This design comes from an exercise in tuning for small area, a short achievable clock period and few clock cycles on the open sky130 flow, not from production work.
Where RTL was checked, it was by simulation tests only, not by an equivalence proof against the original.
Not every run is shown, and edits may drop behaviour that the tests do not exercise.
No functional check of the RTL was part of runs 2 to 8.

## flow/design.v

```verilog
`timescale 1ns / 1ps
module matriscarpici #(parameter M=8)(
    input clk,
    input rst,
    input [M-1:0] matris_veri,
    input matris_gecerli,
    output reg [2*M+1:0] carpim_veri,  
    output reg carpim_gecerli
    );
    reg [M-1:0] A_matrisi [7:0];
    reg [M-1:0] B_matrisi [7:0];
    reg [2*M+1:0] carpim_veri_sonraki;
    reg carpim_gecerli_sonraki;
    reg [4:0] sayac;
    reg [4:0] sayac_sonraki;
    reg [1:0] sayac2;
    reg [1:0] sayac2_sonraki;
    always @* begin
        sayac_sonraki = sayac;
        sayac2_sonraki = sayac2;
        carpim_veri_sonraki = 0;
        carpim_gecerli_sonraki = 0;
        if(matris_gecerli && sayac < 16) begin
            sayac_sonraki = sayac + 1;
        end
        if(sayac == 16) begin  
            sayac2_sonraki = sayac2 + 1;
            case(sayac2)
                2'b00: begin
                    carpim_veri_sonraki = A_matrisi[0]*B_matrisi[0] + A_matrisi[1]*B_matrisi[2] 
                                        + A_matrisi[2]*B_matrisi[4] + A_matrisi[3]*B_matrisi[6];
                    carpim_gecerli_sonraki = 1;
                end
                2'b01: begin
                    carpim_veri_sonraki = A_matrisi[0]*B_matrisi[1] + A_matrisi[1]*B_matrisi[3] 
                                        + A_matrisi[2]*B_matrisi[5] + A_matrisi[3]*B_matrisi[7];
                    carpim_gecerli_sonraki = 1;
                end
                2'b10: begin
                    carpim_veri_sonraki = A_matrisi[4]*B_matrisi[0] + A_matrisi[5]*B_matrisi[2] 
                                        + A_matrisi[6]*B_matrisi[4] + A_matrisi[7]*B_matrisi[6];
                    carpim_gecerli_sonraki = 1;
                end
                2'b11: begin
                    carpim_veri_sonraki = A_matrisi[4]*B_matrisi[1] + A_matrisi[5]*B_matrisi[3] 
                                        + A_matrisi[6]*B_matrisi[5] + A_matrisi[7]*B_matrisi[7];
                    carpim_gecerli_sonraki = 1;
                    sayac_sonraki = 0;
                    sayac2_sonraki = 0;
                end
            endcase
        end
    end
    always @(posedge clk) begin
        if(rst) begin
            sayac <= 0;
            sayac2 <= 0;
            carpim_veri <= 0;
            carpim_gecerli <= 0;
        end
        else begin
            if(matris_gecerli && sayac < 16) begin  
                if(sayac[3] == 0) begin
                    A_matrisi[sayac[2:0]] = matris_veri;
                end
                else begin
                    B_matrisi[sayac[2:0]] = matris_veri;
                end
            end
            sayac <= sayac_sonraki;
            sayac2 <= sayac2_sonraki;
            carpim_veri <= carpim_veri_sonraki;
            carpim_gecerli <= carpim_gecerli_sonraki;
        end
    end
endmodule
```

## flow/run.sh

```bash
#!/bin/bash
# synth_recipe.tcl (not shown) runs the flow's synth.tcl, then flattens the netlist and writes it again
# the make line also repeats each setting of config.mk as NAME=value (left out here)
make -C /OpenROAD-flow-scripts/flow DESIGN_CONFIG=/design/flow/config.mk WORK_HOME=/design/flow/orfs CLKGATE_MAP_FILE= SYNTH_SCRIPT=/design/flow/synth_recipe.tcl finish
```

## flow/config.mk

```make
export PLATFORM = sky130hd
export DESIGN_NAME = matriscarpici
export DESIGN_NICKNAME = matriscarpici
export VERILOG_FILES = /design/flow/design.v
export SDC_FILE = /design/flow/constraint.sdc
export NUM_CORES = 4
export LEC_CHECK = 0
export CAP_MARGIN = 20
export CORE_MARGIN = 2
export CORE_UTILIZATION = 40
export PLACE_DENSITY = 0.6
export SLEW_MARGIN = 20
```

## flow/constraint.sdc

```tcl
create_clock -name core_clock -period 9.0 [get_ports {clk}]
set_input_delay 1.8000 -clock core_clock [delete_from_list [all_inputs] [get_ports {clk}]]
set_output_delay 1.8000 -clock core_clock [all_outputs]
set_load 0.01 [all_outputs]
```

Fig. 1: run 1, clock network drawn from the DEF
(1.5 px per um)
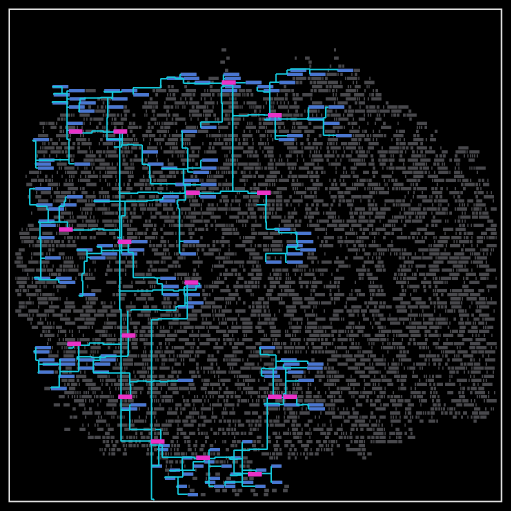
- flip-flops: blue (count 154)
- clock wires: cyan (length 3040 um)
- clock-net drivers: magenta (count 17)
- routed clock nets: 18

Fig. 2: run 1, signal wires by layer
(1.5 px per um) Only two layers are drawn.
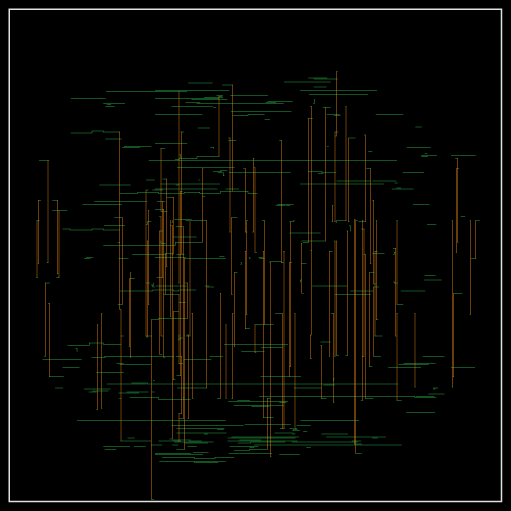
- M4: orange (wire length 7180 um)
- M3: green (wire length 4680 um)

Fig. 3: run 1, layout detail
Window x 149 to 179, y 214 to 244 um. Cells in gray, sequential cells in the stronger gray; small squares are vias.
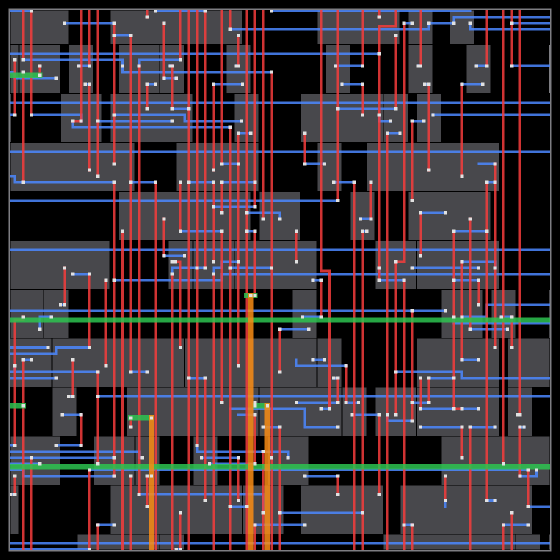
- M1: blue
- M3: green
- M4: orange
- M2: red
- cells with their middle in the window: 58
- most frequent: inv_1 (21), and2_1 (12), ha_1 (12)
- sequential cells in the window: 0

==> flow_summary_export.csv, run 1 <==
group,metric,value,unit
clock_network,cts_resized,0,
global_route,grt_usage,23.8,%
critical_path,critical-path-max-stage-delay,0.89,ns
floorplanning,core_area,0.103,mm^2
clock_network,clock_latency,0.51,ns
critical_path,worstSetupPathType,"reg2reg",
global_route,grt_pass1_vias,30700,
placed_design,io_buffers,29,
clock_network,cts_buffer_depth,2,
critical_path,crit_path_end_kind,"register",
layout,fin_nets,5686,
drt,wl_per_cell,21.8,um
clock_network,cts.sink_count,154,
synthesis,netlist_instances,4323,
synthesis,ys_seq_area_share,10.4,%
synthesis,synth_common_cells,"inv_1 (1227), fa_1 (896), and2_1 (638)",
sta,fin_worst_skew,0.0214,ns
sta,rsz0062_at_grt,"no",
clock_network,clockRootBuffer,"clkbuf_16",
critical_path,cp_num_cells,24,
synthesis,yosys.area.top_type,"fa_1",
critical_path,reg2reg_depth,24,
floorplanning,die_h,327,um
critical_path,critPathArrivalTime,8.18,ns
drt,drtPass1Iterations,5,
sta,min_period_over_period,87.1,%
sta,tightest_slew,1.05,ns
layout,layout-drive-gt1-share,1.76,%
outcome,status,"no timing/DRC/antenna violations",
floorplanning,ios,30,
critical_path,timing.rr.end,"carpim_veri[16]",
synthesis,synth_ff_type,"edfxtp_1",
clock_network,cts_tree,"yes",
sta,hold_violations,0,
clock_network,htreeDepth,4,
critical_path,cp.required,9.34,ns
sta,setup_violations,0,
clock_network,path_clk_slew,0.09,ns
synthesis,synth-edff-count,128,
placed_design,place_hpwl,103,mm
global_route,grt-ovfl-total,0,
critical_path,crit_buf_inv,7,
synthesis,yosysWarnings,1,
critical_path,crit_chain,"nand2_1 > fa_1 > inv_1 > fa_1 > inv_1 > fa_1 > inv_1 > fa_1 > fa_1 > inv_1 > fa_1 > inv_1 > fa_1 > inv_1 > fa_1 > inv_1 > ha_1 > a21o_1 > a2111oi_1 > o31ai_1 > a21o_1 > a21oi_1 > xor2_1 > a221oi_1",
sta,fin_crit,7.84,ns
synthesis,ys_ff_latch,154,
sta,setup_tns,0,ns
critical_path,r2r_start,"B_matrisi[6][2]",
clock_network,cts_made_buffers,17,
Testbench counts for the RTL of run 1, summed over its fixed seeds: cycles 10,248.
==> run 1: worst reg2reg max path: cells and delay by family (launching register included) <==
| kind | cells | cell delay (ns) |
|---|---|---|
| adder cells (fa/ha/maj) | 9 | 4.43 |
| AND/OR/NAND/NOR | 1 | 0.16 |
| flip-flops | 1 | 0.89 |
| buffers and inverters | 7 | 0.37 |
| AO/OA/AOI/OAI | 6 | 1.46 |
| XOR/XNOR | 1 | 0.37 |
==> run 1: routing by layer <==
| layer | wire (um) | track usage (%) | vias to the layer above |
|---|---|---|---|
| met5 | 0 | 0 | - |
| met4 | 7180 | 12.5 | 0 |
| met3 | 4680 | 1.83 | 221 |
| met2 | 64500 | 42.7 | 671 |
| met1 | 46900 | 28.4 | 14700 |
| li1 | - | - | 12500 |
==> run 1: per-stage QoR <==
| step | utilization, % | setup slack, ns | hold WS (ns) | cell area, um^2 | instances |
|---|---|---|---|---|---|
| floorplan | - | 2.06 | 0.469 | 41800 | 4323 |
| global placement | 42.0 | 1.26 | 0.494 | 43400 | 5618 |
| detailed placement | 42.0 | 1.30 | 0.503 | 43500 | 5618 |
| CTS | 42.5 | 1.24 | 0.516 | 44000 | 5650 |
| global route | 42.5 | 0.784 | 0.536 | 44000 | 5650 |
| finish | 42.5 | 1.16 | 0.517 | 44000 | 5657 |
==> run 1: flip-flops by register name (all words and copies together), names as in the netlist <==
register,cells
carpim_veri,18
A_matrisi,64
B_matrisi,64
sayac2,2
sayac,5
carpim_gecerli,1
==> run 1: how the worst min path moves through the flow <==
stage	startpoint	endpoint	slack, ns	depth (start not counted)
final	sayac[1]	sayac[1]	0.52	2
after global routing	sayac[1]	sayac[1]	0.54	2
after CTS	sayac[1]	sayac[1]	0.52	2
after detailed placement	sayac[4]	sayac[4]	0.50	2
after global placement	sayac[4]	sayac[4]	0.49	2
after floorplan	sayac[4]	sayac[4]	0.47	2
==> run 1: area by class of cell <==
type | count | area, um^2
Antenna cell | 7 | 17.5
Clock buffer | 18 | 429
Clock inverter | 14 | 136
Fill cell | 10200 | 59500
Inverter | 1227 | 4610
Multi-Input combinational cell | 2800 | 32300
Sequential cell | 154 | 4360
Tap cell | 1380 | 1730
Timing Repair Buffer | 57 | 480
==> run 1: layout by cell type, fill, tap and decap left out, drive strengths merged, types with 3 or more instances in the layout <==
| cell | n |
|---|---|
| o21a | 6 |
| edfxtp | 128 |
| a211oi | 11 |
| buf | 32 |
| ha | 522 |
| dfxtp | 26 |
| clkbuf | 18 |
| a41oi | 3 |
| a2111oi | 3 |
| nor2 | 57 |
| or2 | 3 |
| a222oi | 7 |
| o21bai | 5 |
| nand3 | 10 |
| o41ai | 4 |
| a221o | 3 |
| nor3 | 14 |
| a21o | 18 |
| xor2 | 18 |
| diode | 7 |
| a31oi | 5 |
| clkinv | 3 |
| clkinvlp | 4 |
| clkdlybuf4s50 | 25 |
| nand2b | 6 |
| fa | 896 |
| inv | 1233 |
| o21ai | 13 |
| and2 | 638 |
| a21oi | 43 |
| nor2b | 10 |
| a221oi | 10 |
| xnor2 | 46 |
| a22oi | 4 |
| nand2 | 413 |
==> run 1: kinds of logic (layout without fill, tap and decap cells) <==
logic type	Yosys count	count (layout)	synth area share (%)
AOI/OAI and AO/OA	151	151	2.66
xor gates and xnor gates	64	64	1.34
adders and majority gates	1418	1418	58.6
buffers and inverters	1369	1316	12.3
DFF	154	154	10.4
muxes	1	1	0.0240
other	0	7	0
and+or+nand+nor	1166	1166	14.6
Fig. 4: run 1, clock wiring as the flow saved it
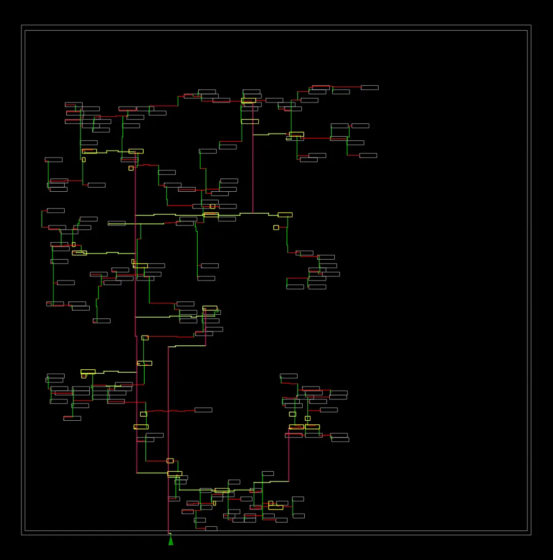

==> inputs of run 2 (changes only) <==
==> flow/design.v (replaced) <==
`timescale 1ns / 1ps
module matriscarpici #(parameter M=8)(
    input clk,
    input rst,
    input [M-1:0] matris_veri,
    input matris_gecerli,
    output reg [2*M+1:0] carpim_veri,
    output reg carpim_gecerli
    );
    reg [M-1:0] a_zincir [7:0];    
    reg [M-1:0] b_reg;             
    reg         b_gecerli;         
    reg [4:0]   sayac;             
    reg [2*M+1:0] r0a;             
    reg [2*M+1:0] r1a, r1b;        
    wire al = matris_gecerli && !sayac[4];
    wire k0 = (sayac == 5'd9) || (sayac == 5'd10);
    wire k3 = (sayac == 5'd15) || (sayac == 5'd16);
    wire j1 = !sayac[0];
    wire kaydir = (al && !sayac[3]) || (b_gecerli && j1);
    wire [2*M+1:0] mac0 = (k0 ? {(2*M+2){1'b0}} : r0a) + a_zincir[0] * b_reg;
    wire [2*M+1:0] mac1 = (k0 ? {(2*M+2){1'b0}} : r1a) + a_zincir[4] * b_reg;
    wire kuyruk1 = (sayac == 5'd17);
    wire kuyruk2 = (sayac == 5'd18);
    integer i;
    always @(posedge clk) begin
        b_reg <= matris_veri;
        if (kaydir) begin
            for (i = 0; i < 7; i = i + 1) a_zincir[i] <= a_zincir[i+1];
            a_zincir[7] <= matris_veri;
        end
        if (b_gecerli) begin
            carpim_veri <= mac0;
            r0a <= carpim_veri;
            r1b <= mac1;
            r1a <= r1b;
        end else if (kuyruk1) begin
            carpim_veri <= r1a;
            r1a <= r1b;
        end else if (kuyruk2) begin
            carpim_veri <= r1a;
        end
        if (rst) begin
            sayac <= 5'd0;
            b_gecerli <= 1'b0;
            carpim_gecerli <= 1'b0;
        end else begin
            b_gecerli <= al && sayac[3];
            carpim_gecerli <= (b_gecerli && k3) || kuyruk1 || kuyruk2;
            if (kuyruk2)
                sayac <= 5'd0;
            else if (sayac[4] || al)
                sayac <= sayac + 5'd1;
        end
    end
endmodule
Fig. 5: run 2, clock wiring as the flow saved it
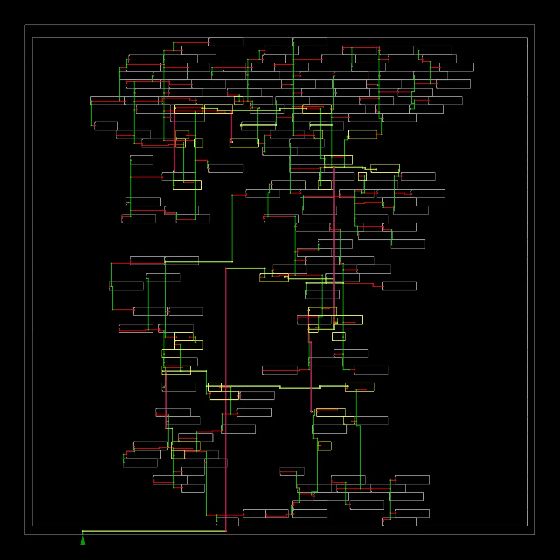
CTS sink cnt: 151
Clock buffer cells: 17
seq_cells: 151
Inserted Clock Buffers: 17

Fig. 6: run 2, signal wires by layer
(3 px per um) Only two layers are drawn.
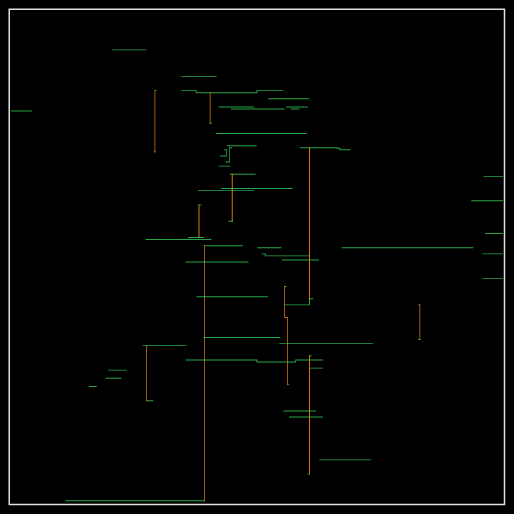
- M4: orange (wire length 295 um)
- M3: green (wire length 675 um)

Fig. 7: run 2, wires at chosen ports, followed through buffers
(3 px per um)
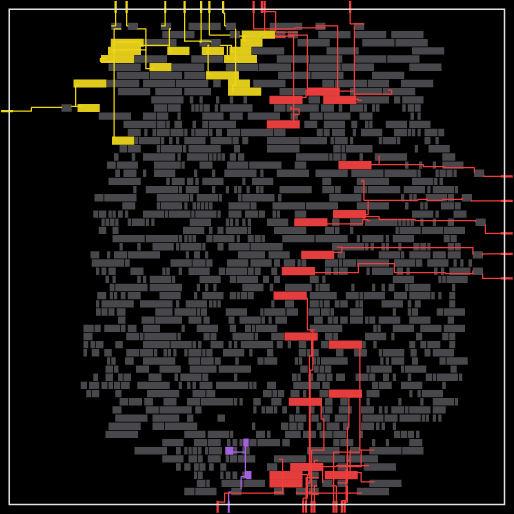
- rst: purple (bits 1; direction input; edge bottom; end cells 3; buffers 1; wire 28.5 um)
- matris_veri: yellow (bits 8; direction input; edge 7 top, 1 left; end cells 16; buffers 8; wire 254 um)
- carpim_veri: red (bits 18; direction output; edge 9 bottom, 5 right, 4 top; end cells 18; buffers 18; wire 994 um)

Fig. 8: run 2, clock network drawn from the DEF
(3 px per um)
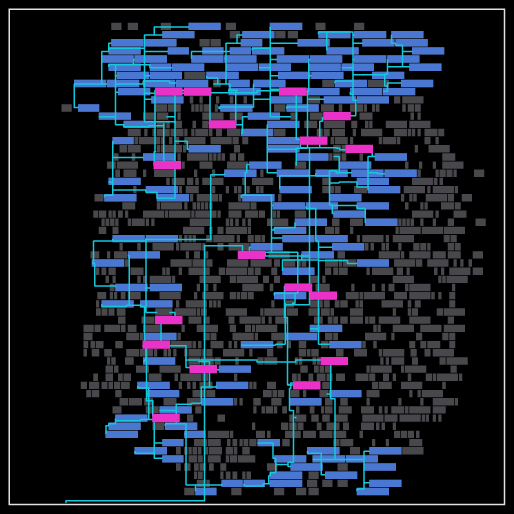
- flip-flops: blue (count 151)
- clock wires: cyan (length 2080 um)
- clock-net drivers: magenta (count 17)
- routed clock nets: 18

==> run 2 against run 1 <==
Die area fell by 75%. Register-to-register slack improved by 2.4 ns. Final cell count fell by 78%. Hold slack worse by 0.10 ns. Non-clock buffer count down 25. Still clean on timing, DRC and antenna. Core utilization up 3.2 points. Highest routed layer unchanged.
==> flow_summary_export.csv, run 2 <==
group,metric,value,unit
outcome,status,"no timing/DRC/antenna violations",
global_route,grt-ovfl-total,0,
sta,holdWs,0.415,ns
drt,wl_per_cell,15.6,um
clock_network,path_clk_slew,0.07,ns
floorplanning,core_area,0.0253,mm^2
synthesis,ys_ff_latch,151,
floorplanning,ios,30,
clock_network,clock_latency,0.43,ns
sta,tightest_slew,0.881,ns
layout,fin_nets,1119,
synthesis,synth_common_cells,"inv_1 (176), edfxtp_1 (136), fa_1 (100), nand2_1 (100), and2_1 (94)",
layout,multi_input_area,0.00519,mm^2
layout,layout-drive-gt1-share,5.98,%
synthesis,netlist_instances,891,
critical_path,crit_path_end_kind,"register",
clock_network,clockRootBuffer,"clkbuf_16",
critical_path,critPathArrivalTime,5.61,ns
synthesis,synth-edff-count,136,
floorplanning,die_h,165,um
clock_network,cts_tree,"yes",
critical_path,critical-path-max-stage-delay,0.55,ns
layout,layout_commonest_cell,"inv_1",
critical_path,crit_chain,"inv_1 > ha_1 > nor2_1 > or4_1 > buf_4 > nand2_1 > fa_1 > inv_1 > fa_1 > fa_1 > inv_1 > fa_1 > inv_1 > ha_1 > nand4_1 > a211o_2 > a211oi_1 > o311ai_0",
layout,fin_cells,1267,
sta,setup_tns,0,ns
sta,setup_violations,0,
layout,largest_reg_flops,64,
critical_path,cp.required,9.16,ns
synthesis,ys_seq_area_share,42.5,%
layout,nFillCells,2348,
global_route,grt_pass1_vias,6303,
placed_design,dpl.cell_count,1235,
layout,regArea,0.00439,mm^2
sta,fin_crit,5.45,ns
clock_network,htreeDepth,4,
clock_network,cts_resized,0,
global_route,grt_usage,16.0,%
## run 2: metrics by stage
stage               cell area [um^2]  setup slack (ns)  util [%]
floorplan                      10300              3.46         -
global placement               11000              3.65      43.4
detailed placement             11000              3.52      43.4
CTS                            11500              3.51      45.7
global route                   11500              3.13      45.7
finish                         11500              3.55      45.7
## run 2: final timing paths
check	start	endpoint	slack [ns]	cells after the start
max	sayac[0]	carpim_veri[16]	3.55	18
min	a_zincir[7][2]	a_zincir[6][2]	0.42	0
max reg2reg	sayac[0]	carpim_veri[16]	3.55	18
min reg2reg	a_zincir[7][2]	a_zincir[6][2]	0.42	0
## run 2: worst max-delay path: cells and delay by family, from the launching register on
| family | cells | cell delay, ns |
|---|---|---|
| flops | 1 | 0.44 |
| fa+ha+maj | 6 | 2.69 |
| buf+inv | 5 | 0.65 |
| simple gates | 4 | 0.52 |
| compound gates | 3 | 0.86 |
## run 2: final cells by class
class | instances | share of cell area [%]
clock buffers | 17 | 3.68
repair buffers | 32 | 2.71
well taps | 330 | 3.58
inverters | 177 | 5.75
flip-flops and latches | 151 | 38.0
multi-input cells | 545 | 44.9
clock inverters | 15 | 1.35
## run 2: per-layer routing
metal	global-route usage (%)	part of all wire [%]	up-vias
met5	0	0	-
met4	4.98	1.5	0
met3	2.64	3.4	23
met2	25.7	48	101
met1	22.4	47	2969
li1	-	-	2944
## run 2: logic make-up after synthesis
group | synth area share (%)
muxes | 1.08
and+or+nand+nor | 11.8
xor gates and xnor gates | 1.70
AOI/OAI and AO/OA | 6.03
adders and majority gates | 29.6
buffers and inverters | 7.31
DFF | 42.5
Fig. 9: run 2, layout detail
Window x 67 to 97, y 100 to 130 um. Cells in gray, sequential cells in the stronger gray; small squares are vias.
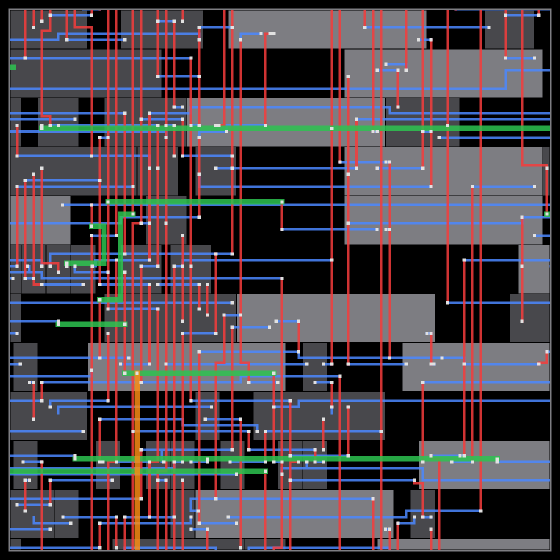

==> inputs of run 3 (changes only) <==
--- a/flow/config.mk
+++ b/flow/config.mk
@@ -5,8 +5,10 @@
 export SDC_FILE = /design/flow/constraint.sdc
 export NUM_CORES = 4
 export LEC_CHECK = 0
+export ABC_CLOCK_PERIOD_IN_PS = 2000
 export CAP_MARGIN = 20
 export CORE_MARGIN = 2
 export CORE_UTILIZATION = 40
 export PLACE_DENSITY = 0.6
+export SETUP_SLACK_MARGIN = 5
 export SLEW_MARGIN = 20
Fig. 10: run 3, layout detail
Window x 67 to 97, y 100 to 130 um. Cells in gray, sequential cells in the stronger gray; small squares are vias.
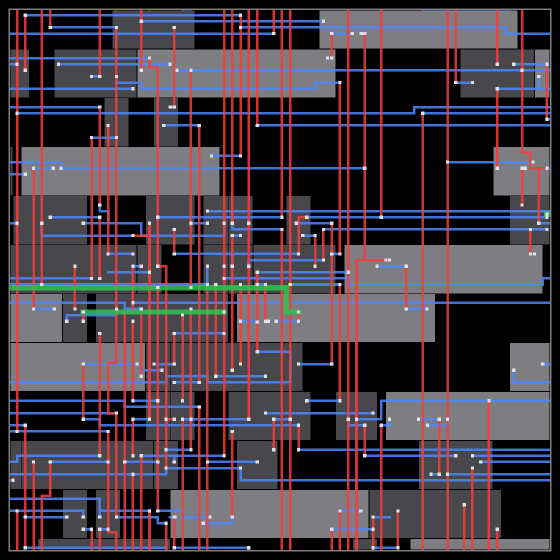
- M3: green
- M2: red
- M1: blue
- sequential cells in the window: 8
- most frequent: nand2_1 (11), edfxtp_1 (8)
- netlist names of flops here include: r1a (4), r1b (3)
- cells with their middle in the window: 40

Fig. 11: run 3, clock network drawn from the DEF
(3 px per um)
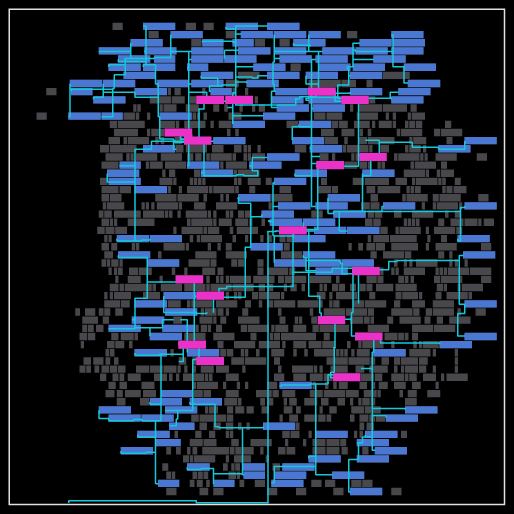
- clock-net drivers: magenta (count 17)
- flip-flops: blue (count 151)
- clock wires: cyan (length 2260 um)
- routed clock nets: 18

Fig. 12: run 3, clock wiring as the flow saved it
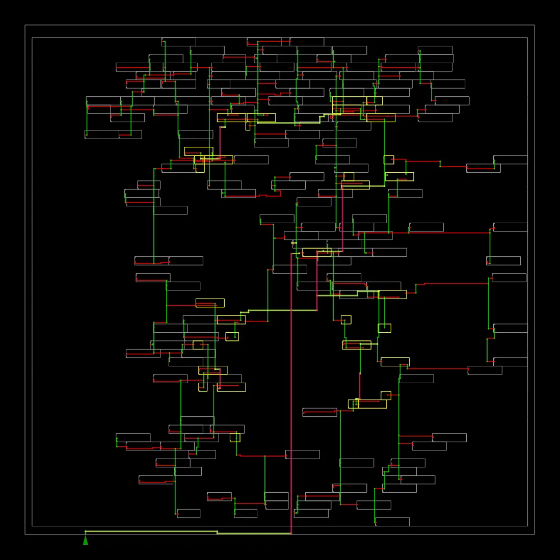
Skew-Pair Late Insertion Delay: 0.43 ns
Clock buffer cells: 19

Fig. 13: run 3, wires at chosen ports, followed through buffers
(3 px per um)
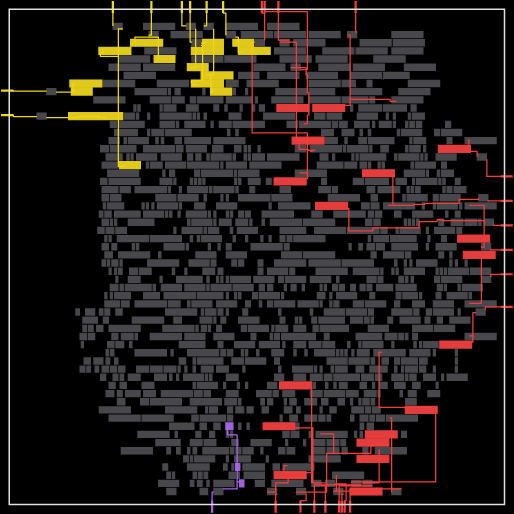
- carpim_veri: red (bits 18; direction output; edge 8 bottom, 6 right, 4 top; end cells 18; buffers 18; wire 860 um)
- matris_veri: yellow (bits 8; direction input; edge 6 top, 2 left; end cells 16; buffers 8; wire 241 um)
- rst: purple (bits 1; direction input; edge bottom; end cells 3; buffers 1; wire 34.0 um)

==> run 3 against run 2 <==
Critical path depth rose by 4. Non-clock buffer count rose by 25. Clock-buffer cell count rose by 2. Final cell count rose by 2.0%. Clock skew rose by 0.0026 ns.
==> flow_summary_export.csv, run 3 <==
group,metric,value,unit
layout,layout-drive-gt1-share,16.7,%
clock_network,clockRootBuffer,"clkbuf_16",
layout,fin_nets,1144,
synthesis,netlist_instances,891,
layout,largest_reg_flops,64,
synthesis,synth_ff_type,"edfxtp_1",
layout,stdcell_area,0.0122,mm^2
clock_network,cts_buffer_depth,2,
layout,final_cell_mix,"inv_1 (159), edfxtp_1 (136), fa_1 (96)",
layout,antenna_cells,0,
floorplanning,core_area,0.0253,mm^2
placed_design,io_buffers,29,
sta,tightest_slew,1.05,ns
critical_path,critical-path-max-stage-delay,0.49,ns
critical_path,cp.required,9.29,ns
placed_design,postPlaceCellArea,0.0111,mm^2
global_route,grt-ovfl-total,0,
sta,fin_worst_skew,0.0155,ns
layout,layout_commonest_cell,"inv_1",
sta,rsz0062_at_grt,"yes",
synthesis,synth_adder_area_share,29.6,%
layout,top_register,"a_zincir",
synthesis,synth_compound_area_share,6.03,%
global_route,grt_pass1_vias,6711,
sta,setup_tns,0,ns
synthesis,synth-edff-count,136,
clock_network,cts.sink_count,151,
outcome,status,"no timing/DRC/antenna violations",
synthesis,muxShareOfSynthArea,1.08,%
sta,fin_crit,4.94,ns
synthesis,synth_xor_area_share,1.70,%
synthesis,synth_common_cells,"inv_1 (176), edfxtp_1 (136), fa_1 (100), nand2_1 (100), and2_1 (94)",
layout,multi_input_area,0.00560,mm^2
drt,wl_per_cell,16.9,um
layout,regArea,0.00439,mm^2
layout,final_core_util,48.5,%
clock_network,cts_tree,"yes",
-- run 3: cell counts after synthesis --
Identical to the previous run, type by type.
-- run 3: per-layer routing --
metal  GRT usage [%]  part of all wire (%)  up-vias
met1            24.0                    47     3218
met5               0                     0        -
met2            28.5                    50       83
met3            2.71                   2.3       25
li1                -                     -     3009
met4            4.78                   1.2        0
-- run 3: worst paths after layout --
path                                        end  depth (start not counted)      startpoint  slack [ns]
worst max-delay path            carpim_veri[15]                         22        sayac[1]        4.06
worst min-delay path             a_zincir[5][1]                          0  a_zincir[6][1]        0.42
worst max register to register  carpim_veri[15]                         22        sayac[1]        4.06
worst min register to register   a_zincir[5][1]                          0  a_zincir[6][1]        0.42
-- run 3: worst max-delay path: cells and delay by family (launching register included) --
| family | cells | cell delay [ns] |
|---|---|---|
| AND/OR/NAND/NOR | 5 | 0.87 |
| AO/OA/AOI/OAI | 4 | 1.01 |
| buffers and inverters | 6 | 0.52 |
| adder cells (fa/ha/maj) | 7 | 2.02 |
| flip-flops | 1 | 0.37 |
-- run 3: logic make-up (layout without fill, tap and decap cells) --
logic type,after synthesis,count (layout)
xor+xnor,20,20
fa+ha+maj,184,184
compound gates,90,90
mux,10,10
buf+inv,195,266
simple gates,241,241
flops,151,151
-- run 3: area by class of cell --
type,count,share of cell area (%)
repair buffers,57,4.81
inverters,177,5.47
multi-input cells,545,45.7
clock buffers,19,3.62
flip-flops and latches,151,35.9
well taps,330,3.37
clock inverters,13,1.11
-- run 3: repair_timing --
item                       in CTS  in global routing
hold buffers                    0                  0
gates cloned                    2                  0
pin swaps                      23                 27
setup endpoints to repair      27                 28
gates resized for setup        34                 41
setup buffers                  16                  7
-- run 3: metrics by stage --
stage	std cells	worst slack, ns	hold WS, ns
after floorplan	891	4.28	0.400
after detailed placement	1235	3.85	0.405
final	1292	4.06	0.415
after global placement	1235	3.96	0.401
after global routing	1292	3.87	0.423
after CTS	1285	4.07	0.417
Fig. 14: run 3, signal wires by layer
(3 px per um) Only two layers are drawn.
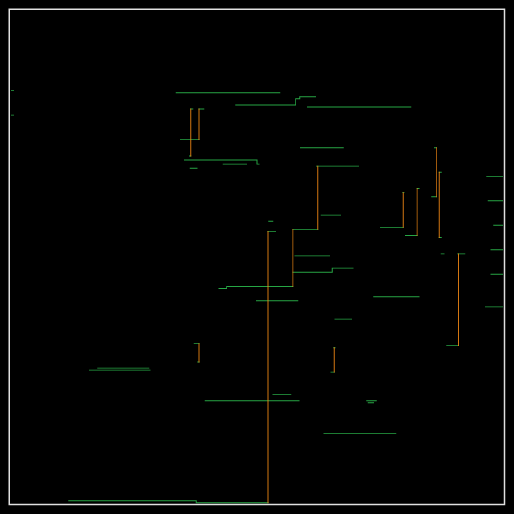

--- run 4 (changed files replaced; the others as in run 3) ---
==> flow/design.v <==
`timescale 1ns / 1ps
module matriscarpici #(parameter M=8)(
    input clk,
    input rst,
    input [M-1:0] matris_veri,
    input matris_gecerli,
    output reg [2*M+1:0] carpim_veri,
    output reg carpim_gecerli
    );
    localparam [17:0] BASLA = 18'd88064;    
    reg [7:0]   a_zincir [7:0];    
    reg [4:0]   sayac;             
    reg [3:0]   b_one, b_two, b_neg;    
    reg         b_b7;
    reg         p_v, p_k0, p_k3, p_j1, p_t1, p_t2;
    reg [17:0]  r0a, r1a, r1b;
    wire al   = matris_gecerli && !sayac[4];
    wire al_b = al && sayac[3];
    wire [9:0] bb = {1'b0, matris_veri, 1'b0};
    wire [3:0] e_one, e_two, e_neg;
    genvar g;
    generate for (g = 0; g < 4; g = g + 1) begin : enc
        assign e_one[g] = bb[2*g+1] ^ bb[2*g];
        assign e_two[g] = (bb[2*g+2] & ~bb[2*g+1] & ~bb[2*g]) | (~bb[2*g+2] & bb[2*g+1] & bb[2*g]);
        assign e_neg[g] = bb[2*g+2];
    end endgenerate
    wire [3:0] nn = {4{p_v}} & ~b_neg;
    wire [17:0] acc0 = p_k0 ? BASLA : p_v ? r0a : (p_t1 || p_t2) ? r1a : carpim_veri;
    wire [17:0] acc1 = p_k0 ? BASLA : p_v ? r1a : r1b;
    wire [17:0] mac0, mac1;
    matriscarpici_mac u0 (.a(a_zincir[0]), .one(b_one), .two(b_two), .neg(b_neg), .nn(nn),
                          .b7(b_b7), .acc(acc0), .y(mac0));
    matriscarpici_mac u1 (.a(a_zincir[4]), .one(b_one), .two(b_two), .neg(b_neg), .nn(nn),
                          .b7(b_b7), .acc(acc1), .y(mac1));
    wire kaydir = (al && !sayac[3]) || (p_v && p_j1);
    integer i;
    always @(posedge clk) begin
        if (kaydir) begin
            for (i = 0; i < 7; i = i + 1) a_zincir[i] <= a_zincir[i+1];
            a_zincir[7] <= matris_veri;
        end
        carpim_veri <= mac0;
        r1b <= mac1;
        if (p_v) r0a <= carpim_veri;
        if (p_v || p_t1) r1a <= r1b;
        if (rst) begin
            sayac <= 5'd0;
            b_one <= 4'd0; b_two <= 4'd0; b_neg <= 4'd0; b_b7 <= 1'b0;
            p_v <= 1'b0; p_k0 <= 1'b0; p_k3 <= 1'b0; p_j1 <= 1'b0;
            p_t1 <= 1'b0; p_t2 <= 1'b0;
            carpim_gecerli <= 1'b0;
        end else begin
            b_one <= al_b ? e_one : 4'd0;
            b_two <= al_b ? e_two : 4'd0;
            b_neg <= al_b ? e_neg : 4'd0;
            b_b7  <= al_b & matris_veri[7];
            p_v  <= al_b;
            p_k0 <= al_b && (sayac[2:1] == 2'd0);
            p_k3 <= al_b && (sayac[2:1] == 2'd3);
            p_j1 <= al_b && sayac[0];
            p_t1 <= (sayac == 5'd16);
            p_t2 <= (sayac == 5'd17);
            carpim_gecerli <= (p_v && p_k3) || p_t1 || p_t2;
            if (sayac == 5'd18)
                sayac <= 5'd0;
            else if (sayac[4] || al)
                sayac <= sayac + 5'd1;
        end
    end
endmodule
module matriscarpici_mac (
    input  [7:0] a,
    input  [3:0] one, two, neg, nn,
    input        b7,
    input  [17:0] acc,
    output [17:0] y
);
    wire x0_0 = ((one[0] & a[0])) ^ neg[0];
    wire x0_1 = ((one[0] & a[1]) | (two[0] & a[0])) ^ neg[0];
    wire x0_2 = ((one[0] & a[2]) | (two[0] & a[1])) ^ neg[0];
    wire x0_3 = ((one[0] & a[3]) | (two[0] & a[2])) ^ neg[0];
    wire x0_4 = ((one[0] & a[4]) | (two[0] & a[3])) ^ neg[0];
    wire x0_5 = ((one[0] & a[5]) | (two[0] & a[4])) ^ neg[0];
    wire x0_6 = ((one[0] & a[6]) | (two[0] & a[5])) ^ neg[0];
    wire x0_7 = ((one[0] & a[7]) | (two[0] & a[6])) ^ neg[0];
    wire x0_8 = ((two[0] & a[7])) ^ neg[0];
    wire x1_0 = ((one[1] & a[0])) ^ neg[1];
    wire x1_1 = ((one[1] & a[1]) | (two[1] & a[0])) ^ neg[1];
    wire x1_2 = ((one[1] & a[2]) | (two[1] & a[1])) ^ neg[1];
    wire x1_3 = ((one[1] & a[3]) | (two[1] & a[2])) ^ neg[1];
    wire x1_4 = ((one[1] & a[4]) | (two[1] & a[3])) ^ neg[1];
    wire x1_5 = ((one[1] & a[5]) | (two[1] & a[4])) ^ neg[1];
    wire x1_6 = ((one[1] & a[6]) | (two[1] & a[5])) ^ neg[1];
    wire x1_7 = ((one[1] & a[7]) | (two[1] & a[6])) ^ neg[1];
    wire x1_8 = ((two[1] & a[7])) ^ neg[1];
    wire x2_0 = ((one[2] & a[0])) ^ neg[2];
    wire x2_1 = ((one[2] & a[1]) | (two[2] & a[0])) ^ neg[2];
    wire x2_2 = ((one[2] & a[2]) | (two[2] & a[1])) ^ neg[2];
    wire x2_3 = ((one[2] & a[3]) | (two[2] & a[2])) ^ neg[2];
    wire x2_4 = ((one[2] & a[4]) | (two[2] & a[3])) ^ neg[2];
    wire x2_5 = ((one[2] & a[5]) | (two[2] & a[4])) ^ neg[2];
    wire x2_6 = ((one[2] & a[6]) | (two[2] & a[5])) ^ neg[2];
    wire x2_7 = ((one[2] & a[7]) | (two[2] & a[6])) ^ neg[2];
    wire x2_8 = ((two[2] & a[7])) ^ neg[2];
    wire x3_0 = ((one[3] & a[0])) ^ neg[3];
    wire x3_1 = ((one[3] & a[1]) | (two[3] & a[0])) ^ neg[3];
    wire x3_2 = ((one[3] & a[2]) | (two[3] & a[1])) ^ neg[3];
    wire x3_3 = ((one[3] & a[3]) | (two[3] & a[2])) ^ neg[3];
    wire x3_4 = ((one[3] & a[4]) | (two[3] & a[3])) ^ neg[3];
    wire x3_5 = ((one[3] & a[5]) | (two[3] & a[4])) ^ neg[3];
    wire x3_6 = ((one[3] & a[6]) | (two[3] & a[5])) ^ neg[3];
    wire x3_7 = ((one[3] & a[7]) | (two[3] & a[6])) ^ neg[3];
    wire x3_8 = ((two[3] & a[7])) ^ neg[3];
    wire y_0 = b7 & a[0];
    wire y_1 = b7 & a[1];
    wire y_2 = b7 & a[2];
    wire y_3 = b7 & a[3];
    wire y_4 = b7 & a[4];
    wire y_5 = b7 & a[5];
    wire y_6 = b7 & a[6];
    wire y_7 = b7 & a[7];
    wire t1 = neg[0] ^ acc[0] ^ x0_0;
    wire t2 = (neg[0] & acc[0]) | (neg[0] & x0_0) | (acc[0] & x0_0);
    wire t3 = neg[1] ^ acc[2] ^ x0_2;
    wire t4 = (neg[1] & acc[2]) | (neg[1] & x0_2) | (acc[2] & x0_2);
    wire t5 = acc[3] ^ x0_3 ^ x1_1;
    wire t6 = (acc[3] & x0_3) | (acc[3] & x1_1) | (x0_3 & x1_1);
    wire t7 = neg[2] ^ acc[4] ^ x0_4;
    wire t8 = (neg[2] & acc[4]) | (neg[2] & x0_4) | (acc[4] & x0_4);
    wire t9 = acc[5] ^ x0_5 ^ x1_3;
    wire t10 = (acc[5] & x0_5) | (acc[5] & x1_3) | (x0_5 & x1_3);
    wire t11 = neg[3] ^ acc[6] ^ x0_6;
    wire t12 = (neg[3] & acc[6]) | (neg[3] & x0_6) | (acc[6] & x0_6);
    wire t13 = x1_4 ^ x2_2 ^ x3_0;
    wire t14 = (x1_4 & x2_2) | (x1_4 & x3_0) | (x2_2 & x3_0);
    wire t15 = acc[7] ^ x0_7 ^ x1_5;
    wire t16 = (acc[7] & x0_7) | (acc[7] & x1_5) | (x0_7 & x1_5);
    wire t17 = y_0 ^ acc[8] ^ x0_8;
    wire t18 = (y_0 & acc[8]) | (y_0 & x0_8) | (acc[8] & x0_8);
    wire t19 = x1_6 ^ x2_4 ^ x3_2;
    wire t20 = (x1_6 & x2_4) | (x1_6 & x3_2) | (x2_4 & x3_2);
    wire t21 = nn[0] ^ y_1 ^ acc[9];
    wire t22 = (nn[0] & y_1) | (nn[0] & acc[9]) | (y_1 & acc[9]);
    wire t23 = x1_7 ^ x2_5 ^ x3_3;
    wire t24 = (x1_7 & x2_5) | (x1_7 & x3_3) | (x2_5 & x3_3);
    wire t25 = y_2 ^ acc[10] ^ x1_8;
    wire t26 = (y_2 & acc[10]) | (y_2 & x1_8) | (acc[10] & x1_8);
    wire t27 = nn[1] ^ y_3 ^ acc[11];
    wire t28 = (nn[1] & y_3) | (nn[1] & acc[11]) | (y_3 & acc[11]);
    wire t29 = y_4 ^ acc[12] ^ x2_8;
    wire t30 = (y_4 & acc[12]) | (y_4 & x2_8) | (acc[12] & x2_8);
    wire t31 = nn[2] ^ y_5 ^ acc[13];
    wire t32 = (nn[2] & y_5) | (nn[2] & acc[13]) | (y_5 & acc[13]);
    wire t33 = y_6 ^ acc[14] ^ x3_8;
    wire t34 = (y_6 & acc[14]) | (y_6 & x3_8) | (acc[14] & x3_8);
    wire t35 = nn[3] ^ y_7 ^ acc[15];
    wire t36 = (nn[3] & y_7) | (nn[3] & acc[15]) | (y_7 & acc[15]);
    wire t37 = acc[1] ^ x0_1 ^ t2;
    wire t38 = (acc[1] & x0_1) | (acc[1] & t2) | (x0_1 & t2);
    wire t39 = x1_2 ^ x2_0 ^ t6;
    wire t40 = (x1_2 & x2_0) | (x1_2 & t6) | (x2_0 & t6);
    wire t41 = x2_1 ^ t8 ^ t9;
    wire t42 = (x2_1 & t8) | (x2_1 & t9) | (t8 & t9);
    wire t43 = t10 ^ t11 ^ t13;
    wire t44 = (t10 & t11) | (t10 & t13) | (t11 & t13);
    wire t45 = x2_3 ^ x3_1 ^ t12;
    wire t46 = (x2_3 & x3_1) | (x2_3 & t12) | (x3_1 & t12);
    wire t47 = t16 ^ t17 ^ t19;
    wire t48 = (t16 & t17) | (t16 & t19) | (t17 & t19);
    wire t49 = t18 ^ t20 ^ t21;
    wire t50 = (t18 & t20) | (t18 & t21) | (t20 & t21);
    wire t51 = x2_6 ^ x3_4 ^ t22;
    wire t52 = (x2_6 & x3_4) | (x2_6 & t22) | (x3_4 & t22);
    wire t53 = x2_7 ^ x3_5 ^ t26;
    wire t54 = (x2_7 & x3_5) | (x2_7 & t26) | (x3_5 & t26);
    wire t55 = x3_6 ^ t28 ^ t29;
    wire t56 = (x3_6 & t28) | (x3_6 & t29) | (t28 & t29);
    wire t57 = x3_7 ^ t30 ^ t31;
    wire t58 = (x3_7 & t30) | (x3_7 & t31) | (t30 & t31);
    wire t59 = x1_0 ^ t3 ^ t38;
    wire t60 = (x1_0 & t3) | (x1_0 & t38) | (t3 & t38);
    wire t61 = t14 ^ t15 ^ t44;
    wire t62 = (t14 & t15) | (t14 & t44) | (t15 & t44);
    wire t63 = t23 ^ t48 ^ t49;
    wire t64 = (t23 & t48) | (t23 & t49) | (t48 & t49);
    wire t65 = t24 ^ t25 ^ t50;
    wire t66 = (t24 & t25) | (t24 & t50) | (t25 & t50);
    wire t67 = t27 ^ t52 ^ t53;
    wire t68 = (t27 & t52) | (t27 & t53) | (t52 & t53);
    wire t69 = t32 ^ t33 ^ t58;
    wire t70 = (t32 & t33) | (t32 & t58) | (t33 & t58);
    wire t71 = t4 ^ t5 ^ t60;
    wire t72 = (t4 & t5) | (t4 & t60) | (t5 & t60);
    wire t73 = t46 ^ t47 ^ t62;
    wire t74 = (t46 & t47) | (t46 & t62) | (t47 & t62);
    wire t75 = t51 ^ t64 ^ t65;
    wire t76 = (t51 & t64) | (t51 & t65) | (t64 & t65);
    wire t77 = t54 ^ t55 ^ t68;
    wire t78 = (t54 & t55) | (t54 & t68) | (t55 & t68);
    wire t79 = t34 ^ t35 ^ t70;
    wire t80 = (t34 & t35) | (t34 & t70) | (t35 & t70);
    wire t81 = t7 ^ t39 ^ t72;
    wire t82 = (t7 & t39) | (t7 & t72) | (t39 & t72);
    wire t83 = t66 ^ t67 ^ t76;
    wire t84 = (t66 & t67) | (t66 & t76) | (t67 & t76);
    wire t85 = t56 ^ t57 ^ t78;
    wire t86 = (t56 & t57) | (t56 & t78) | (t57 & t78);
    wire t87 = acc[16] ^ t36 ^ t80;
    wire t88 = (acc[16] & t36) | (acc[16] & t80) | (t36 & t80);
    wire t89 = t40 ^ t41 ^ t82;
    wire t90 = (t40 & t41) | (t40 & t82) | (t41 & t82);
    wire t91 = t42 ^ t43 ^ t90;
    wire t92 = (t42 & t43) | (t42 & t90) | (t43 & t90);
    wire t93 = t45 ^ t61 ^ t92;
    wire t94 = (t45 & t61) | (t45 & t92) | (t61 & t92);
    wire [17:0] ra = {acc[17], t87, t79, t69, t85, t77, t83, t75, t63, t94, t93, t91, t89, t81, t71, t59, t37, t1};
    wire [17:0] rb = {t88, 1'b0, 1'b0, t86, 1'b0, t84, 1'b0, 1'b0, t74, t73, 1'b0, 1'b0, 1'b0, 1'b0, 1'b0, 1'b0, 1'b0, 1'b0};
    assign y = ra + rb;
endmodule
==> flow/config.mk <==
export PLATFORM = sky130hd
export DESIGN_NAME = matriscarpici
export DESIGN_NICKNAME = matriscarpici
export VERILOG_FILES = /design/flow/design.v
export SDC_FILE = /design/flow/constraint.sdc
export NUM_CORES = 4
export LEC_CHECK = 0
export CAP_MARGIN = 20
export CORE_MARGIN = 2
export CORE_UTILIZATION = 40
export PLACE_DENSITY = 0.6
export SLEW_MARGIN = 20
Fig. 15: run 4, signal wires by layer
(4 px per um) Only two layers are drawn.
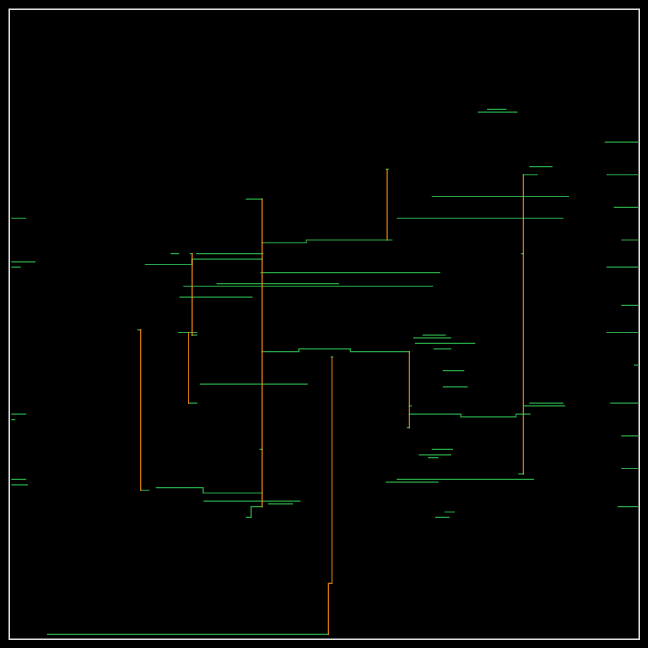
- M4: orange (wire length 337 um)
- M3: green (wire length 802 um)

Fig. 16: run 4, clock wiring as the flow saved it
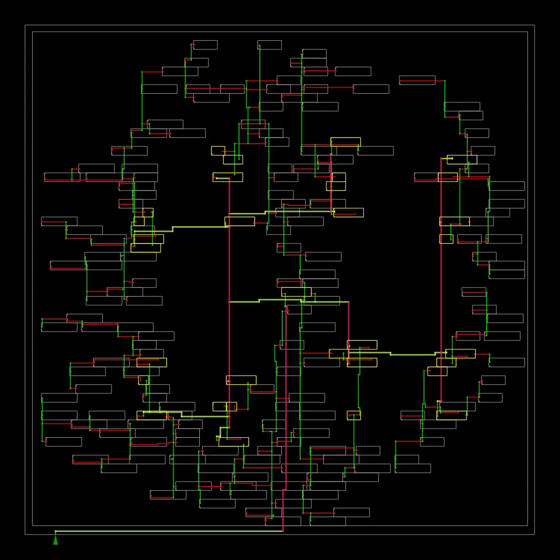
skew final: 0.0115 ns
CTS sink cnt: 161
Skew-Pair Late Insertion Delay: 0.44 ns

Fig. 17: run 4, wires at chosen ports, followed through buffers
(3 px per um)
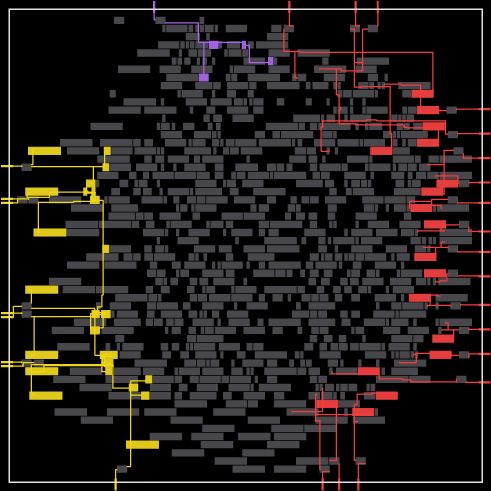
- matris_veri: yellow (bits 8; direction input; edge 7 left, 1 bottom; end cells 26; buffers 8; wire 432 um)
- carpim_veri: red (bits 18; direction output; edge 12 right, 3 bottom, 3 top; end cells 18; buffers 18; wire 755 um)
- rst: purple (bits 1; direction input; edge top; end cells 4; buffers 1; wire 64.0 um)

Fig. 18: run 4, layout detail
Window x 64 to 94, y 95 to 125 um. Cells in gray, sequential cells in the stronger gray; small squares are vias.
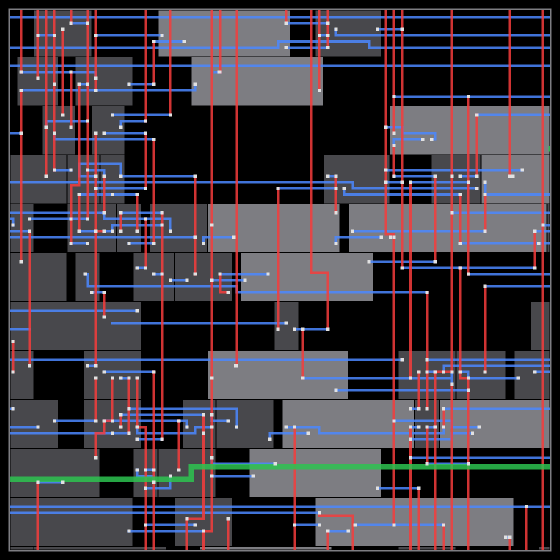
- M2: red
- M1: blue
- M3: green
- most frequent: dfxtp_1 (6), xor2_1 (4), edfxtp_1 (4)
- sequential cells in the window: 11
- netlist names of flops here include: r1b (6), r1a (4)
- cells with their middle in the window: 44

==> run 4 against run 3 <==
Still clean on timing, DRC and antenna. Hold slack gained 0.0039 ns. Synthesized cell count shrank 12%. Non-clock buffer count shrank 23. Clock skew shrank 0.0041 ns. Largest cell class unchanged.
==> flow_summary_export.csv, run 4 <==
group,metric,value,unit
sta,setup_tns,0,ns
worst_hold_path,min_from,"a_zincir[2][0]",
synthesis,yosys.area.top_type,"edfxtp_1",
floorplanning,ios,30,
floorplanning,die_h,157,um
synthesis,ys_ff_latch,161,
global_route,met2_usage,25.8,%
global_route,grt-ovfl-total,0,
synthesis,synth-edff-count,100,
clock_network,cts_buffer_depth,2,
floorplanning,core_area,0.0233,mm^2
synthesis,yosysWarnings,3,
synthesis,synth_ff_type,"edfxtp_1",
critical_path,critical-path-max-stage-delay,0.70,ns
drt,drtPass1Iterations,5,
layout,top_register,"a_zincir",
synthesis,synth_common_cells,"edfxtp_1 (100), fa_1 (94), inv_1 (79)",
clock_network,clockRootBuffer,"clkbuf_16",
critical_path,cp.required,9.33,ns
clock_network,holdBufCountCts,0,
critical_path,crit_buf_inv,3,
layout,fin_cells,1111,
critical_path,cp-startpoint,"p_v",
critical_path,crit_path_end_kind,"register",
layout,antenna_cells,0,
sta,hold_violations,0,
critical_path,crit_chain,"inv_2 > nor2_1 > a311oi_1 > mux2_2 > fa_1 > fa_1 > inv_1 > fa_1 > inv_1 > fa_1 > fa_1 > fa_1 > fa_1 > ha_1 > fa_1 > a41oi_1 > o21ai_0 > xnor2_1",
placed_design,io_buffers,29,
global_route,met3_usage,2.92,%
layout,final_cell_mix,"edfxtp_1 (100), fa_1 (94), inv_1 (79)",
layout,stdcell_area,0.0105,mm^2
layout,fin_nets,896,
outcome,status,"no timing/DRC/antenna violations",
clock_network,cts_resized,0,
clock_network,path_clk_slew,0.07,ns
global_route,grt_pass1_vias,5761,
clock_network,cts_made_buffers,17,
global_route,grt_usage,16.7,%
sta,rsz0062_at_grt,"no",
## run 4: cell count changes after synthesis, moves of 44 or more
cell | previous run | this run
dfxtp_1 | 15 | 61
nand2_1 | 100 | 56
a22oi_1 | 1 | 56
and2_1 | 94 | 18
inv_1 | 176 | 79
ha_1 | 84 | 12
xnor2_1 | 13 | 75
## run 4: final timing paths
check / end / slack, ns / cells after the start
worst min-delay path: a_zincir[1][0] / 0.42 / 0
worst max register to register: carpim_veri[16] / 2.78 / 18
worst min register to register: a_zincir[1][0] / 0.42 / 0
worst max-delay path: carpim_veri[16] / 2.78 / 18
## run 4: area by class of cell
type / instances / area [um^2]
Fill cell: 2177 / 12800
Multi-Input combinational cell: 484 / 4630
Clock buffer: 17 / 425
Timing Repair Buffer: 34 / 328
Sequential cell: 161 / 4230
Tap cell: 319 / 399
Inverter: 81 / 307
Clock inverter: 15 / 189
## run 4: cells by family after synthesis
family | synth area share, %
XOR/XNOR | 8.87
adder cells (fa/ha/maj) | 21.7
flip-flops | 45.0
AO/OA/AOI/OAI | 8.48
buffers and inverters | 5.71
multiplexers | 2.76
AND/OR/NAND/NOR | 7.47
## run 4: stage by stage
step | hold WS [ns] | setup slack (ns) | utilization (%)
6_report | 0.419 | 2.78 | 45.2
5_1_grt | 0.426 | 2.36 | 45.2
4_1_cts | 0.420 | 2.71 | 45.2
3_5_place_dp | 0.405 | 2.75 | 42.5
3_3_place_gp | 0.400 | 2.80 | 42.5
2_1_floorplan | 0.400 | 2.07 | -
## run 4: layer usage
| layer | routed length [um] | vias up |
|---|---|---|
| li1 | - | 2582 |
| met1 | 9220 | 2680 |
| met2 | 8540 | 112 |
| met3 | 801 | 25 |
| met4 | 336 | 0 |
| met5 | 0 | - |
Fig. 19: run 4, clock network drawn from the DEF
(3 px per um)
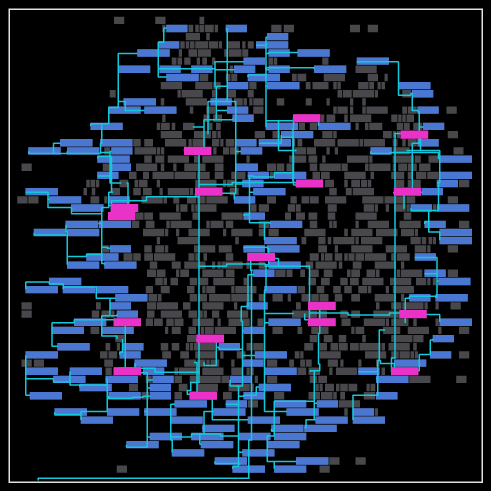

## Run 5: files that changed since run 4, shown whole
==> flow/design.v <==
`timescale 1ns / 1ps
module matriscarpici #(parameter M=8)(
    input clk,
    input rst,
    input [M-1:0] matris_veri,
    input matris_gecerli,
    output reg [2*M+1:0] carpim_veri,
    output reg carpim_gecerli
    );
    localparam [17:0] BASLA = 18'd88064;    
    reg [7:0]   a_zincir [7:0];    
    reg [4:0]   sayac;             
    reg [3:0]   b_one, b_two, b_neg;    
    reg         b_b7;
    reg         p_v, p_k3, p_j1, p_t1, p_t2;
    reg [17:0]  r0a, r1a, r1b;
    wire al   = matris_gecerli && !sayac[4];
    wire al_b = al && sayac[3];
    wire [9:0] bb = {1'b0, matris_veri, 1'b0};
    wire [3:0] e_one, e_two, e_neg;
    genvar g;
    generate for (g = 0; g < 4; g = g + 1) begin : enc
        assign e_one[g] = bb[2*g+1] ^ bb[2*g];
        assign e_two[g] = (bb[2*g+2] & ~bb[2*g+1] & ~bb[2*g]) | (~bb[2*g+2] & bb[2*g+1] & bb[2*g]);
        assign e_neg[g] = bb[2*g+2];
    end endgenerate
    wire [3:0] nn = {4{p_v}} & ~b_neg;
    reg q_c, q_p, q_t, q_h0, q_h1;
    wire [17:0] acc0 = ({18{q_c}} & BASLA) | ({18{q_p}} & r0a) | ({18{q_t}} & r1a) | ({18{q_h0}} & carpim_veri);
    wire [17:0] acc1 = ({18{q_c}} & BASLA) | ({18{q_p}} & r1a) | ({18{q_h1}} & r1b);
    wire [17:0] mac0, mac1;
    matriscarpici_mac u0 (.a(a_zincir[0]), .one(b_one), .two(b_two), .neg(b_neg), .nn(nn),
                          .b7(b_b7), .acc(acc0), .y(mac0));
    matriscarpici_mac u1 (.a(a_zincir[4]), .one(b_one), .two(b_two), .neg(b_neg), .nn(nn),
                          .b7(b_b7), .acc(acc1), .y(mac1));
    wire kaydir = (al && !sayac[3]) || (p_v && p_j1);
    integer i;
    always @(posedge clk) begin
        if (kaydir) begin
            for (i = 0; i < 7; i = i + 1) a_zincir[i] <= a_zincir[i+1];
            a_zincir[7] <= matris_veri;
        end
        carpim_veri <= mac0;
        r1b <= mac1;
        if (p_v) r0a <= carpim_veri;
        if (p_v || p_t1) r1a <= r1b;
        if (rst) begin
            sayac <= 5'd0;
            b_one <= 4'd0; b_two <= 4'd0; b_neg <= 4'd0; b_b7 <= 1'b0;
            p_v <= 1'b0; p_k3 <= 1'b0; p_j1 <= 1'b0;
            p_t1 <= 1'b0; p_t2 <= 1'b0;
            q_c <= 1'b0; q_p <= 1'b0; q_t <= 1'b0; q_h0 <= 1'b0; q_h1 <= 1'b0;
            carpim_gecerli <= 1'b0;
        end else begin
            b_one <= al_b ? e_one : 4'd0;
            b_two <= al_b ? e_two : 4'd0;
            b_neg <= al_b ? e_neg : 4'd0;
            b_b7  <= al_b & matris_veri[7];
            p_v  <= al_b;
            p_k3 <= al_b && (sayac[2:1] == 2'd3);
            p_j1 <= al_b && sayac[0];
            p_t1 <= (sayac == 5'd16);
            p_t2 <= (sayac == 5'd17);
            q_c  <= al_b && (sayac[2:1] == 2'd0);
            q_p  <= al_b && (sayac[2:1] != 2'd0);
            q_t  <= (sayac == 5'd16) || (sayac == 5'd17);
            q_h0 <= !al_b && !((sayac == 5'd16) || (sayac == 5'd17));
            q_h1 <= !al_b;
            carpim_gecerli <= (p_v && p_k3) || p_t1 || p_t2;
            if (sayac == 5'd18)
                sayac <= 5'd0;
            else if (sayac[4] || al)
                sayac <= sayac + 5'd1;
        end
    end
endmodule
module matriscarpici_mac (
    input  [7:0] a,
    input  [3:0] one, two, neg, nn,
    input        b7,
    input  [17:0] acc,
    output [17:0] y
);
    wire x0_0 = ((one[0] & a[0])) ^ neg[0];
    wire x0_1 = ((one[0] & a[1]) | (two[0] & a[0])) ^ neg[0];
    wire x0_2 = ((one[0] & a[2]) | (two[0] & a[1])) ^ neg[0];
    wire x0_3 = ((one[0] & a[3]) | (two[0] & a[2])) ^ neg[0];
    wire x0_4 = ((one[0] & a[4]) | (two[0] & a[3])) ^ neg[0];
    wire x0_5 = ((one[0] & a[5]) | (two[0] & a[4])) ^ neg[0];
    wire x0_6 = ((one[0] & a[6]) | (two[0] & a[5])) ^ neg[0];
    wire x0_7 = ((one[0] & a[7]) | (two[0] & a[6])) ^ neg[0];
    wire x0_8 = ((two[0] & a[7])) ^ neg[0];
    wire x1_0 = ((one[1] & a[0])) ^ neg[1];
    wire x1_1 = ((one[1] & a[1]) | (two[1] & a[0])) ^ neg[1];
    wire x1_2 = ((one[1] & a[2]) | (two[1] & a[1])) ^ neg[1];
    wire x1_3 = ((one[1] & a[3]) | (two[1] & a[2])) ^ neg[1];
    wire x1_4 = ((one[1] & a[4]) | (two[1] & a[3])) ^ neg[1];
    wire x1_5 = ((one[1] & a[5]) | (two[1] & a[4])) ^ neg[1];
    wire x1_6 = ((one[1] & a[6]) | (two[1] & a[5])) ^ neg[1];
    wire x1_7 = ((one[1] & a[7]) | (two[1] & a[6])) ^ neg[1];
    wire x1_8 = ((two[1] & a[7])) ^ neg[1];
    wire x2_0 = ((one[2] & a[0])) ^ neg[2];
    wire x2_1 = ((one[2] & a[1]) | (two[2] & a[0])) ^ neg[2];
    wire x2_2 = ((one[2] & a[2]) | (two[2] & a[1])) ^ neg[2];
    wire x2_3 = ((one[2] & a[3]) | (two[2] & a[2])) ^ neg[2];
    wire x2_4 = ((one[2] & a[4]) | (two[2] & a[3])) ^ neg[2];
    wire x2_5 = ((one[2] & a[5]) | (two[2] & a[4])) ^ neg[2];
    wire x2_6 = ((one[2] & a[6]) | (two[2] & a[5])) ^ neg[2];
    wire x2_7 = ((one[2] & a[7]) | (two[2] & a[6])) ^ neg[2];
    wire x2_8 = ((two[2] & a[7])) ^ neg[2];
    wire x3_0 = ((one[3] & a[0])) ^ neg[3];
    wire x3_1 = ((one[3] & a[1]) | (two[3] & a[0])) ^ neg[3];
    wire x3_2 = ((one[3] & a[2]) | (two[3] & a[1])) ^ neg[3];
    wire x3_3 = ((one[3] & a[3]) | (two[3] & a[2])) ^ neg[3];
    wire x3_4 = ((one[3] & a[4]) | (two[3] & a[3])) ^ neg[3];
    wire x3_5 = ((one[3] & a[5]) | (two[3] & a[4])) ^ neg[3];
    wire x3_6 = ((one[3] & a[6]) | (two[3] & a[5])) ^ neg[3];
    wire x3_7 = ((one[3] & a[7]) | (two[3] & a[6])) ^ neg[3];
    wire x3_8 = ((two[3] & a[7])) ^ neg[3];
    wire y_0 = b7 & a[0];
    wire y_1 = b7 & a[1];
    wire y_2 = b7 & a[2];
    wire y_3 = b7 & a[3];
    wire y_4 = b7 & a[4];
    wire y_5 = b7 & a[5];
    wire y_6 = b7 & a[6];
    wire y_7 = b7 & a[7];
    wire t1 = neg[2] ^ x0_4;
    wire t2 = neg[2] & x0_4;
    wire t3 = x0_5 ^ x1_3;
    wire t4 = x0_5 & x1_3;
    wire t5 = neg[3] ^ x0_6 ^ x1_4;
    wire t6 = (neg[3] & x0_6) | (neg[3] & x1_4) | (x0_6 & x1_4);
    wire t7 = x2_2 ^ x3_0;
    wire t8 = x2_2 & x3_0;
    wire t9 = x0_7 ^ x1_5 ^ x2_3;
    wire t10 = (x0_7 & x1_5) | (x0_7 & x2_3) | (x1_5 & x2_3);
    wire t11 = x3_1 ^ acc[7];
    wire t12 = x3_1 & acc[7];
    wire t13 = y_0 ^ x0_8 ^ x1_6;
    wire t14 = (y_0 & x0_8) | (y_0 & x1_6) | (x0_8 & x1_6);
    wire t15 = x2_4 ^ x3_2 ^ acc[8];
    wire t16 = (x2_4 & x3_2) | (x2_4 & acc[8]) | (x3_2 & acc[8]);
    wire t17 = nn[0] ^ y_1 ^ x1_7;
    wire t18 = (nn[0] & y_1) | (nn[0] & x1_7) | (y_1 & x1_7);
    wire t19 = x2_5 ^ x3_3 ^ acc[9];
    wire t20 = (x2_5 & x3_3) | (x2_5 & acc[9]) | (x3_3 & acc[9]);
    wire t21 = y_2 ^ x1_8 ^ x2_6;
    wire t22 = (y_2 & x1_8) | (y_2 & x2_6) | (x1_8 & x2_6);
    wire t23 = x3_4 ^ acc[10];
    wire t24 = x3_4 & acc[10];
    wire t25 = nn[1] ^ y_3 ^ x2_7;
    wire t26 = (nn[1] & y_3) | (nn[1] & x2_7) | (y_3 & x2_7);
    wire t27 = x3_5 ^ acc[11];
    wire t28 = x3_5 & acc[11];
    wire t29 = y_4 ^ x2_8 ^ x3_6;
    wire t30 = (y_4 & x2_8) | (y_4 & x3_6) | (x2_8 & x3_6);
    wire t31 = nn[2] ^ y_5;
    wire t32 = nn[2] & y_5;
    wire t33 = neg[1] ^ x0_2;
    wire t34 = neg[1] & x0_2;
    wire t35 = x0_3 ^ x1_1;
    wire t36 = x0_3 & x1_1;
    wire t37 = x1_2 ^ x2_0 ^ t1;
    wire t38 = (x1_2 & x2_0) | (x1_2 & t1) | (x2_0 & t1);
    wire t39 = x2_1 ^ t2 ^ t3;
    wire t40 = (x2_1 & t2) | (x2_1 & t3) | (t2 & t3);
    wire t41 = t4 ^ t7 ^ t5;
    wire t42 = (t4 & t7) | (t4 & t5) | (t7 & t5);
    wire t43 = t8 ^ t6 ^ t9;
    wire t44 = (t8 & t6) | (t8 & t9) | (t6 & t9);
    wire t45 = t10 ^ t13 ^ t12;
    wire t46 = (t10 & t13) | (t10 & t12) | (t13 & t12);
    wire t47 = t14 ^ t17 ^ t16;
    wire t48 = (t14 & t17) | (t14 & t16) | (t17 & t16);
    wire t49 = t18 ^ t21 ^ t23;
    wire t50 = (t18 & t21) | (t18 & t23) | (t21 & t23);
    wire t51 = t22 ^ t25 ^ t24;
    wire t52 = (t22 & t25) | (t22 & t24) | (t25 & t24);
    wire t53 = t26 ^ t29 ^ acc[12];
    wire t54 = (t26 & t29) | (t26 & acc[12]) | (t29 & acc[12]);
    wire t55 = x3_7 ^ t31 ^ t30;
    wire t56 = (x3_7 & t31) | (x3_7 & t30) | (t31 & t30);
    wire t57 = y_6 ^ t32 ^ x3_8;
    wire t58 = (y_6 & t32) | (y_6 & x3_8) | (t32 & x3_8);
    wire t59 = nn[3] ^ y_7;
    wire t60 = nn[3] & y_7;
    wire t61 = neg[0] ^ x0_0;
    wire t62 = neg[0] & x0_0;
    wire t63 = x0_1 ^ acc[1];
    wire t64 = x0_1 & acc[1];
    wire t65 = x1_0 ^ t33 ^ acc[2];
    wire t66 = (x1_0 & t33) | (x1_0 & acc[2]) | (t33 & acc[2]);
    wire t67 = t34 ^ t35 ^ acc[3];
    wire t68 = (t34 & t35) | (t34 & acc[3]) | (t35 & acc[3]);
    wire t69 = t36 ^ acc[4] ^ t37;
    wire t70 = (t36 & acc[4]) | (t36 & t37) | (acc[4] & t37);
    wire t71 = acc[5] ^ t38 ^ t39;
    wire t72 = (acc[5] & t38) | (acc[5] & t39) | (t38 & t39);
    wire t73 = acc[6] ^ t40 ^ t41;
    wire t74 = (acc[6] & t40) | (acc[6] & t41) | (t40 & t41);
    wire t75 = t11 ^ t42 ^ t43;
    wire t76 = (t11 & t42) | (t11 & t43) | (t42 & t43);
    wire t77 = t44 ^ t15 ^ t45;
    wire t78 = (t44 & t15) | (t44 & t45) | (t15 & t45);
    wire t79 = t19 ^ t46 ^ t47;
    wire t80 = (t19 & t46) | (t19 & t47) | (t46 & t47);
    wire t81 = t20 ^ t49 ^ t48;
    wire t82 = (t20 & t49) | (t20 & t48) | (t49 & t48);
    wire t83 = t27 ^ t50 ^ t51;
    wire t84 = (t27 & t50) | (t27 & t51) | (t50 & t51);
    wire t85 = t28 ^ t53 ^ t52;
    wire t86 = (t28 & t53) | (t28 & t52) | (t53 & t52);
    wire t87 = acc[13] ^ t54 ^ t55;
    wire t88 = (acc[13] & t54) | (acc[13] & t55) | (t54 & t55);
    wire t89 = t57 ^ acc[14] ^ t56;
    wire t90 = (t57 & acc[14]) | (t57 & t56) | (acc[14] & t56);
    wire t91 = t59 ^ t58 ^ acc[15];
    wire t92 = (t59 & t58) | (t59 & acc[15]) | (t58 & acc[15]);
    wire t93 = t60 ^ acc[16];
    wire t94 = t60 & acc[16];
    wire [17:0] ra = {t94, t92, t90, t88, t86, t84, t82, t80, t78, t76, t74, t72, t70, t68, t66, t64, t62, t61};
    wire [17:0] rb = {acc[17], t93, t91, t89, t87, t85, t83, t81, t79, t77, t75, t73, t71, t69, t67, t65, t63, acc[0]};
    assign y = ra + rb;
endmodule
==> flow/config.mk <==
export PLATFORM = sky130hd
export DESIGN_NAME = matriscarpici
export DESIGN_NICKNAME = matriscarpici
export VERILOG_FILES = /design/flow/design.v
export SDC_FILE = /design/flow/constraint.sdc
export NUM_CORES = 4
export LEC_CHECK = 0
export ABC_CLOCK_PERIOD_IN_PS = 2000
export CAP_MARGIN = 20
export CORE_MARGIN = 2
export CORE_UTILIZATION = 40
export PLACE_DENSITY = 0.6
export SETUP_SLACK_MARGIN = 5
export SLEW_MARGIN = 20
Fig. 20: run 5, clock network drawn from the DEF
(3 px per um)
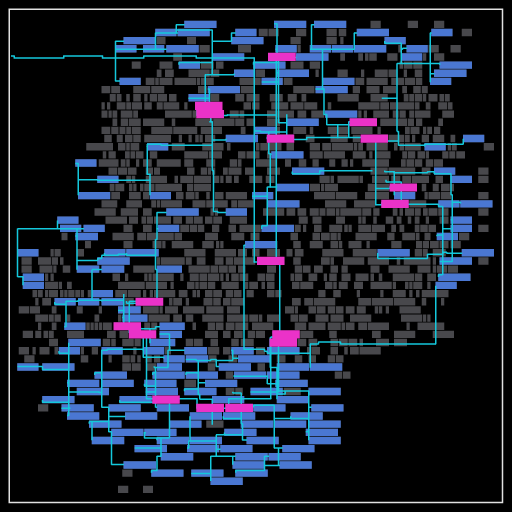
- clock-net drivers: magenta (count 17)
- clock wires: cyan (length 2190 um)
- flip-flops: blue (count 165)
- flops lie: widely spread

Fig. 21: run 5, layout detail
Window x 67 to 97, y 100 to 130 um. Cells in gray, sequential cells in the stronger gray; small squares are vias.
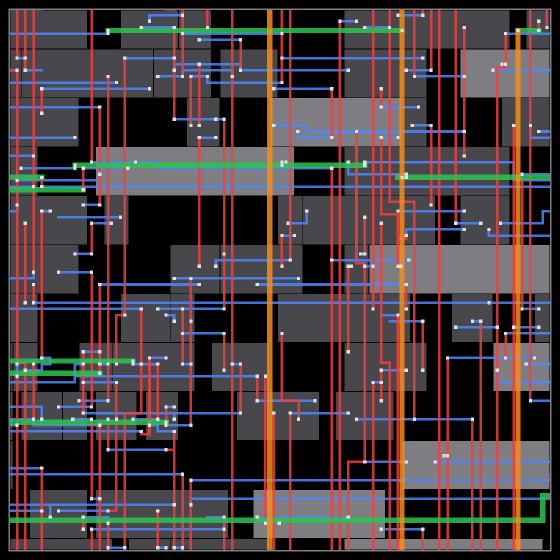
- M4: orange
- M2: red
- M1: blue
- M3: green
- netlist names of flops here include: r1a (2), r1b (2)
- sequential cells in the window: 5
- most frequent: fa_1 (6)
- cells with their middle in the window: 44

==> run 5 against run 4 <==
Final cell count up 15%. Fmax is 55% higher. Synthesized cell count grew 15%. Area after synthesis rose by 9.0%. Setup slack gained 2.2 ns. Clock skew increased by 0.010 ns. Critical path type unchanged.
==> flow_summary_export.csv, run 5 <==
group,metric,value,unit
clock_network,cts_buffer_depth,2,
clock_network,cts_tree,"yes",
layout,regArea,0.00433,mm^2
global_route,grt_pass1_vias,7079,
synthesis,ys_ff_latch,165,
outcome,status,"no timing/DRC/antenna violations",
layout,final_cell_mix,"edfxtp_1 (100), inv_1 (81), xnor2_1 (75)",
clock_network,htreeDepth,4,
drt,drtPass1Iterations,6,
sta,tightest_slew,0.770,ns
critical_path,timing.rr.end,"carpim_veri[17]",
placed_design,io_buffers,29,
placed_design,place_hpwl,17.4,mm
critical_path,cp_top_family,"adder cells",
sta,setup_tns,0,ns
critical_path,r2r_start,"a_zincir[0][5]",
critical_path,crit_path_end_kind,"register",
sta,fin_worst_skew,0.0219,ns
drt,wl_per_cell,19.3,um
worst_hold_path,worstHoldPathCells,0,
synthesis,yosys.area.top_type,"edfxtp_1",
layout,layout-drive-gt1-share,19.5,%
clock_network,path_clk_slew,0.09,ns
floorplanning,ios,30,
clock_network,holdBufCountCts,0,
sta,hold_violations,0,
floorplanning,core_area,0.0251,mm^2
clock_network,clock_latency,0.44,ns
layout,top_register,"a_zincir",
synthesis,synth_ff_type,"edfxtp_1",
synthesis,synth_common_cells,"edfxtp_1 (100), inv_1 (82), xnor2_1 (79)",
layout,antenna_cells,0,
sta,rsz0062_at_grt,"yes",
clock_network,clockRootBuffer,"clkbuf_16",
global_route,grt-ovfl-total,0,
layout,stdcell_area,0.0122,mm^2
critical_path,critical-path-max-stage-delay,0.51,ns
placed_design,postPlaceCellArea,0.0107,mm^2
synthesis,yosysWarnings,3,
critical_path,worstSetupPathType,"reg2reg",
synthesis,ys_seq_area_share,42.1,%
worst_hold_path,min_from,"a_zincir[2][7]",
clock_network,cts_made_buffers,17,
sta,fin_crit,4.02,ns
synthesis,netlist_instances,901,
critical_path,crit_buf_inv,3,
sta,min_period_over_period,44.6,%
layout,largest_reg_flops,64,
critical_path,worst-r2r-setup-slack,4.98,ns
Fig. 22: run 5, signal wires by layer
(3 px per um) Only two layers are drawn.
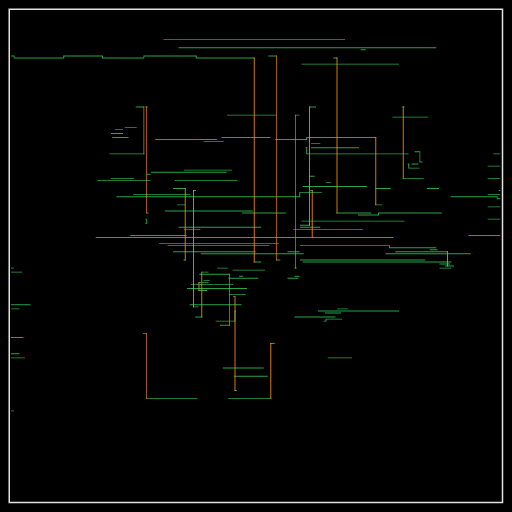
- M3: green (wire length 1640 um)
- M4: orange (wire length 564 um)

Fig. 23: run 5, wires at chosen ports, followed through buffers
(3 px per um)
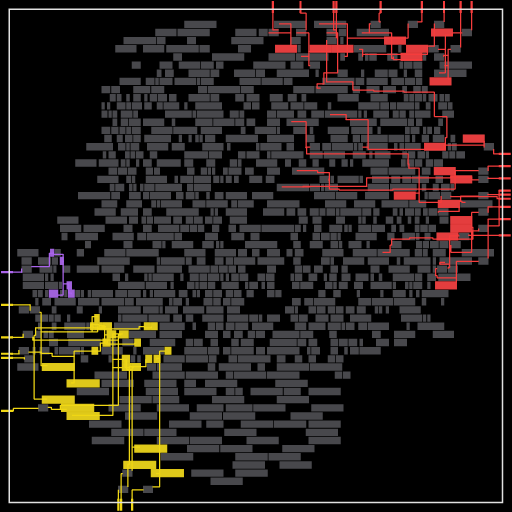
- rst: purple (bits 1; direction input; edge left; end cells 5; buffers 1; wire 42.0 um)
- matris_veri: yellow (bits 8; direction input; edge 5 left, 3 bottom; end cells 26; buffers 8; wire 518 um)
- carpim_veri: red (bits 18; direction output; edge 9 top, 9 right; end cells 18; buffers 18; wire 887 um)

## run 5: logic make-up (layout without fill, tap and decap cells)
| kind of cell | after synthesis | count (layout) | share of synthesized area (%) |
|---|---|---|---|
| compound gates | 193 | 193 | 14.0 |
| flops | 165 | 165 | 42.1 |
| simple gates | 154 | 154 | 7.45 |
| buf+inv | 145 | 197 | 5.52 |
| fa+ha+maj | 134 | 134 | 21.5 |
| xor+xnor | 109 | 109 | 9.34 |
| mux | 1 | 1 | 0.0979 |
## run 5: routing by layer
metal / GRT usage (%) / vias to the layer above / share of wire [%]
met3: 3.08 / 42 / 6.6
met2: 32.0 / 224 / 48
li1: - / 3238 / -
met1: 25.1 / 3437 / 43
met4: 7.38 / 0 / 2.3
met5: 0 / - / 0
## run 5: worst max path at each step
stage,to,cells past startpoint,startpoint,slack [ns]
after detailed placement,carpim_veri[17],13,b_neg[3],4.44
after CTS,carpim_veri[17],14,a_zincir[0][5],4.98
after floorplan,carpim_veri[12],16,b_one[1],5.00
final,carpim_veri[17],15,a_zincir[0][5],4.98
after global placement,carpim_veri[17],13,b_neg[3],4.49
after global routing,carpim_veri[17],15,a_zincir[0][5],4.85
## run 5: what timing repair did
action	4_1_cts	5_1_grt
cloned	0	0
pin swaps	7	24
gates resized for setup	44	72
setup buffers	26	20
setup endpoints to repair	19	18
## run 5: layout make-up
cell class | count | area share (%)
timing repair buffer | 80 | 5.76
inverter | 85 | 2.63
clock inverter | 15 | 1.65
tap | 330 | 3.38
multi-input combinational | 591 | 47.6
sequential | 165 | 35.5
clock buffer | 17 | 3.48
## run 5: through the flow
| step | setup slack (ns) | utilization, % | hold WS [ns] | std cells |
|---|---|---|---|---|
| after CTS | 4.98 | 46.7 | 0.406 | 1263 |
| after global placement | 4.49 | 42.7 | 0.400 | 1205 |
| after floorplan | 5.00 | - | 0.400 | 901 |
| after global routing | 4.85 | 48.6 | 0.413 | 1283 |
| final | 4.98 | 48.6 | 0.405 | 1283 |
| after detailed placement | 4.44 | 42.7 | 0.405 | 1205 |
Fig. 24: run 5, clock wiring as the flow saved it
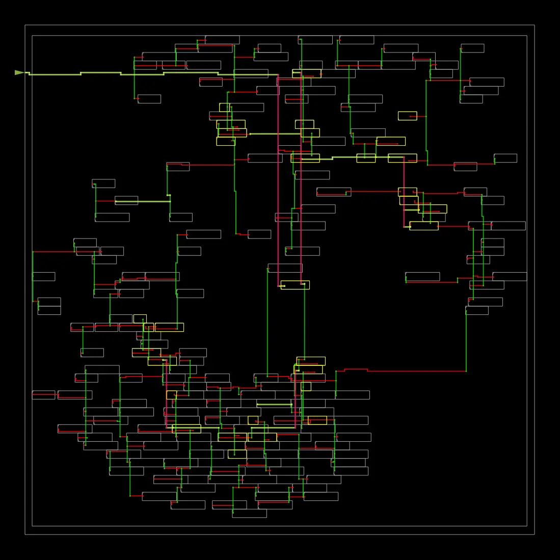

==> inputs of run 6 (changes only) <==
--- a/flow/config.mk
+++ b/flow/config.mk
@@ -5,10 +5,8 @@
 export SDC_FILE = /design/flow/constraint.sdc
 export NUM_CORES = 4
 export LEC_CHECK = 0
-export ABC_CLOCK_PERIOD_IN_PS = 2000
 export CAP_MARGIN = 20
 export CORE_MARGIN = 2
 export CORE_UTILIZATION = 40
 export PLACE_DENSITY = 0.6
-export SETUP_SLACK_MARGIN = 5
 export SLEW_MARGIN = 20
Fig. 25: run 6, clock wiring as the flow saved it
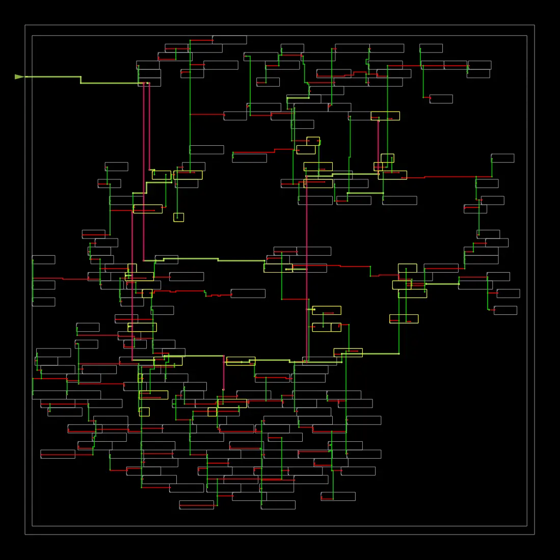
Clock buffer cells: 18
seq_cells: 165
skew final: 0.0121 ns
CTS sink cnt: 165

Fig. 26: run 6, wires at chosen ports, followed through buffers
(3 px per um)
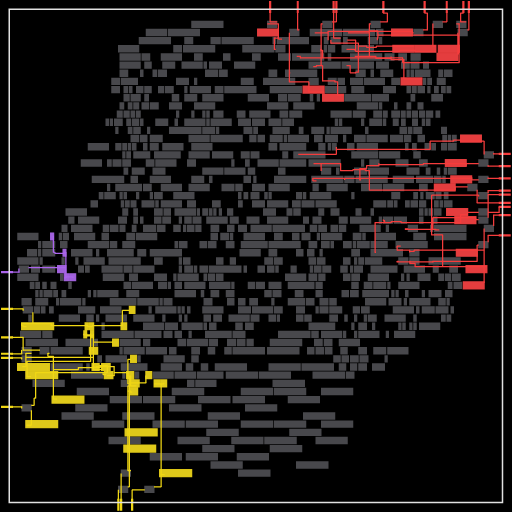
- rst: purple (bits 1; direction input; edge left; end cells 5; buffers 1; wire 38.3 um)
- matris_veri: yellow (bits 8; direction input; edge 5 left, 3 bottom; end cells 26; buffers 8; wire 432 um)
- carpim_veri: red (bits 18; direction output; edge 9 top, 9 right; end cells 18; buffers 18; wire 969 um)

==> run 6 against run 5 <==
First-iteration DRC count is 23% lower. Largest cell class unchanged. Global-route usage is 0.32 points lower. Non-clock buffer count is 44 lower. Design area is 7.2% lower. Flip-flop and latch count stayed put. Still clean. Clock skew is 0.0098 ns lower. Fmax is 15% lower. Die area stayed put.
==> flow_summary_export.csv, run 6 <==
group,metric,value,unit
drt,drtPass1Iterations,6,
critical_path,worstSetupPathType,"reg2reg",
clock_network,cts_buffer_depth,2,
critical_path,crit_path_end_kind,"register",
clock_network,clock_latency,0.44,ns
sta,min_period_over_period,52.6,%
critical_path,critical-path-max-stage-delay,0.82,ns
placed_design,io_buffers,29,
clock_network,postCtsSetupRepairBufs,0,
layout,layout-drive-gt1-share,5.83,%
critical_path,crit_chain,"a22oi_1 > xnor2_1 > fa_1 > inv_1 > fa_1 > fa_1 > inv_1 > ha_1 > a211oi_1 > o211ai_1 > a41oi_2 > o21bai_1 > a21o_1 > xor2_1",
critical_path,worst-r2r-setup-slack,4.26,ns
sta,setup_violations,0,
layout,layout_commonest_cell,"edfxtp_1",
clock_network,holdBufCountCts,0,
worst_hold_path,worstHoldPathCells,0,
synthesis,yosys.area.top_type,"edfxtp_1",
layout,antenna_cells,0,
synthesis,netlist_instances,901,
critical_path,timing.rr.end,"carpim_veri[12]",
placed_design,place_hpwl,17.3,mm
sta,rsz0062_at_grt,"no",
synthesis,ys_seq_area_share,42.1,%
outcome,status,"no timing/DRC/antenna violations",
sta,hold_violations,0,
clock_network,cts_tree,"yes",
floorplanning,die_h,164,um
synthesis,ys_ff_latch,165,
critical_path,cp.required,9.32,ns
layout,regArea,0.00430,mm^2
clock_network,clockRootBuffer,"clkbuf_16",
clock_network,cts_made_buffers,17,
critical_path,r2r_start,"b_two[2]",
sta,tightest_slew,0.868,ns
drt,wl_per_cell,19.4,um
synthesis,synth_common_cells,"edfxtp_1 (100), inv_1 (82), xnor2_1 (79)",
critical_path,reg2reg_depth,14,
layout,top_register,"a_zincir",
layout,nFillCells,2380,
floorplanning,core_area,0.0251,mm^2
worst_hold_path,min_from,"a_zincir[3][6]",
clock_network,htreeDepth,4,
global_route,grt-ovfl-total,0,
placed_design,dpl.cell_count,1207,
layout,fin_cells,1239,
layout,largest_reg_flops,64,
clock_network,path_clk_slew,0.08,ns
Fig. 27: run 6, layout detail
Window x 67 to 97, y 100 to 130 um. Cells in gray, sequential cells in the stronger gray; small squares are vias.
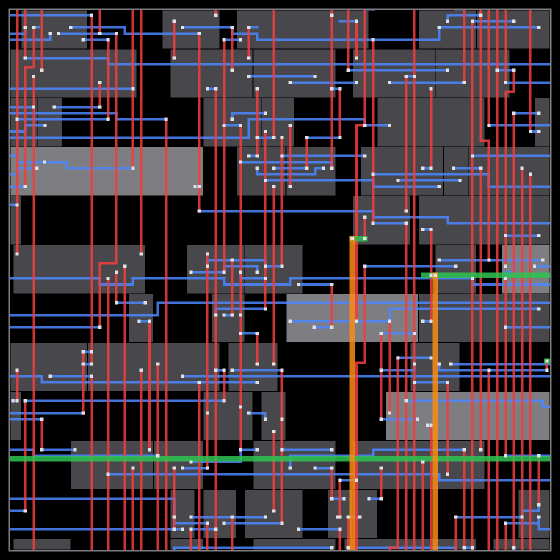
- M2: red
- M4: orange
- M3: green
- M1: blue
- cells with their middle in the window: 47
- sequential cells in the window: 3
- most frequent: fa_1 (7), ha_1 (7)
- netlist names of flops here include: r1a (2), r1b (1)

Fig. 28: run 6, clock network drawn from the DEF
(3 px per um)
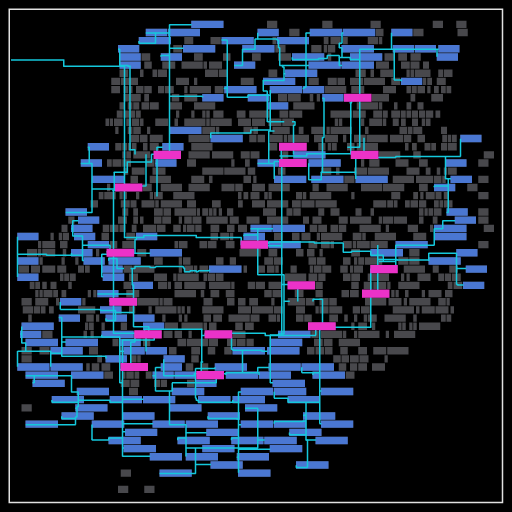
- flip-flops: blue (count 165)
- clock-net drivers: magenta (count 17)
- clock wires: cyan (length 2340 um)
- flops lie: widely spread

-- run 6: changes by cell type in the layout (fill, tap and decap cells not counted), moves of 9 or more --
| cell | change |
|---|---|
| dfxtp_2 | -9 |
| a22oi_2 | -15 |
| buf_4 | -37 |
| ha_4 | -12 |
| a22oi_1 | +15 |
| ha_1 | +19 |
| dfxtp_1 | +14 |
-- run 6: through the flow --
| stage | util (%) | setup slack [ns] | cell area (um^2) | hold WS, ns |
|---|---|---|---|---|
| finish | 45.2 | 4.26 | 11300 | 0.416 |
| detailed placement | 42.8 | 4.31 | 10700 | 0.405 |
| global route | 45.2 | 4.02 | 11300 | 0.417 |
| CTS | 45.2 | 4.30 | 11300 | 0.414 |
| floorplan | - | 1.86 | 10200 | 0.400 |
| global placement | 42.8 | 4.33 | 10700 | 0.400 |
-- run 6: kinds of logic (layout without fill, tap and decap cells) --
kind of cell	after synthesis	in the layout	share of synthesized area, %
AOI/OAI and AO/OA	193	193	14.0
DFF	165	165	42.1
and+or+nand+nor	154	154	7.45
buffers and inverters	145	153	5.52
adders and majority gates	134	134	21.5
xor gates and xnor gates	109	109	9.34
muxes	1	1	0.0979
-- run 6: per-layer routing --
metal	wire length (um)	GRT usage, %	up-vias	share of wire [%]
li1	-	-	3152	-
met1	10700	25.7	3318	44
met2	11500	30.8	218	48
met3	1370	3.23	27	5.7
met4	386	6.06	0	1.6
met5	0	0	-	0
-- run 6: worst max-delay path, delay by kind of cell, from the launching register on --
| family | cells | cell delay [ns] |
|---|---|---|
| AO/OA/AOI/OAI | 6 | 1.39 |
| XOR/XNOR | 2 | 0.35 |
| adder cells (fa/ha/maj) | 4 | 1.96 |
| buffers and inverters | 2 | 0.09 |
| flip-flops | 1 | 0.82 |
-- run 6: worst max path at each step --
stage | from | to | slack, ns | cells after the start
floorplan | matris_gecerli | a_zincir[0][0] | 1.86 | 3
global placement | b_two[2] | carpim_veri[12] | 4.33 | 14
detailed placement | b_neg[3] | carpim_veri[17] | 4.31 | 13
CTS | b_neg[3] | carpim_veri[17] | 4.30 | 13
global route | b_neg[3] | carpim_veri[17] | 4.02 | 13
finish | b_two[2] | carpim_veri[12] | 4.26 | 14
-- run 6: area by class of cell --
cell class,instances,area share [%]
inverters,85,2.81
clock buffers,18,3.79
well taps,330,3.64
flip-flops and latches,165,38.0
clock inverters,14,1.42
multi-input cells,591,47.4
repair buffers,36,3.02
Fig. 29: run 6, signal wires by layer
(3 px per um) Only two layers are drawn.
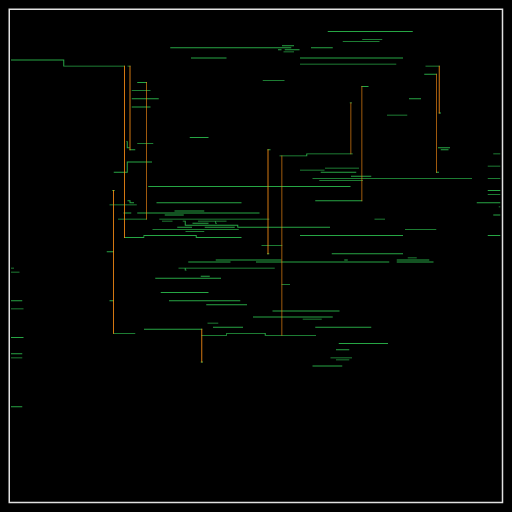

==> run 7: a larger rewrite; changed files in full <==
==> flow/design.v <==
`timescale 1ns / 1ps
module matriscarpici #(parameter M=8)(
    input clk,
    input rst,
    input [M-1:0] matris_veri,
    input matris_gecerli,
    output reg [2*M+1:0] carpim_veri,
    output reg carpim_gecerli
    );
    localparam [17:0] BASLA = 18'd88064;    
    reg [7:0]   a_zincir [7:0];    
    reg [4:0]   sayac;             
    reg [3:0]   b_one, b_two, b_neg;    
    reg         b_b7;
    reg         p_v, p_k0, p_k3, p_j1;      
    reg         c_k3;                       
    reg         q_c, q_p, q_t, q_h0, q_h1, q_r1a, q_r0a;    
    reg [17:0]  s0a, s0b, s1a, s1b;        
    reg [17:0]  r0a, r1a, r1b;
    wire al   = matris_gecerli && !sayac[4];
    wire al_b = al && sayac[3];
    wire [9:0] bb = {1'b0, matris_veri, 1'b0};
    wire [3:0] e_one, e_two, e_neg;
    genvar g;
    generate for (g = 0; g < 4; g = g + 1) begin : enc
        assign e_one[g] = bb[2*g+1] ^ bb[2*g];
        assign e_two[g] = (bb[2*g+2] & ~bb[2*g+1] & ~bb[2*g]) | (~bb[2*g+2] & bb[2*g+1] & bb[2*g]);
        assign e_neg[g] = bb[2*g+2];
    end endgenerate
    wire [3:0] nn = {4{p_v}} & ~b_neg;
    wire [17:0] t0a, t0b, t1a, t1b;
    matriscarpici_pp u0 (.a(a_zincir[0]), .one(b_one), .two(b_two), .neg(b_neg), .nn(nn),
                         .b7(b_b7), .ra(t0a), .rb(t0b));
    matriscarpici_pp u1 (.a(a_zincir[4]), .one(b_one), .two(b_two), .neg(b_neg), .nn(nn),
                         .b7(b_b7), .ra(t1a), .rb(t1b));
    wire [17:0] acc0 = ({18{q_c}} & BASLA) | ({18{q_p}} & r0a) | ({18{q_t}} & r1a) | ({18{q_h0}} & carpim_veri);
    wire [17:0] acc1 = ({18{q_c}} & BASLA) | ({18{q_p}} & r1a) | ({18{q_h1}} & r1b);
    wire [17:0] mac0, mac1;
    matriscarpici_add3 w0 (.x(acc0), .y(s0a), .z(s0b), .s(mac0));
    matriscarpici_add3 w1 (.x(acc1), .y(s1a), .z(s1b), .s(mac1));
    wire kaydir = (al && !sayac[3]) || (p_v && p_j1);
    integer i;
    always @(posedge clk) begin
        if (kaydir) begin
            for (i = 0; i < 7; i = i + 1) a_zincir[i] <= a_zincir[i+1];
            a_zincir[7] <= matris_veri;
        end
        s0a <= t0a; s0b <= t0b; s1a <= t1a; s1b <= t1b;
        carpim_veri <= mac0;
        r1b <= mac1;
        if (q_r0a) r0a <= carpim_veri;
        if (q_r1a) r1a <= r1b;
        if (rst) begin
            sayac <= 5'd0;
            b_one <= 4'd0; b_two <= 4'd0; b_neg <= 4'd0; b_b7 <= 1'b0;
            p_v <= 1'b0; p_k0 <= 1'b0; p_k3 <= 1'b0; p_j1 <= 1'b0;
            c_k3 <= 1'b0;
            q_c <= 1'b0; q_p <= 1'b0; q_t <= 1'b0; q_h0 <= 1'b0; q_h1 <= 1'b0;
            q_r1a <= 1'b0; q_r0a <= 1'b0;
            carpim_gecerli <= 1'b0;
        end else begin
            b_one <= al_b ? e_one : 4'd0;
            b_two <= al_b ? e_two : 4'd0;
            b_neg <= al_b ? e_neg : 4'd0;
            b_b7  <= al_b & matris_veri[7];
            p_v  <= al_b;
            p_k0 <= al_b && (sayac[2:1] == 2'd0);
            p_k3 <= al_b && (sayac[2:1] == 2'd3);
            p_j1 <= al_b && sayac[0];
            c_k3 <= p_v && p_k3;
            q_c  <= p_v && p_k0;
            q_p  <= p_v && !p_k0;
            q_t  <= (sayac == 5'd17) || (sayac == 5'd18);
            q_h0 <= !p_v && !((sayac == 5'd17) || (sayac == 5'd18));
            q_h1 <= !p_v;
            q_r0a <= p_v;
            q_r1a <= p_v || (sayac == 5'd17);
            carpim_gecerli <= c_k3 || q_t;
            if (sayac == 5'd19)
                sayac <= 5'd0;
            else if (sayac[4] || al)
                sayac <= sayac + 5'd1;
        end
    end
endmodule
module matriscarpici_pp (
    input  [7:0] a,
    input  [3:0] one, two, neg, nn,
    input        b7,
    output [17:0] ra,
    output [17:0] rb
);
    wire x0_0 = ((one[0] & a[0])) ^ neg[0];
    wire x0_1 = ((one[0] & a[1]) | (two[0] & a[0])) ^ neg[0];
    wire x0_2 = ((one[0] & a[2]) | (two[0] & a[1])) ^ neg[0];
    wire x0_3 = ((one[0] & a[3]) | (two[0] & a[2])) ^ neg[0];
    wire x0_4 = ((one[0] & a[4]) | (two[0] & a[3])) ^ neg[0];
    wire x0_5 = ((one[0] & a[5]) | (two[0] & a[4])) ^ neg[0];
    wire x0_6 = ((one[0] & a[6]) | (two[0] & a[5])) ^ neg[0];
    wire x0_7 = ((one[0] & a[7]) | (two[0] & a[6])) ^ neg[0];
    wire x0_8 = ((two[0] & a[7])) ^ neg[0];
    wire x1_0 = ((one[1] & a[0])) ^ neg[1];
    wire x1_1 = ((one[1] & a[1]) | (two[1] & a[0])) ^ neg[1];
    wire x1_2 = ((one[1] & a[2]) | (two[1] & a[1])) ^ neg[1];
    wire x1_3 = ((one[1] & a[3]) | (two[1] & a[2])) ^ neg[1];
    wire x1_4 = ((one[1] & a[4]) | (two[1] & a[3])) ^ neg[1];
    wire x1_5 = ((one[1] & a[5]) | (two[1] & a[4])) ^ neg[1];
    wire x1_6 = ((one[1] & a[6]) | (two[1] & a[5])) ^ neg[1];
    wire x1_7 = ((one[1] & a[7]) | (two[1] & a[6])) ^ neg[1];
    wire x1_8 = ((two[1] & a[7])) ^ neg[1];
    wire x2_0 = ((one[2] & a[0])) ^ neg[2];
    wire x2_1 = ((one[2] & a[1]) | (two[2] & a[0])) ^ neg[2];
    wire x2_2 = ((one[2] & a[2]) | (two[2] & a[1])) ^ neg[2];
    wire x2_3 = ((one[2] & a[3]) | (two[2] & a[2])) ^ neg[2];
    wire x2_4 = ((one[2] & a[4]) | (two[2] & a[3])) ^ neg[2];
    wire x2_5 = ((one[2] & a[5]) | (two[2] & a[4])) ^ neg[2];
    wire x2_6 = ((one[2] & a[6]) | (two[2] & a[5])) ^ neg[2];
    wire x2_7 = ((one[2] & a[7]) | (two[2] & a[6])) ^ neg[2];
    wire x2_8 = ((two[2] & a[7])) ^ neg[2];
    wire x3_0 = ((one[3] & a[0])) ^ neg[3];
    wire x3_1 = ((one[3] & a[1]) | (two[3] & a[0])) ^ neg[3];
    wire x3_2 = ((one[3] & a[2]) | (two[3] & a[1])) ^ neg[3];
    wire x3_3 = ((one[3] & a[3]) | (two[3] & a[2])) ^ neg[3];
    wire x3_4 = ((one[3] & a[4]) | (two[3] & a[3])) ^ neg[3];
    wire x3_5 = ((one[3] & a[5]) | (two[3] & a[4])) ^ neg[3];
    wire x3_6 = ((one[3] & a[6]) | (two[3] & a[5])) ^ neg[3];
    wire x3_7 = ((one[3] & a[7]) | (two[3] & a[6])) ^ neg[3];
    wire x3_8 = ((two[3] & a[7])) ^ neg[3];
    wire y_0 = b7 & a[0];
    wire y_1 = b7 & a[1];
    wire y_2 = b7 & a[2];
    wire y_3 = b7 & a[3];
    wire y_4 = b7 & a[4];
    wire y_5 = b7 & a[5];
    wire y_6 = b7 & a[6];
    wire y_7 = b7 & a[7];
    wire t1 = neg[3] ^ x0_6;
    wire t2 = neg[3] & x0_6;
    wire t3 = x0_7 ^ x1_5;
    wire t4 = x0_7 & x1_5;
    wire t5 = y_0 ^ x0_8 ^ x1_6;
    wire t6 = (y_0 & x0_8) | (y_0 & x1_6) | (x0_8 & x1_6);
    wire t7 = nn[0] ^ y_1 ^ x1_7;
    wire t8 = (nn[0] & y_1) | (nn[0] & x1_7) | (y_1 & x1_7);
    wire t9 = y_2 ^ x1_8;
    wire t10 = y_2 & x1_8;
    wire t11 = nn[1] ^ y_3;
    wire t12 = nn[1] & y_3;
    wire t13 = neg[2] ^ x0_4;
    wire t14 = neg[2] & x0_4;
    wire t15 = x0_5 ^ x1_3;
    wire t16 = x0_5 & x1_3;
    wire t17 = x1_4 ^ x2_2 ^ x3_0;
    wire t18 = (x1_4 & x2_2) | (x1_4 & x3_0) | (x2_2 & x3_0);
    wire t19 = x2_3 ^ x3_1 ^ t2;
    wire t20 = (x2_3 & x3_1) | (x2_3 & t2) | (x3_1 & t2);
    wire t21 = x2_4 ^ x3_2 ^ t4;
    wire t22 = (x2_4 & x3_2) | (x2_4 & t4) | (x3_2 & t4);
    wire t23 = x2_5 ^ x3_3 ^ t6;
    wire t24 = (x2_5 & x3_3) | (x2_5 & t6) | (x3_3 & t6);
    wire t25 = x2_6 ^ x3_4 ^ t9;
    wire t26 = (x2_6 & x3_4) | (x2_6 & t9) | (x3_4 & t9);
    wire t27 = x2_7 ^ x3_5 ^ t11;
    wire t28 = (x2_7 & x3_5) | (x2_7 & t11) | (x3_5 & t11);
    wire t29 = y_4 ^ t12 ^ x2_8;
    wire t30 = (y_4 & t12) | (y_4 & x2_8) | (t12 & x2_8);
    wire t31 = nn[2] ^ y_5;
    wire t32 = nn[2] & y_5;
    wire t33 = neg[1] ^ x0_2;
    wire t34 = neg[1] & x0_2;
    wire t35 = x0_3 ^ x1_1;
    wire t36 = x0_3 & x1_1;
    wire t37 = x1_2 ^ x2_0 ^ t13;
    wire t38 = (x1_2 & x2_0) | (x1_2 & t13) | (x2_0 & t13);
    wire t39 = x2_1 ^ t14 ^ t15;
    wire t40 = (x2_1 & t14) | (x2_1 & t15) | (t14 & t15);
    wire t41 = t16 ^ t1 ^ t17;
    wire t42 = (t16 & t1) | (t16 & t17) | (t1 & t17);
    wire t43 = t3 ^ t18 ^ t19;
    wire t44 = (t3 & t18) | (t3 & t19) | (t18 & t19);
    wire t45 = t5 ^ t20 ^ t21;
    wire t46 = (t5 & t20) | (t5 & t21) | (t20 & t21);
    wire t47 = t7 ^ t22 ^ t23;
    wire t48 = (t7 & t22) | (t7 & t23) | (t22 & t23);
    wire t49 = t8 ^ t25 ^ t24;
    wire t50 = (t8 & t25) | (t8 & t24) | (t25 & t24);
    wire t51 = t10 ^ t27 ^ t26;
    wire t52 = (t10 & t27) | (t10 & t26) | (t27 & t26);
    wire t53 = x3_6 ^ t28 ^ t29;
    wire t54 = (x3_6 & t28) | (x3_6 & t29) | (t28 & t29);
    wire t55 = x3_7 ^ t31 ^ t30;
    wire t56 = (x3_7 & t31) | (x3_7 & t30) | (t31 & t30);
    wire t57 = y_6 ^ t32 ^ x3_8;
    wire t58 = (y_6 & t32) | (y_6 & x3_8) | (t32 & x3_8);
    wire t59 = nn[3] ^ y_7;
    wire t60 = nn[3] & y_7;
    assign ra = {1'b0, t60, t58, t56, t54, t52, t50, t48, t46, t44, t42, t40, t38, t36, t34, t33, x0_1, neg[0]};
    assign rb = {1'b0, 1'b0, t59, t57, t55, t53, t51, t49, t47, t45, t43, t41, t39, t37, t35, x1_0, 1'b0, x0_0};
endmodule
module matriscarpici_add3 (
    input  [17:0] x, y, z,
    output [17:0] s
);
    wire [17:0] u = x ^ y ^ z;
    wire [17:0] v = (x & y) | (x & z) | (y & z);
    assign s = u + {v[16:0], 1'b0};
endmodule
==> flow/config.mk <==
export PLATFORM = sky130hd
export DESIGN_NAME = matriscarpici
export DESIGN_NICKNAME = matriscarpici
export VERILOG_FILES = /design/flow/design.v
export SDC_FILE = /design/flow/constraint.sdc
export NUM_CORES = 4
export LEC_CHECK = 0
export ABC_CLOCK_PERIOD_IN_PS = 2000
export CAP_MARGIN = 20
export CORE_MARGIN = 2
export CORE_UTILIZATION = 40
export PLACE_DENSITY = 0.6
export SETUP_SLACK_MARGIN = 5
export SLEW_MARGIN = 20
Fig. 30: run 7, signal wires by layer
(3 px per um) Only two layers are drawn.
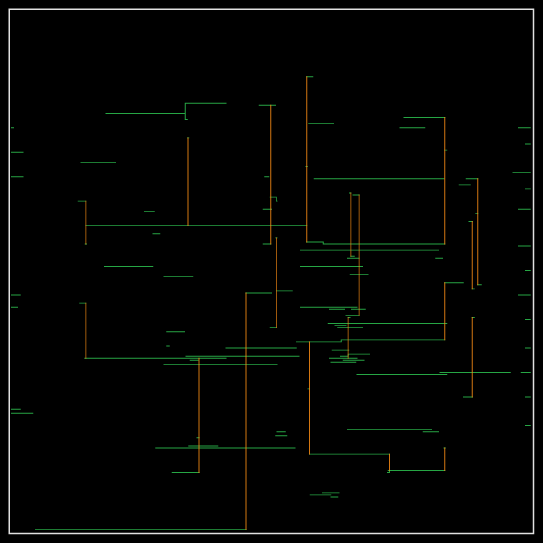
- M3: green (wire length 1110 um)
- M4: orange (wire length 581 um)

Fig. 31: run 7, wires at chosen ports, followed through buffers
(3 px per um)
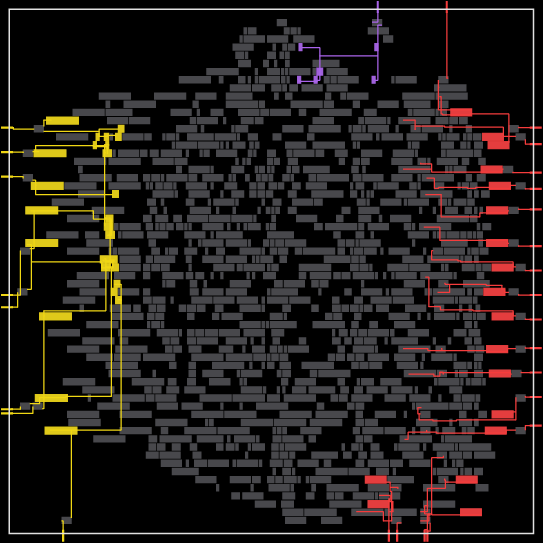
- carpim_veri: red (bits 18; direction output; edge 13 right, 4 bottom, 1 top; end cells 18; buffers 18; wire 744 um)
- matris_veri: yellow (bits 8; direction input; edge 7 left, 1 bottom; end cells 26; buffers 8; wire 571 um)
- rst: purple (bits 1; direction input; edge top; end cells 6; buffers 1; wire 70.0 um)

==> run 7 against run 6 <==
Still clean on timing, DRC and antenna. Sequential share of layout area rose by 4.9 points. Design area grew 15%. Hold slack got worse by 0.012 ns.
==> flow_summary_export.csv, run 7 <==
group,metric,value,unit
outcome,status,"no timing/DRC/antenna violations",
clock_network,cts.sink_count,230,
synthesis,yosysWarnings,3,
layout,nFillCells,2547,
synthesis,synth_common_cells,"inv_1 (163), dfxtp_1 (130), edfxtp_1 (100)",
global_route,grt_pass1_vias,7115,
global_route,use_met1,20.4,%
layout,antenna_cells,0,
floorplanning,core_area,0.0286,mm^2
synthesis,ys_ff_latch,230,
sta,hold_violations,0,
critical_path,cp.required,9.41,ns
layout,largest_reg_flops,64,
critical_path,crit_path_end_kind,"register",
clock_network,postCtsSetupRepairBufs,0,
layout,layout-drive-gt1-share,6.80,%
placed_design,io_buffers,29,
floorplanning,ios,30,
global_route,grt-ovfl-total,0,
placed_design,place_hpwl,15.6,mm
placed_design,postPlaceCellArea,0.0122,mm^2
layout,layout_commonest_cell,"inv_1",
layout,top_register,"a_zincir",
layout,stdcell_area,0.0131,mm^2
clock_network,cts_made_buffers,27,
critical_path,critPathArrivalTime,3.93,ns
global_route,met2_usage,24.6,%
synthesis,yosys.area.top_type,"edfxtp_1",
layout,fin_cells,1414,
sta,setup_violations,0,
critical_path,reg2reg_depth,11,
sta,setup_tns,0,ns
synthesis,synth_ff_type,"dfxtp_1",
layout,fin_nets,1152,
sta,min_period_over_period,39.1,%
worst_hold_path,worstHoldPathCells,1,
synthesis,synth-edff-count,100,
critical_path,worstSetupPathType,"reg2reg",
Fig. 32: run 7, clock wiring as the flow saved it
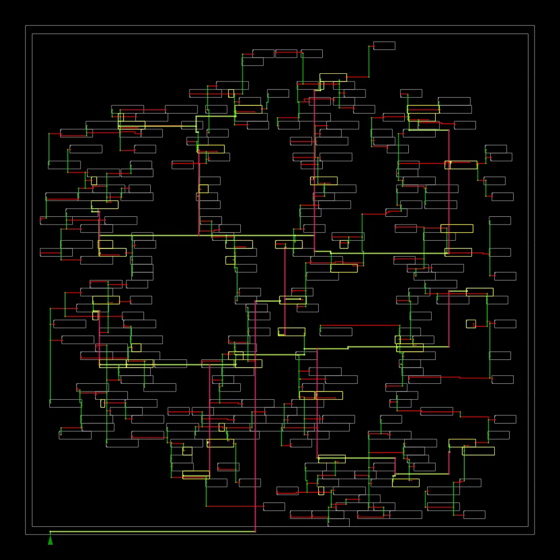
skew final: 0.00900 ns
seq_cells: 230
Skew-Pair Late Insertion Delay: 0.52 ns

Fig. 33: run 7, layout detail
Window x 72 to 102, y 107 to 137 um. Cells in gray, sequential cells in the stronger gray; small squares are vias.
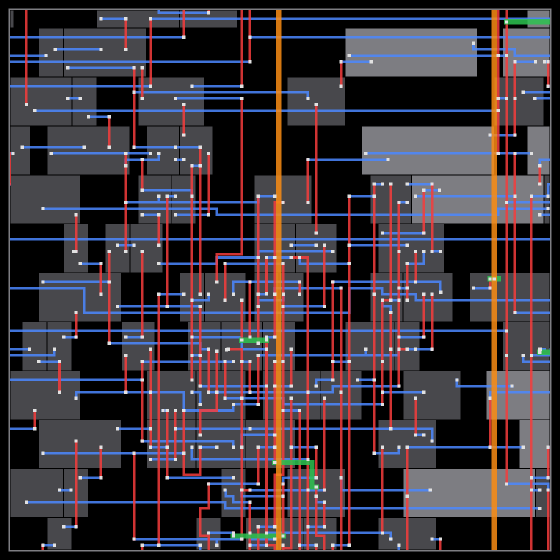
- M1: blue
- M3: green
- M4: orange
- M2: red
- sequential cells in the window: 4
- netlist names of flops here include: r1b (4)
- most frequent: inv_1 (8), nor2_1 (6), a21oi_1 (6)
- cells with their middle in the window: 61

-- run 7: cell types whose count changed in the layout (fill, tap and decap cells not counted), moves of 8 or more --
cell,delta
a21oi_1,-8
a22oi_1,+9
clkbuf_16,+10
clkinv_2,+8
dfxtp_1,+65
inv_1,+81
nand2_1,-11
nand3_1,-14
o21ai_1,-10
xnor2_1,-14
xor2_1,+10
-- run 7: layout make-up --
class | count | area, um^2 | area share (%)
Clock buffer | 31 | 721 | 5.51
Clock inverter | 18 | 185 | 1.41
Inverter | 163 | 612 | 4.67
Multi-Input combinational cell | 553 | 5150 | 39.4
Sequential cell | 230 | 5610 | 42.8
Tap cell | 384 | 480 | 3.67
Timing Repair Buffer | 35 | 335 | 2.56
-- run 7: per-stage QoR --
step,utilization [%],hold WS (ns)
floorplan,-,0.329
global placement,42.6,0.394
detailed placement,42.6,0.397
CTS,45.7,0.404
global route,45.7,0.418
finish,45.7,0.404
-- run 7: worst max path at each step --
stage,endpoint,slack [ns]
after CTS,carpim_veri[17],5.49
after floorplan,a_zincir[0][0],5.05
final,carpim_veri[17],5.48
after detailed placement,a_zincir[0][0],5.22
after global routing,carpim_veri[17],5.25
after global placement,a_zincir[1][1],5.28
-- run 7: cell families (layout without fill, tap and decap cells) --
group,after synthesis,count (layout),synth area share [%]
adder cells (fa/ha/maj),131,131,18.8
XOR/XNOR,105,105,7.93
AO/OA/AOI/OAI,195,195,12.6
AND/OR/NAND/NOR,122,122,5.12
buffers and inverters,220,247,7.20
flip-flops,230,230,48.4
-- run 7: worst max-delay path: stages (launching register included) --
cell and delay (ns):
dfxtp_1 0.54, a222oi_1 0.42, inv_1 0.10, fa_1 0.37, ha_1 0.25, fa_1 0.50
a211oi_2 0.23, o21ai_2 0.11, o221a_2 0.33, a31oi_1 0.26, a31oi_1 0.14, xnor2_1 0.15
-- run 7: routing by layer --
metal / share of wire (%) / up-vias
li1: - / 3377
met3: 5.0 / 47
met2: 45 / 170
met5: 0 / -
met4: 2.6 / 0
met1: 47 / 3374
==> inputs of run 8 (changes only) <==
--- a/flow/config.mk
+++ b/flow/config.mk
@@ -5,10 +5,8 @@
 export SDC_FILE = /design/flow/constraint.sdc
 export NUM_CORES = 4
 export LEC_CHECK = 0
-export ABC_CLOCK_PERIOD_IN_PS = 2000
 export CAP_MARGIN = 20
 export CORE_MARGIN = 2
 export CORE_UTILIZATION = 40
 export PLACE_DENSITY = 0.6
-export SETUP_SLACK_MARGIN = 5
 export SLEW_MARGIN = 20
Fig. 34: run 8, clock network drawn from the DEF
(3 px per um)
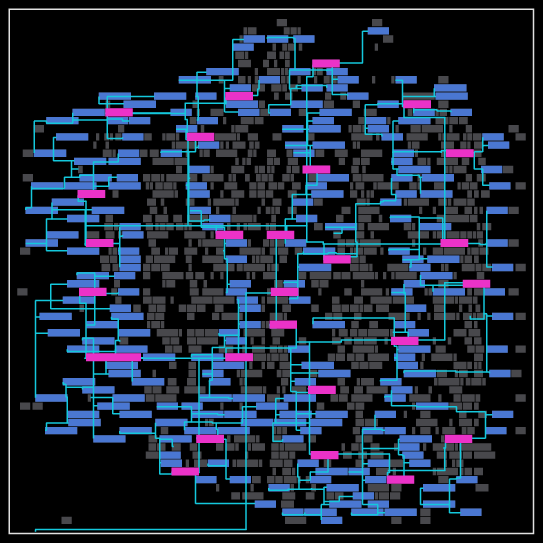
- flip-flops: blue (count 230)
- clock-net drivers: magenta (count 27)
- clock wires: cyan (length 3030 um)
- flops lie: widely spread
- routed clock nets: 28

==> run 8 against run 7 <==
Register-to-register slack barely moved. Clock skew did not move. Sequential share of layout area did not move. Synthesized cell count did not move. Clock-buffer cell count did not move. Global-route usage did not move. First-iteration DRC count did not move. Fmax did not move. Hold slack did not move.
==> flow_summary_export.csv, run 8 <==
group,metric,value,unit
global_route,grt_pass1_vias,7115,
synthesis,ys_ff_latch,230,
layout,antenna_cells,0,
critical_path,cp.required,9.41,ns
critical_path,crit_chain,"a222oi_1 > inv_1 > fa_1 > ha_1 > fa_1 > a211oi_2 > o21ai_2 > o221a_2 > a31oi_1 > a31oi_1 > xnor2_1",
critical_path,critical-path-max-stage-delay,0.54,ns
global_route,grt_usage,15.0,%
placed_design,dpl.cell_count,1365,
worst_hold_path,worstHoldPathCells,1,
critical_path,crit_buf_inv,1,
critical_path,timing.rr.end,"carpim_veri[17]",
layout,fin_nets,1152,
placed_design,io_buffers,29,
critical_path,r2r_start,"q_t",
synthesis,synth_ff_type,"dfxtp_1",
critical_path,worst-r2r-setup-slack,5.48,ns
drt,wl_per_cell,15.8,um
clock_network,cts_buffer_depth,3,
sta,min_period_over_period,39.1,%
layout,final_cell_mix,"inv_1 (163), dfxtp_1 (130), edfxtp_1 (100)",
floorplanning,ios,30,
clock_network,cts_resized,0,
sta,fin_crit,3.52,ns
drt,drtPass1Iterations,5,
critical_path,crit_path_end_kind,"register",
critical_path,critPathArrivalTime,3.93,ns
clock_network,cts.sink_count,230,
sta,setup_violations,0,
outcome,status,"no timing/DRC/antenna violations",
layout,layout_commonest_cell,"inv_1",
## run 8: cell counts after synthesis
Identical to the previous run, type by type.
## run 8: final cells by class
cell class	count	area, um^2	share of cell area, %
clock buffers	31	721	5.51
clock inverters	18	185	1.41
inverters	163	612	4.67
multi-input cells	553	5150	39.4
flip-flops and latches	230	5610	42.8
well taps	384	480	3.67
repair buffers	35	335	2.56
## run 8: how the worst max path moves through the flow
stage                   start         endpoint  slack (ns)  cells after the start
6_report                  q_t  carpim_veri[17]        5.48                     11
5_1_grt                   q_t  carpim_veri[17]        5.25                     11
4_1_cts                   q_t  carpim_veri[17]        5.49                     11
3_5_place_dp   matris_gecerli   a_zincir[0][0]        5.22                      4
3_3_place_gp   matris_gecerli   a_zincir[1][1]        5.28                      4
2_1_floorplan  matris_gecerli   a_zincir[0][0]        5.05                      2
## run 8: cell families (layout without fill, tap and decap cells)
kind of cell,Yosys count,count (layout),synth area share (%)
AND/OR/NAND/NOR,122,122,5.12
adder cells (fa/ha/maj),131,131,18.8
AO/OA/AOI/OAI,195,195,12.6
buffers and inverters,220,247,7.20
flip-flops,230,230,48.4
XOR/XNOR,105,105,7.93
## run 8: metal layers
layer,GRT usage [%],routed length [um]
met4,5.22,580
met2,24.6,10100
met5,0,0
met3,2.10,1110
met1,20.4,10500
## run 8: stage by stage
stage	hold slack, ns	setup slack [ns]	util (%)
2_1_floorplan	0.329	5.05	-
3_3_place_gp	0.394	5.28	42.6
3_5_place_dp	0.397	5.22	42.6
4_1_cts	0.404	5.49	45.7
5_1_grt	0.418	5.25	45.7
6_report	0.404	5.48	45.7
## Run 9: large edit since run 8, in outline
flow/design.v: 207 -> 218 lines; modules unchanged: 2
  matriscarpici: edited, 84 -> 95 lines
Fig. 35: run 9, clock wiring as the flow saved it
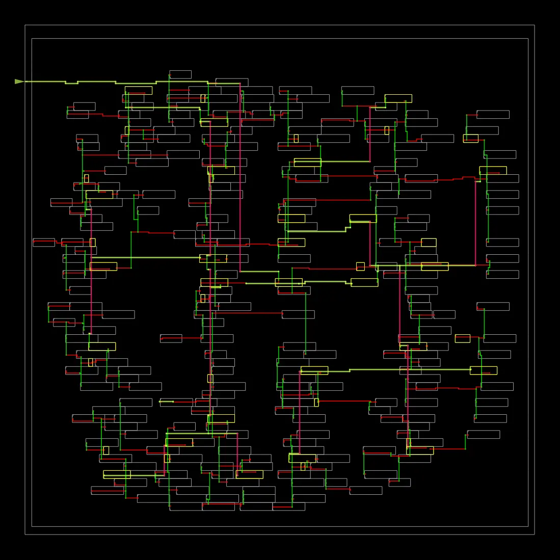
CTS sink cnt: 229
Inserted Clock Buffers: 25
seq_cells: 229
Clock buffer cells: 38

Fig. 36: run 9, clock network drawn from the DEF
(3 px per um)
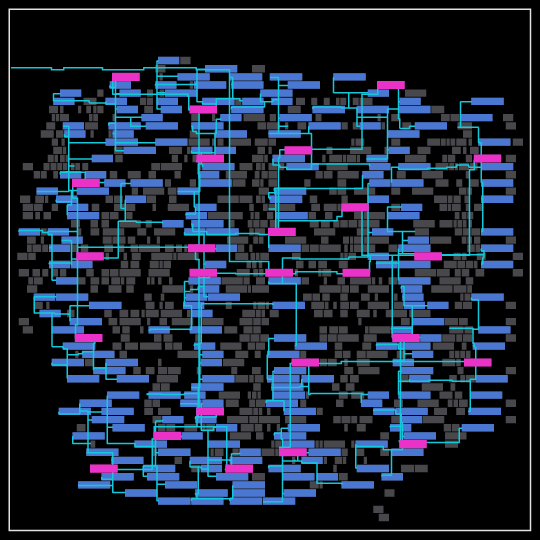
- clock wires: cyan (length 2900 um)
- flip-flops: blue (count 229)
- clock-net drivers: magenta (count 25)
- routed clock nets: 26

==> run 9 against run 8 <==
Setup slack better by 0.25 ns. Critical path depth decreased by 10. Flip-flop and latch count decreased by 1. Largest cell class unchanged.
==> flow_summary_export.csv, run 9 <==
group,metric,value,unit
synthesis,synth_adder_area_share,19.0,%
global_route,grt_pass1_vias,6584,
outcome,status,"no timing/DRC/antenna violations",
layout,fin_cells,1296,
placed_design,postPlaceCellArea,0.0121,mm^2
critical_path,critical-path-max-stage-delay,0.56,ns
layout,regArea,0.00595,mm^2
clock_network,clockRootBuffer,"clkbuf_16",
layout,multi_input_area,0.00513,mm^2
sta,fin_crit,3.27,ns
floorplanning,ios,30,
synthesis,synth_top_family_by_area,"adder cells",
critical_path,cp.required,7.20,ns
synthesis,muxShareOfSynthArea,0.0874,%
sta,worst_slack,5.73,ns
sta,min_period_over_period,36.4,%
worst_hold_path,holdPathEnd,"a_zincir[1][7]",
clock_network,postCtsSetupRepairBufs,0,
layout,layout_commonest_cell,"edfxtp_1",
sta,tightest_slew,0.945,ns
synthesis,synth_xor_area_share,8.48,%
floorplanning,core_area,0.0280,mm^2
critical_path,critPathArrivalTime,1.47,ns
placed_design,io_buffers,29,
synthesis,ys_seq_area_share,51.9,%
Testbench counts for the RTL of run 9, summed over its fixed seeds: cycles 10,248.
Fig. 37: run 9, wires at chosen ports, followed through buffers
(3 px per um)
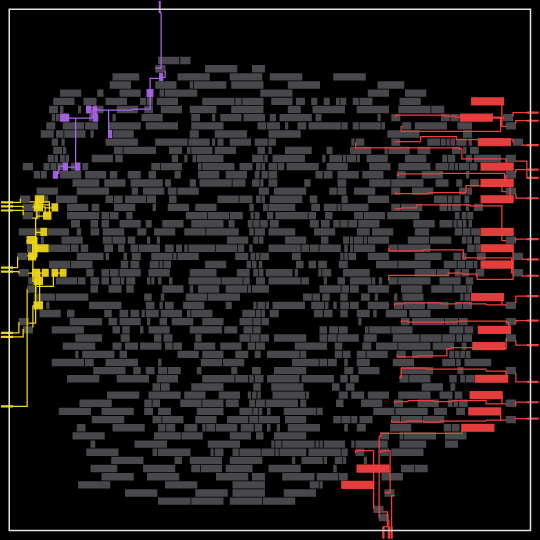
- carpim_veri: red (bits 18; direction output; edge 15 right, 3 bottom; end cells 18; buffers 18; wire 912 um)
- matris_veri: yellow (bits 8; direction input; edge left; end cells 15; buffers 8; wire 225 um)
- rst: purple (bits 1; direction input; edge top; end cells 10; buffers 1; wire 108 um)

Fig. 38: run 9, layout detail
Window x 72 to 102, y 106 to 136 um. Cells in gray, sequential cells in the stronger gray; small squares are vias.
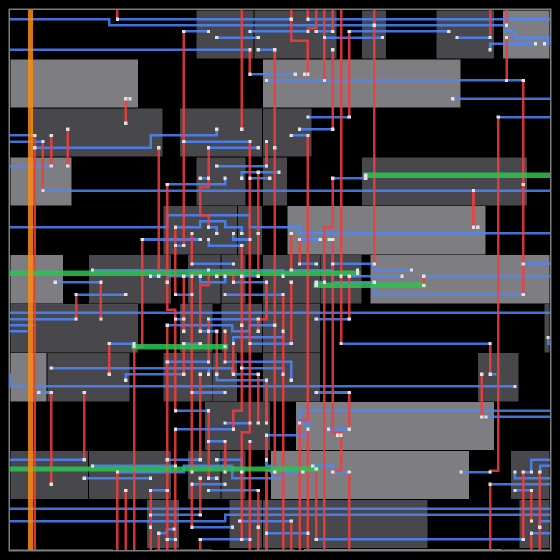
- M2: red
- M3: green
- M4: orange
- M1: blue
- most frequent: edfxtp_1 (6), ha_1 (5)
- cells with their middle in the window: 42
- netlist names of flops here include: r1b (4)
- sequential cells in the window: 6

-- run 9: kinds of logic (layout without fill, tap and decap cells) --
family,after synthesis,count (layout)
flops,229,229
compound gates,163,163
simple gates,151,151
fa+ha+maj,131,131
xor+xnor,111,111
buf+inv,103,132
mux,1,1
-- run 9: area by class of cell --
cell class / instances / share of cell area, %
inverter: 50 / 1.46
sequential: 229 / 46.3
tap: 378 / 3.68
clock buffer: 38 / 5.65
timing repair buffer: 37 / 2.73
multi-input combinational: 557 / 39.9
clock inverter: 7 / 0.273
-- run 9: metrics by stage --
stage                     util [%]  hold WS (ns)
after global routing          45.9         0.422
after detailed placement      43.1         0.405
after floorplan                  -         0.359
final                         45.9         0.405
after global placement        43.1         0.401
after CTS                     45.9         0.410
-- run 9: worst max path at each step --
stage	slack, ns	cells past startpoint	end
2_1_floorplan	6.20	12	r1b[15]
3_3_place_gp	5.91	5	sayac[4]
3_5_place_dp	5.90	5	sayac[4]
4_1_cts	5.69	1	carpim_veri[2]
5_1_grt	5.67	12	r1b[15]
6_report	5.73	1	carpim_veri[15]
-- run 9: routing by layer --
metal,track usage [%],vias to the layer above,part of all wire (%)
li1,-,3142,-
met1,22.1,3239,50
met2,23.4,122,44
met3,2.32,29,4.0
met4,3.18,0,1.7
met5,0,-,0

port drivers added, routing unchanged:
The flow's constraints put no driver on any port. The routed layouts listed below were extracted and timed again, unchanged, in two steps. Step 1 (the two cells are an assumption about what drives the block):
set clk [get_ports {clk}]
set_driving_cell -lib_cell sky130_fd_sc_hd__clkbuf_16 $clk
set_driving_cell -lib_cell sky130_fd_sc_hd__buf_2 [delete_from_list [all_inputs] $clk]
Step 2 times the ports against the registers' clock, not the clock port: input delays grow and output delays shrink by t, the midpoint of the rising clock arrivals with the driver on. a / b / c = ideal ports / drivers / drivers and shift; a / b = the first two.
| run | t (ns) | slack for setup (ns) | worst setup path at the end | worst slew at a driven data input, ns | pins driven straight from the clock port |
|---|---|---|---|---|---|
| run 1 | 0.553 | 1.163 / 1.163 / 1.163 | register to register | 0.05 | 1 |
| run 2 | 0.473 | 3.551 / 3.551 / 3.551 | register to register | 0.03 | 1 |
| run 3 | 0.468 | 4.063 / 4.063 / 4.063 | register to register | 0.03 | 1 |
| run 4 | 0.476 | 2.776 / 2.776 / 2.776 | register to register | 0.03 | 1 |
| run 5 | 0.473 | 4.982 / 4.982 / 4.982 | register to register | 0.03 | 1 |
| run 6 | 0.477 | 4.264 / 4.264 / 4.264 | register to register | 0.03 | 1 |
| run 7 | 0.558 | 5.477 / 5.477 / 5.232 | input to register | 0.03 | 1 |
| run 8 | 0.558 | 5.477 / 5.477 / 5.232 | input to register | 0.03 | 1 |
| run 9 | 0.556 | 5.727 / 5.681 / 5.888 | register to register | 0.04 | 1 |
After both steps every run listed still meets setup and hold.
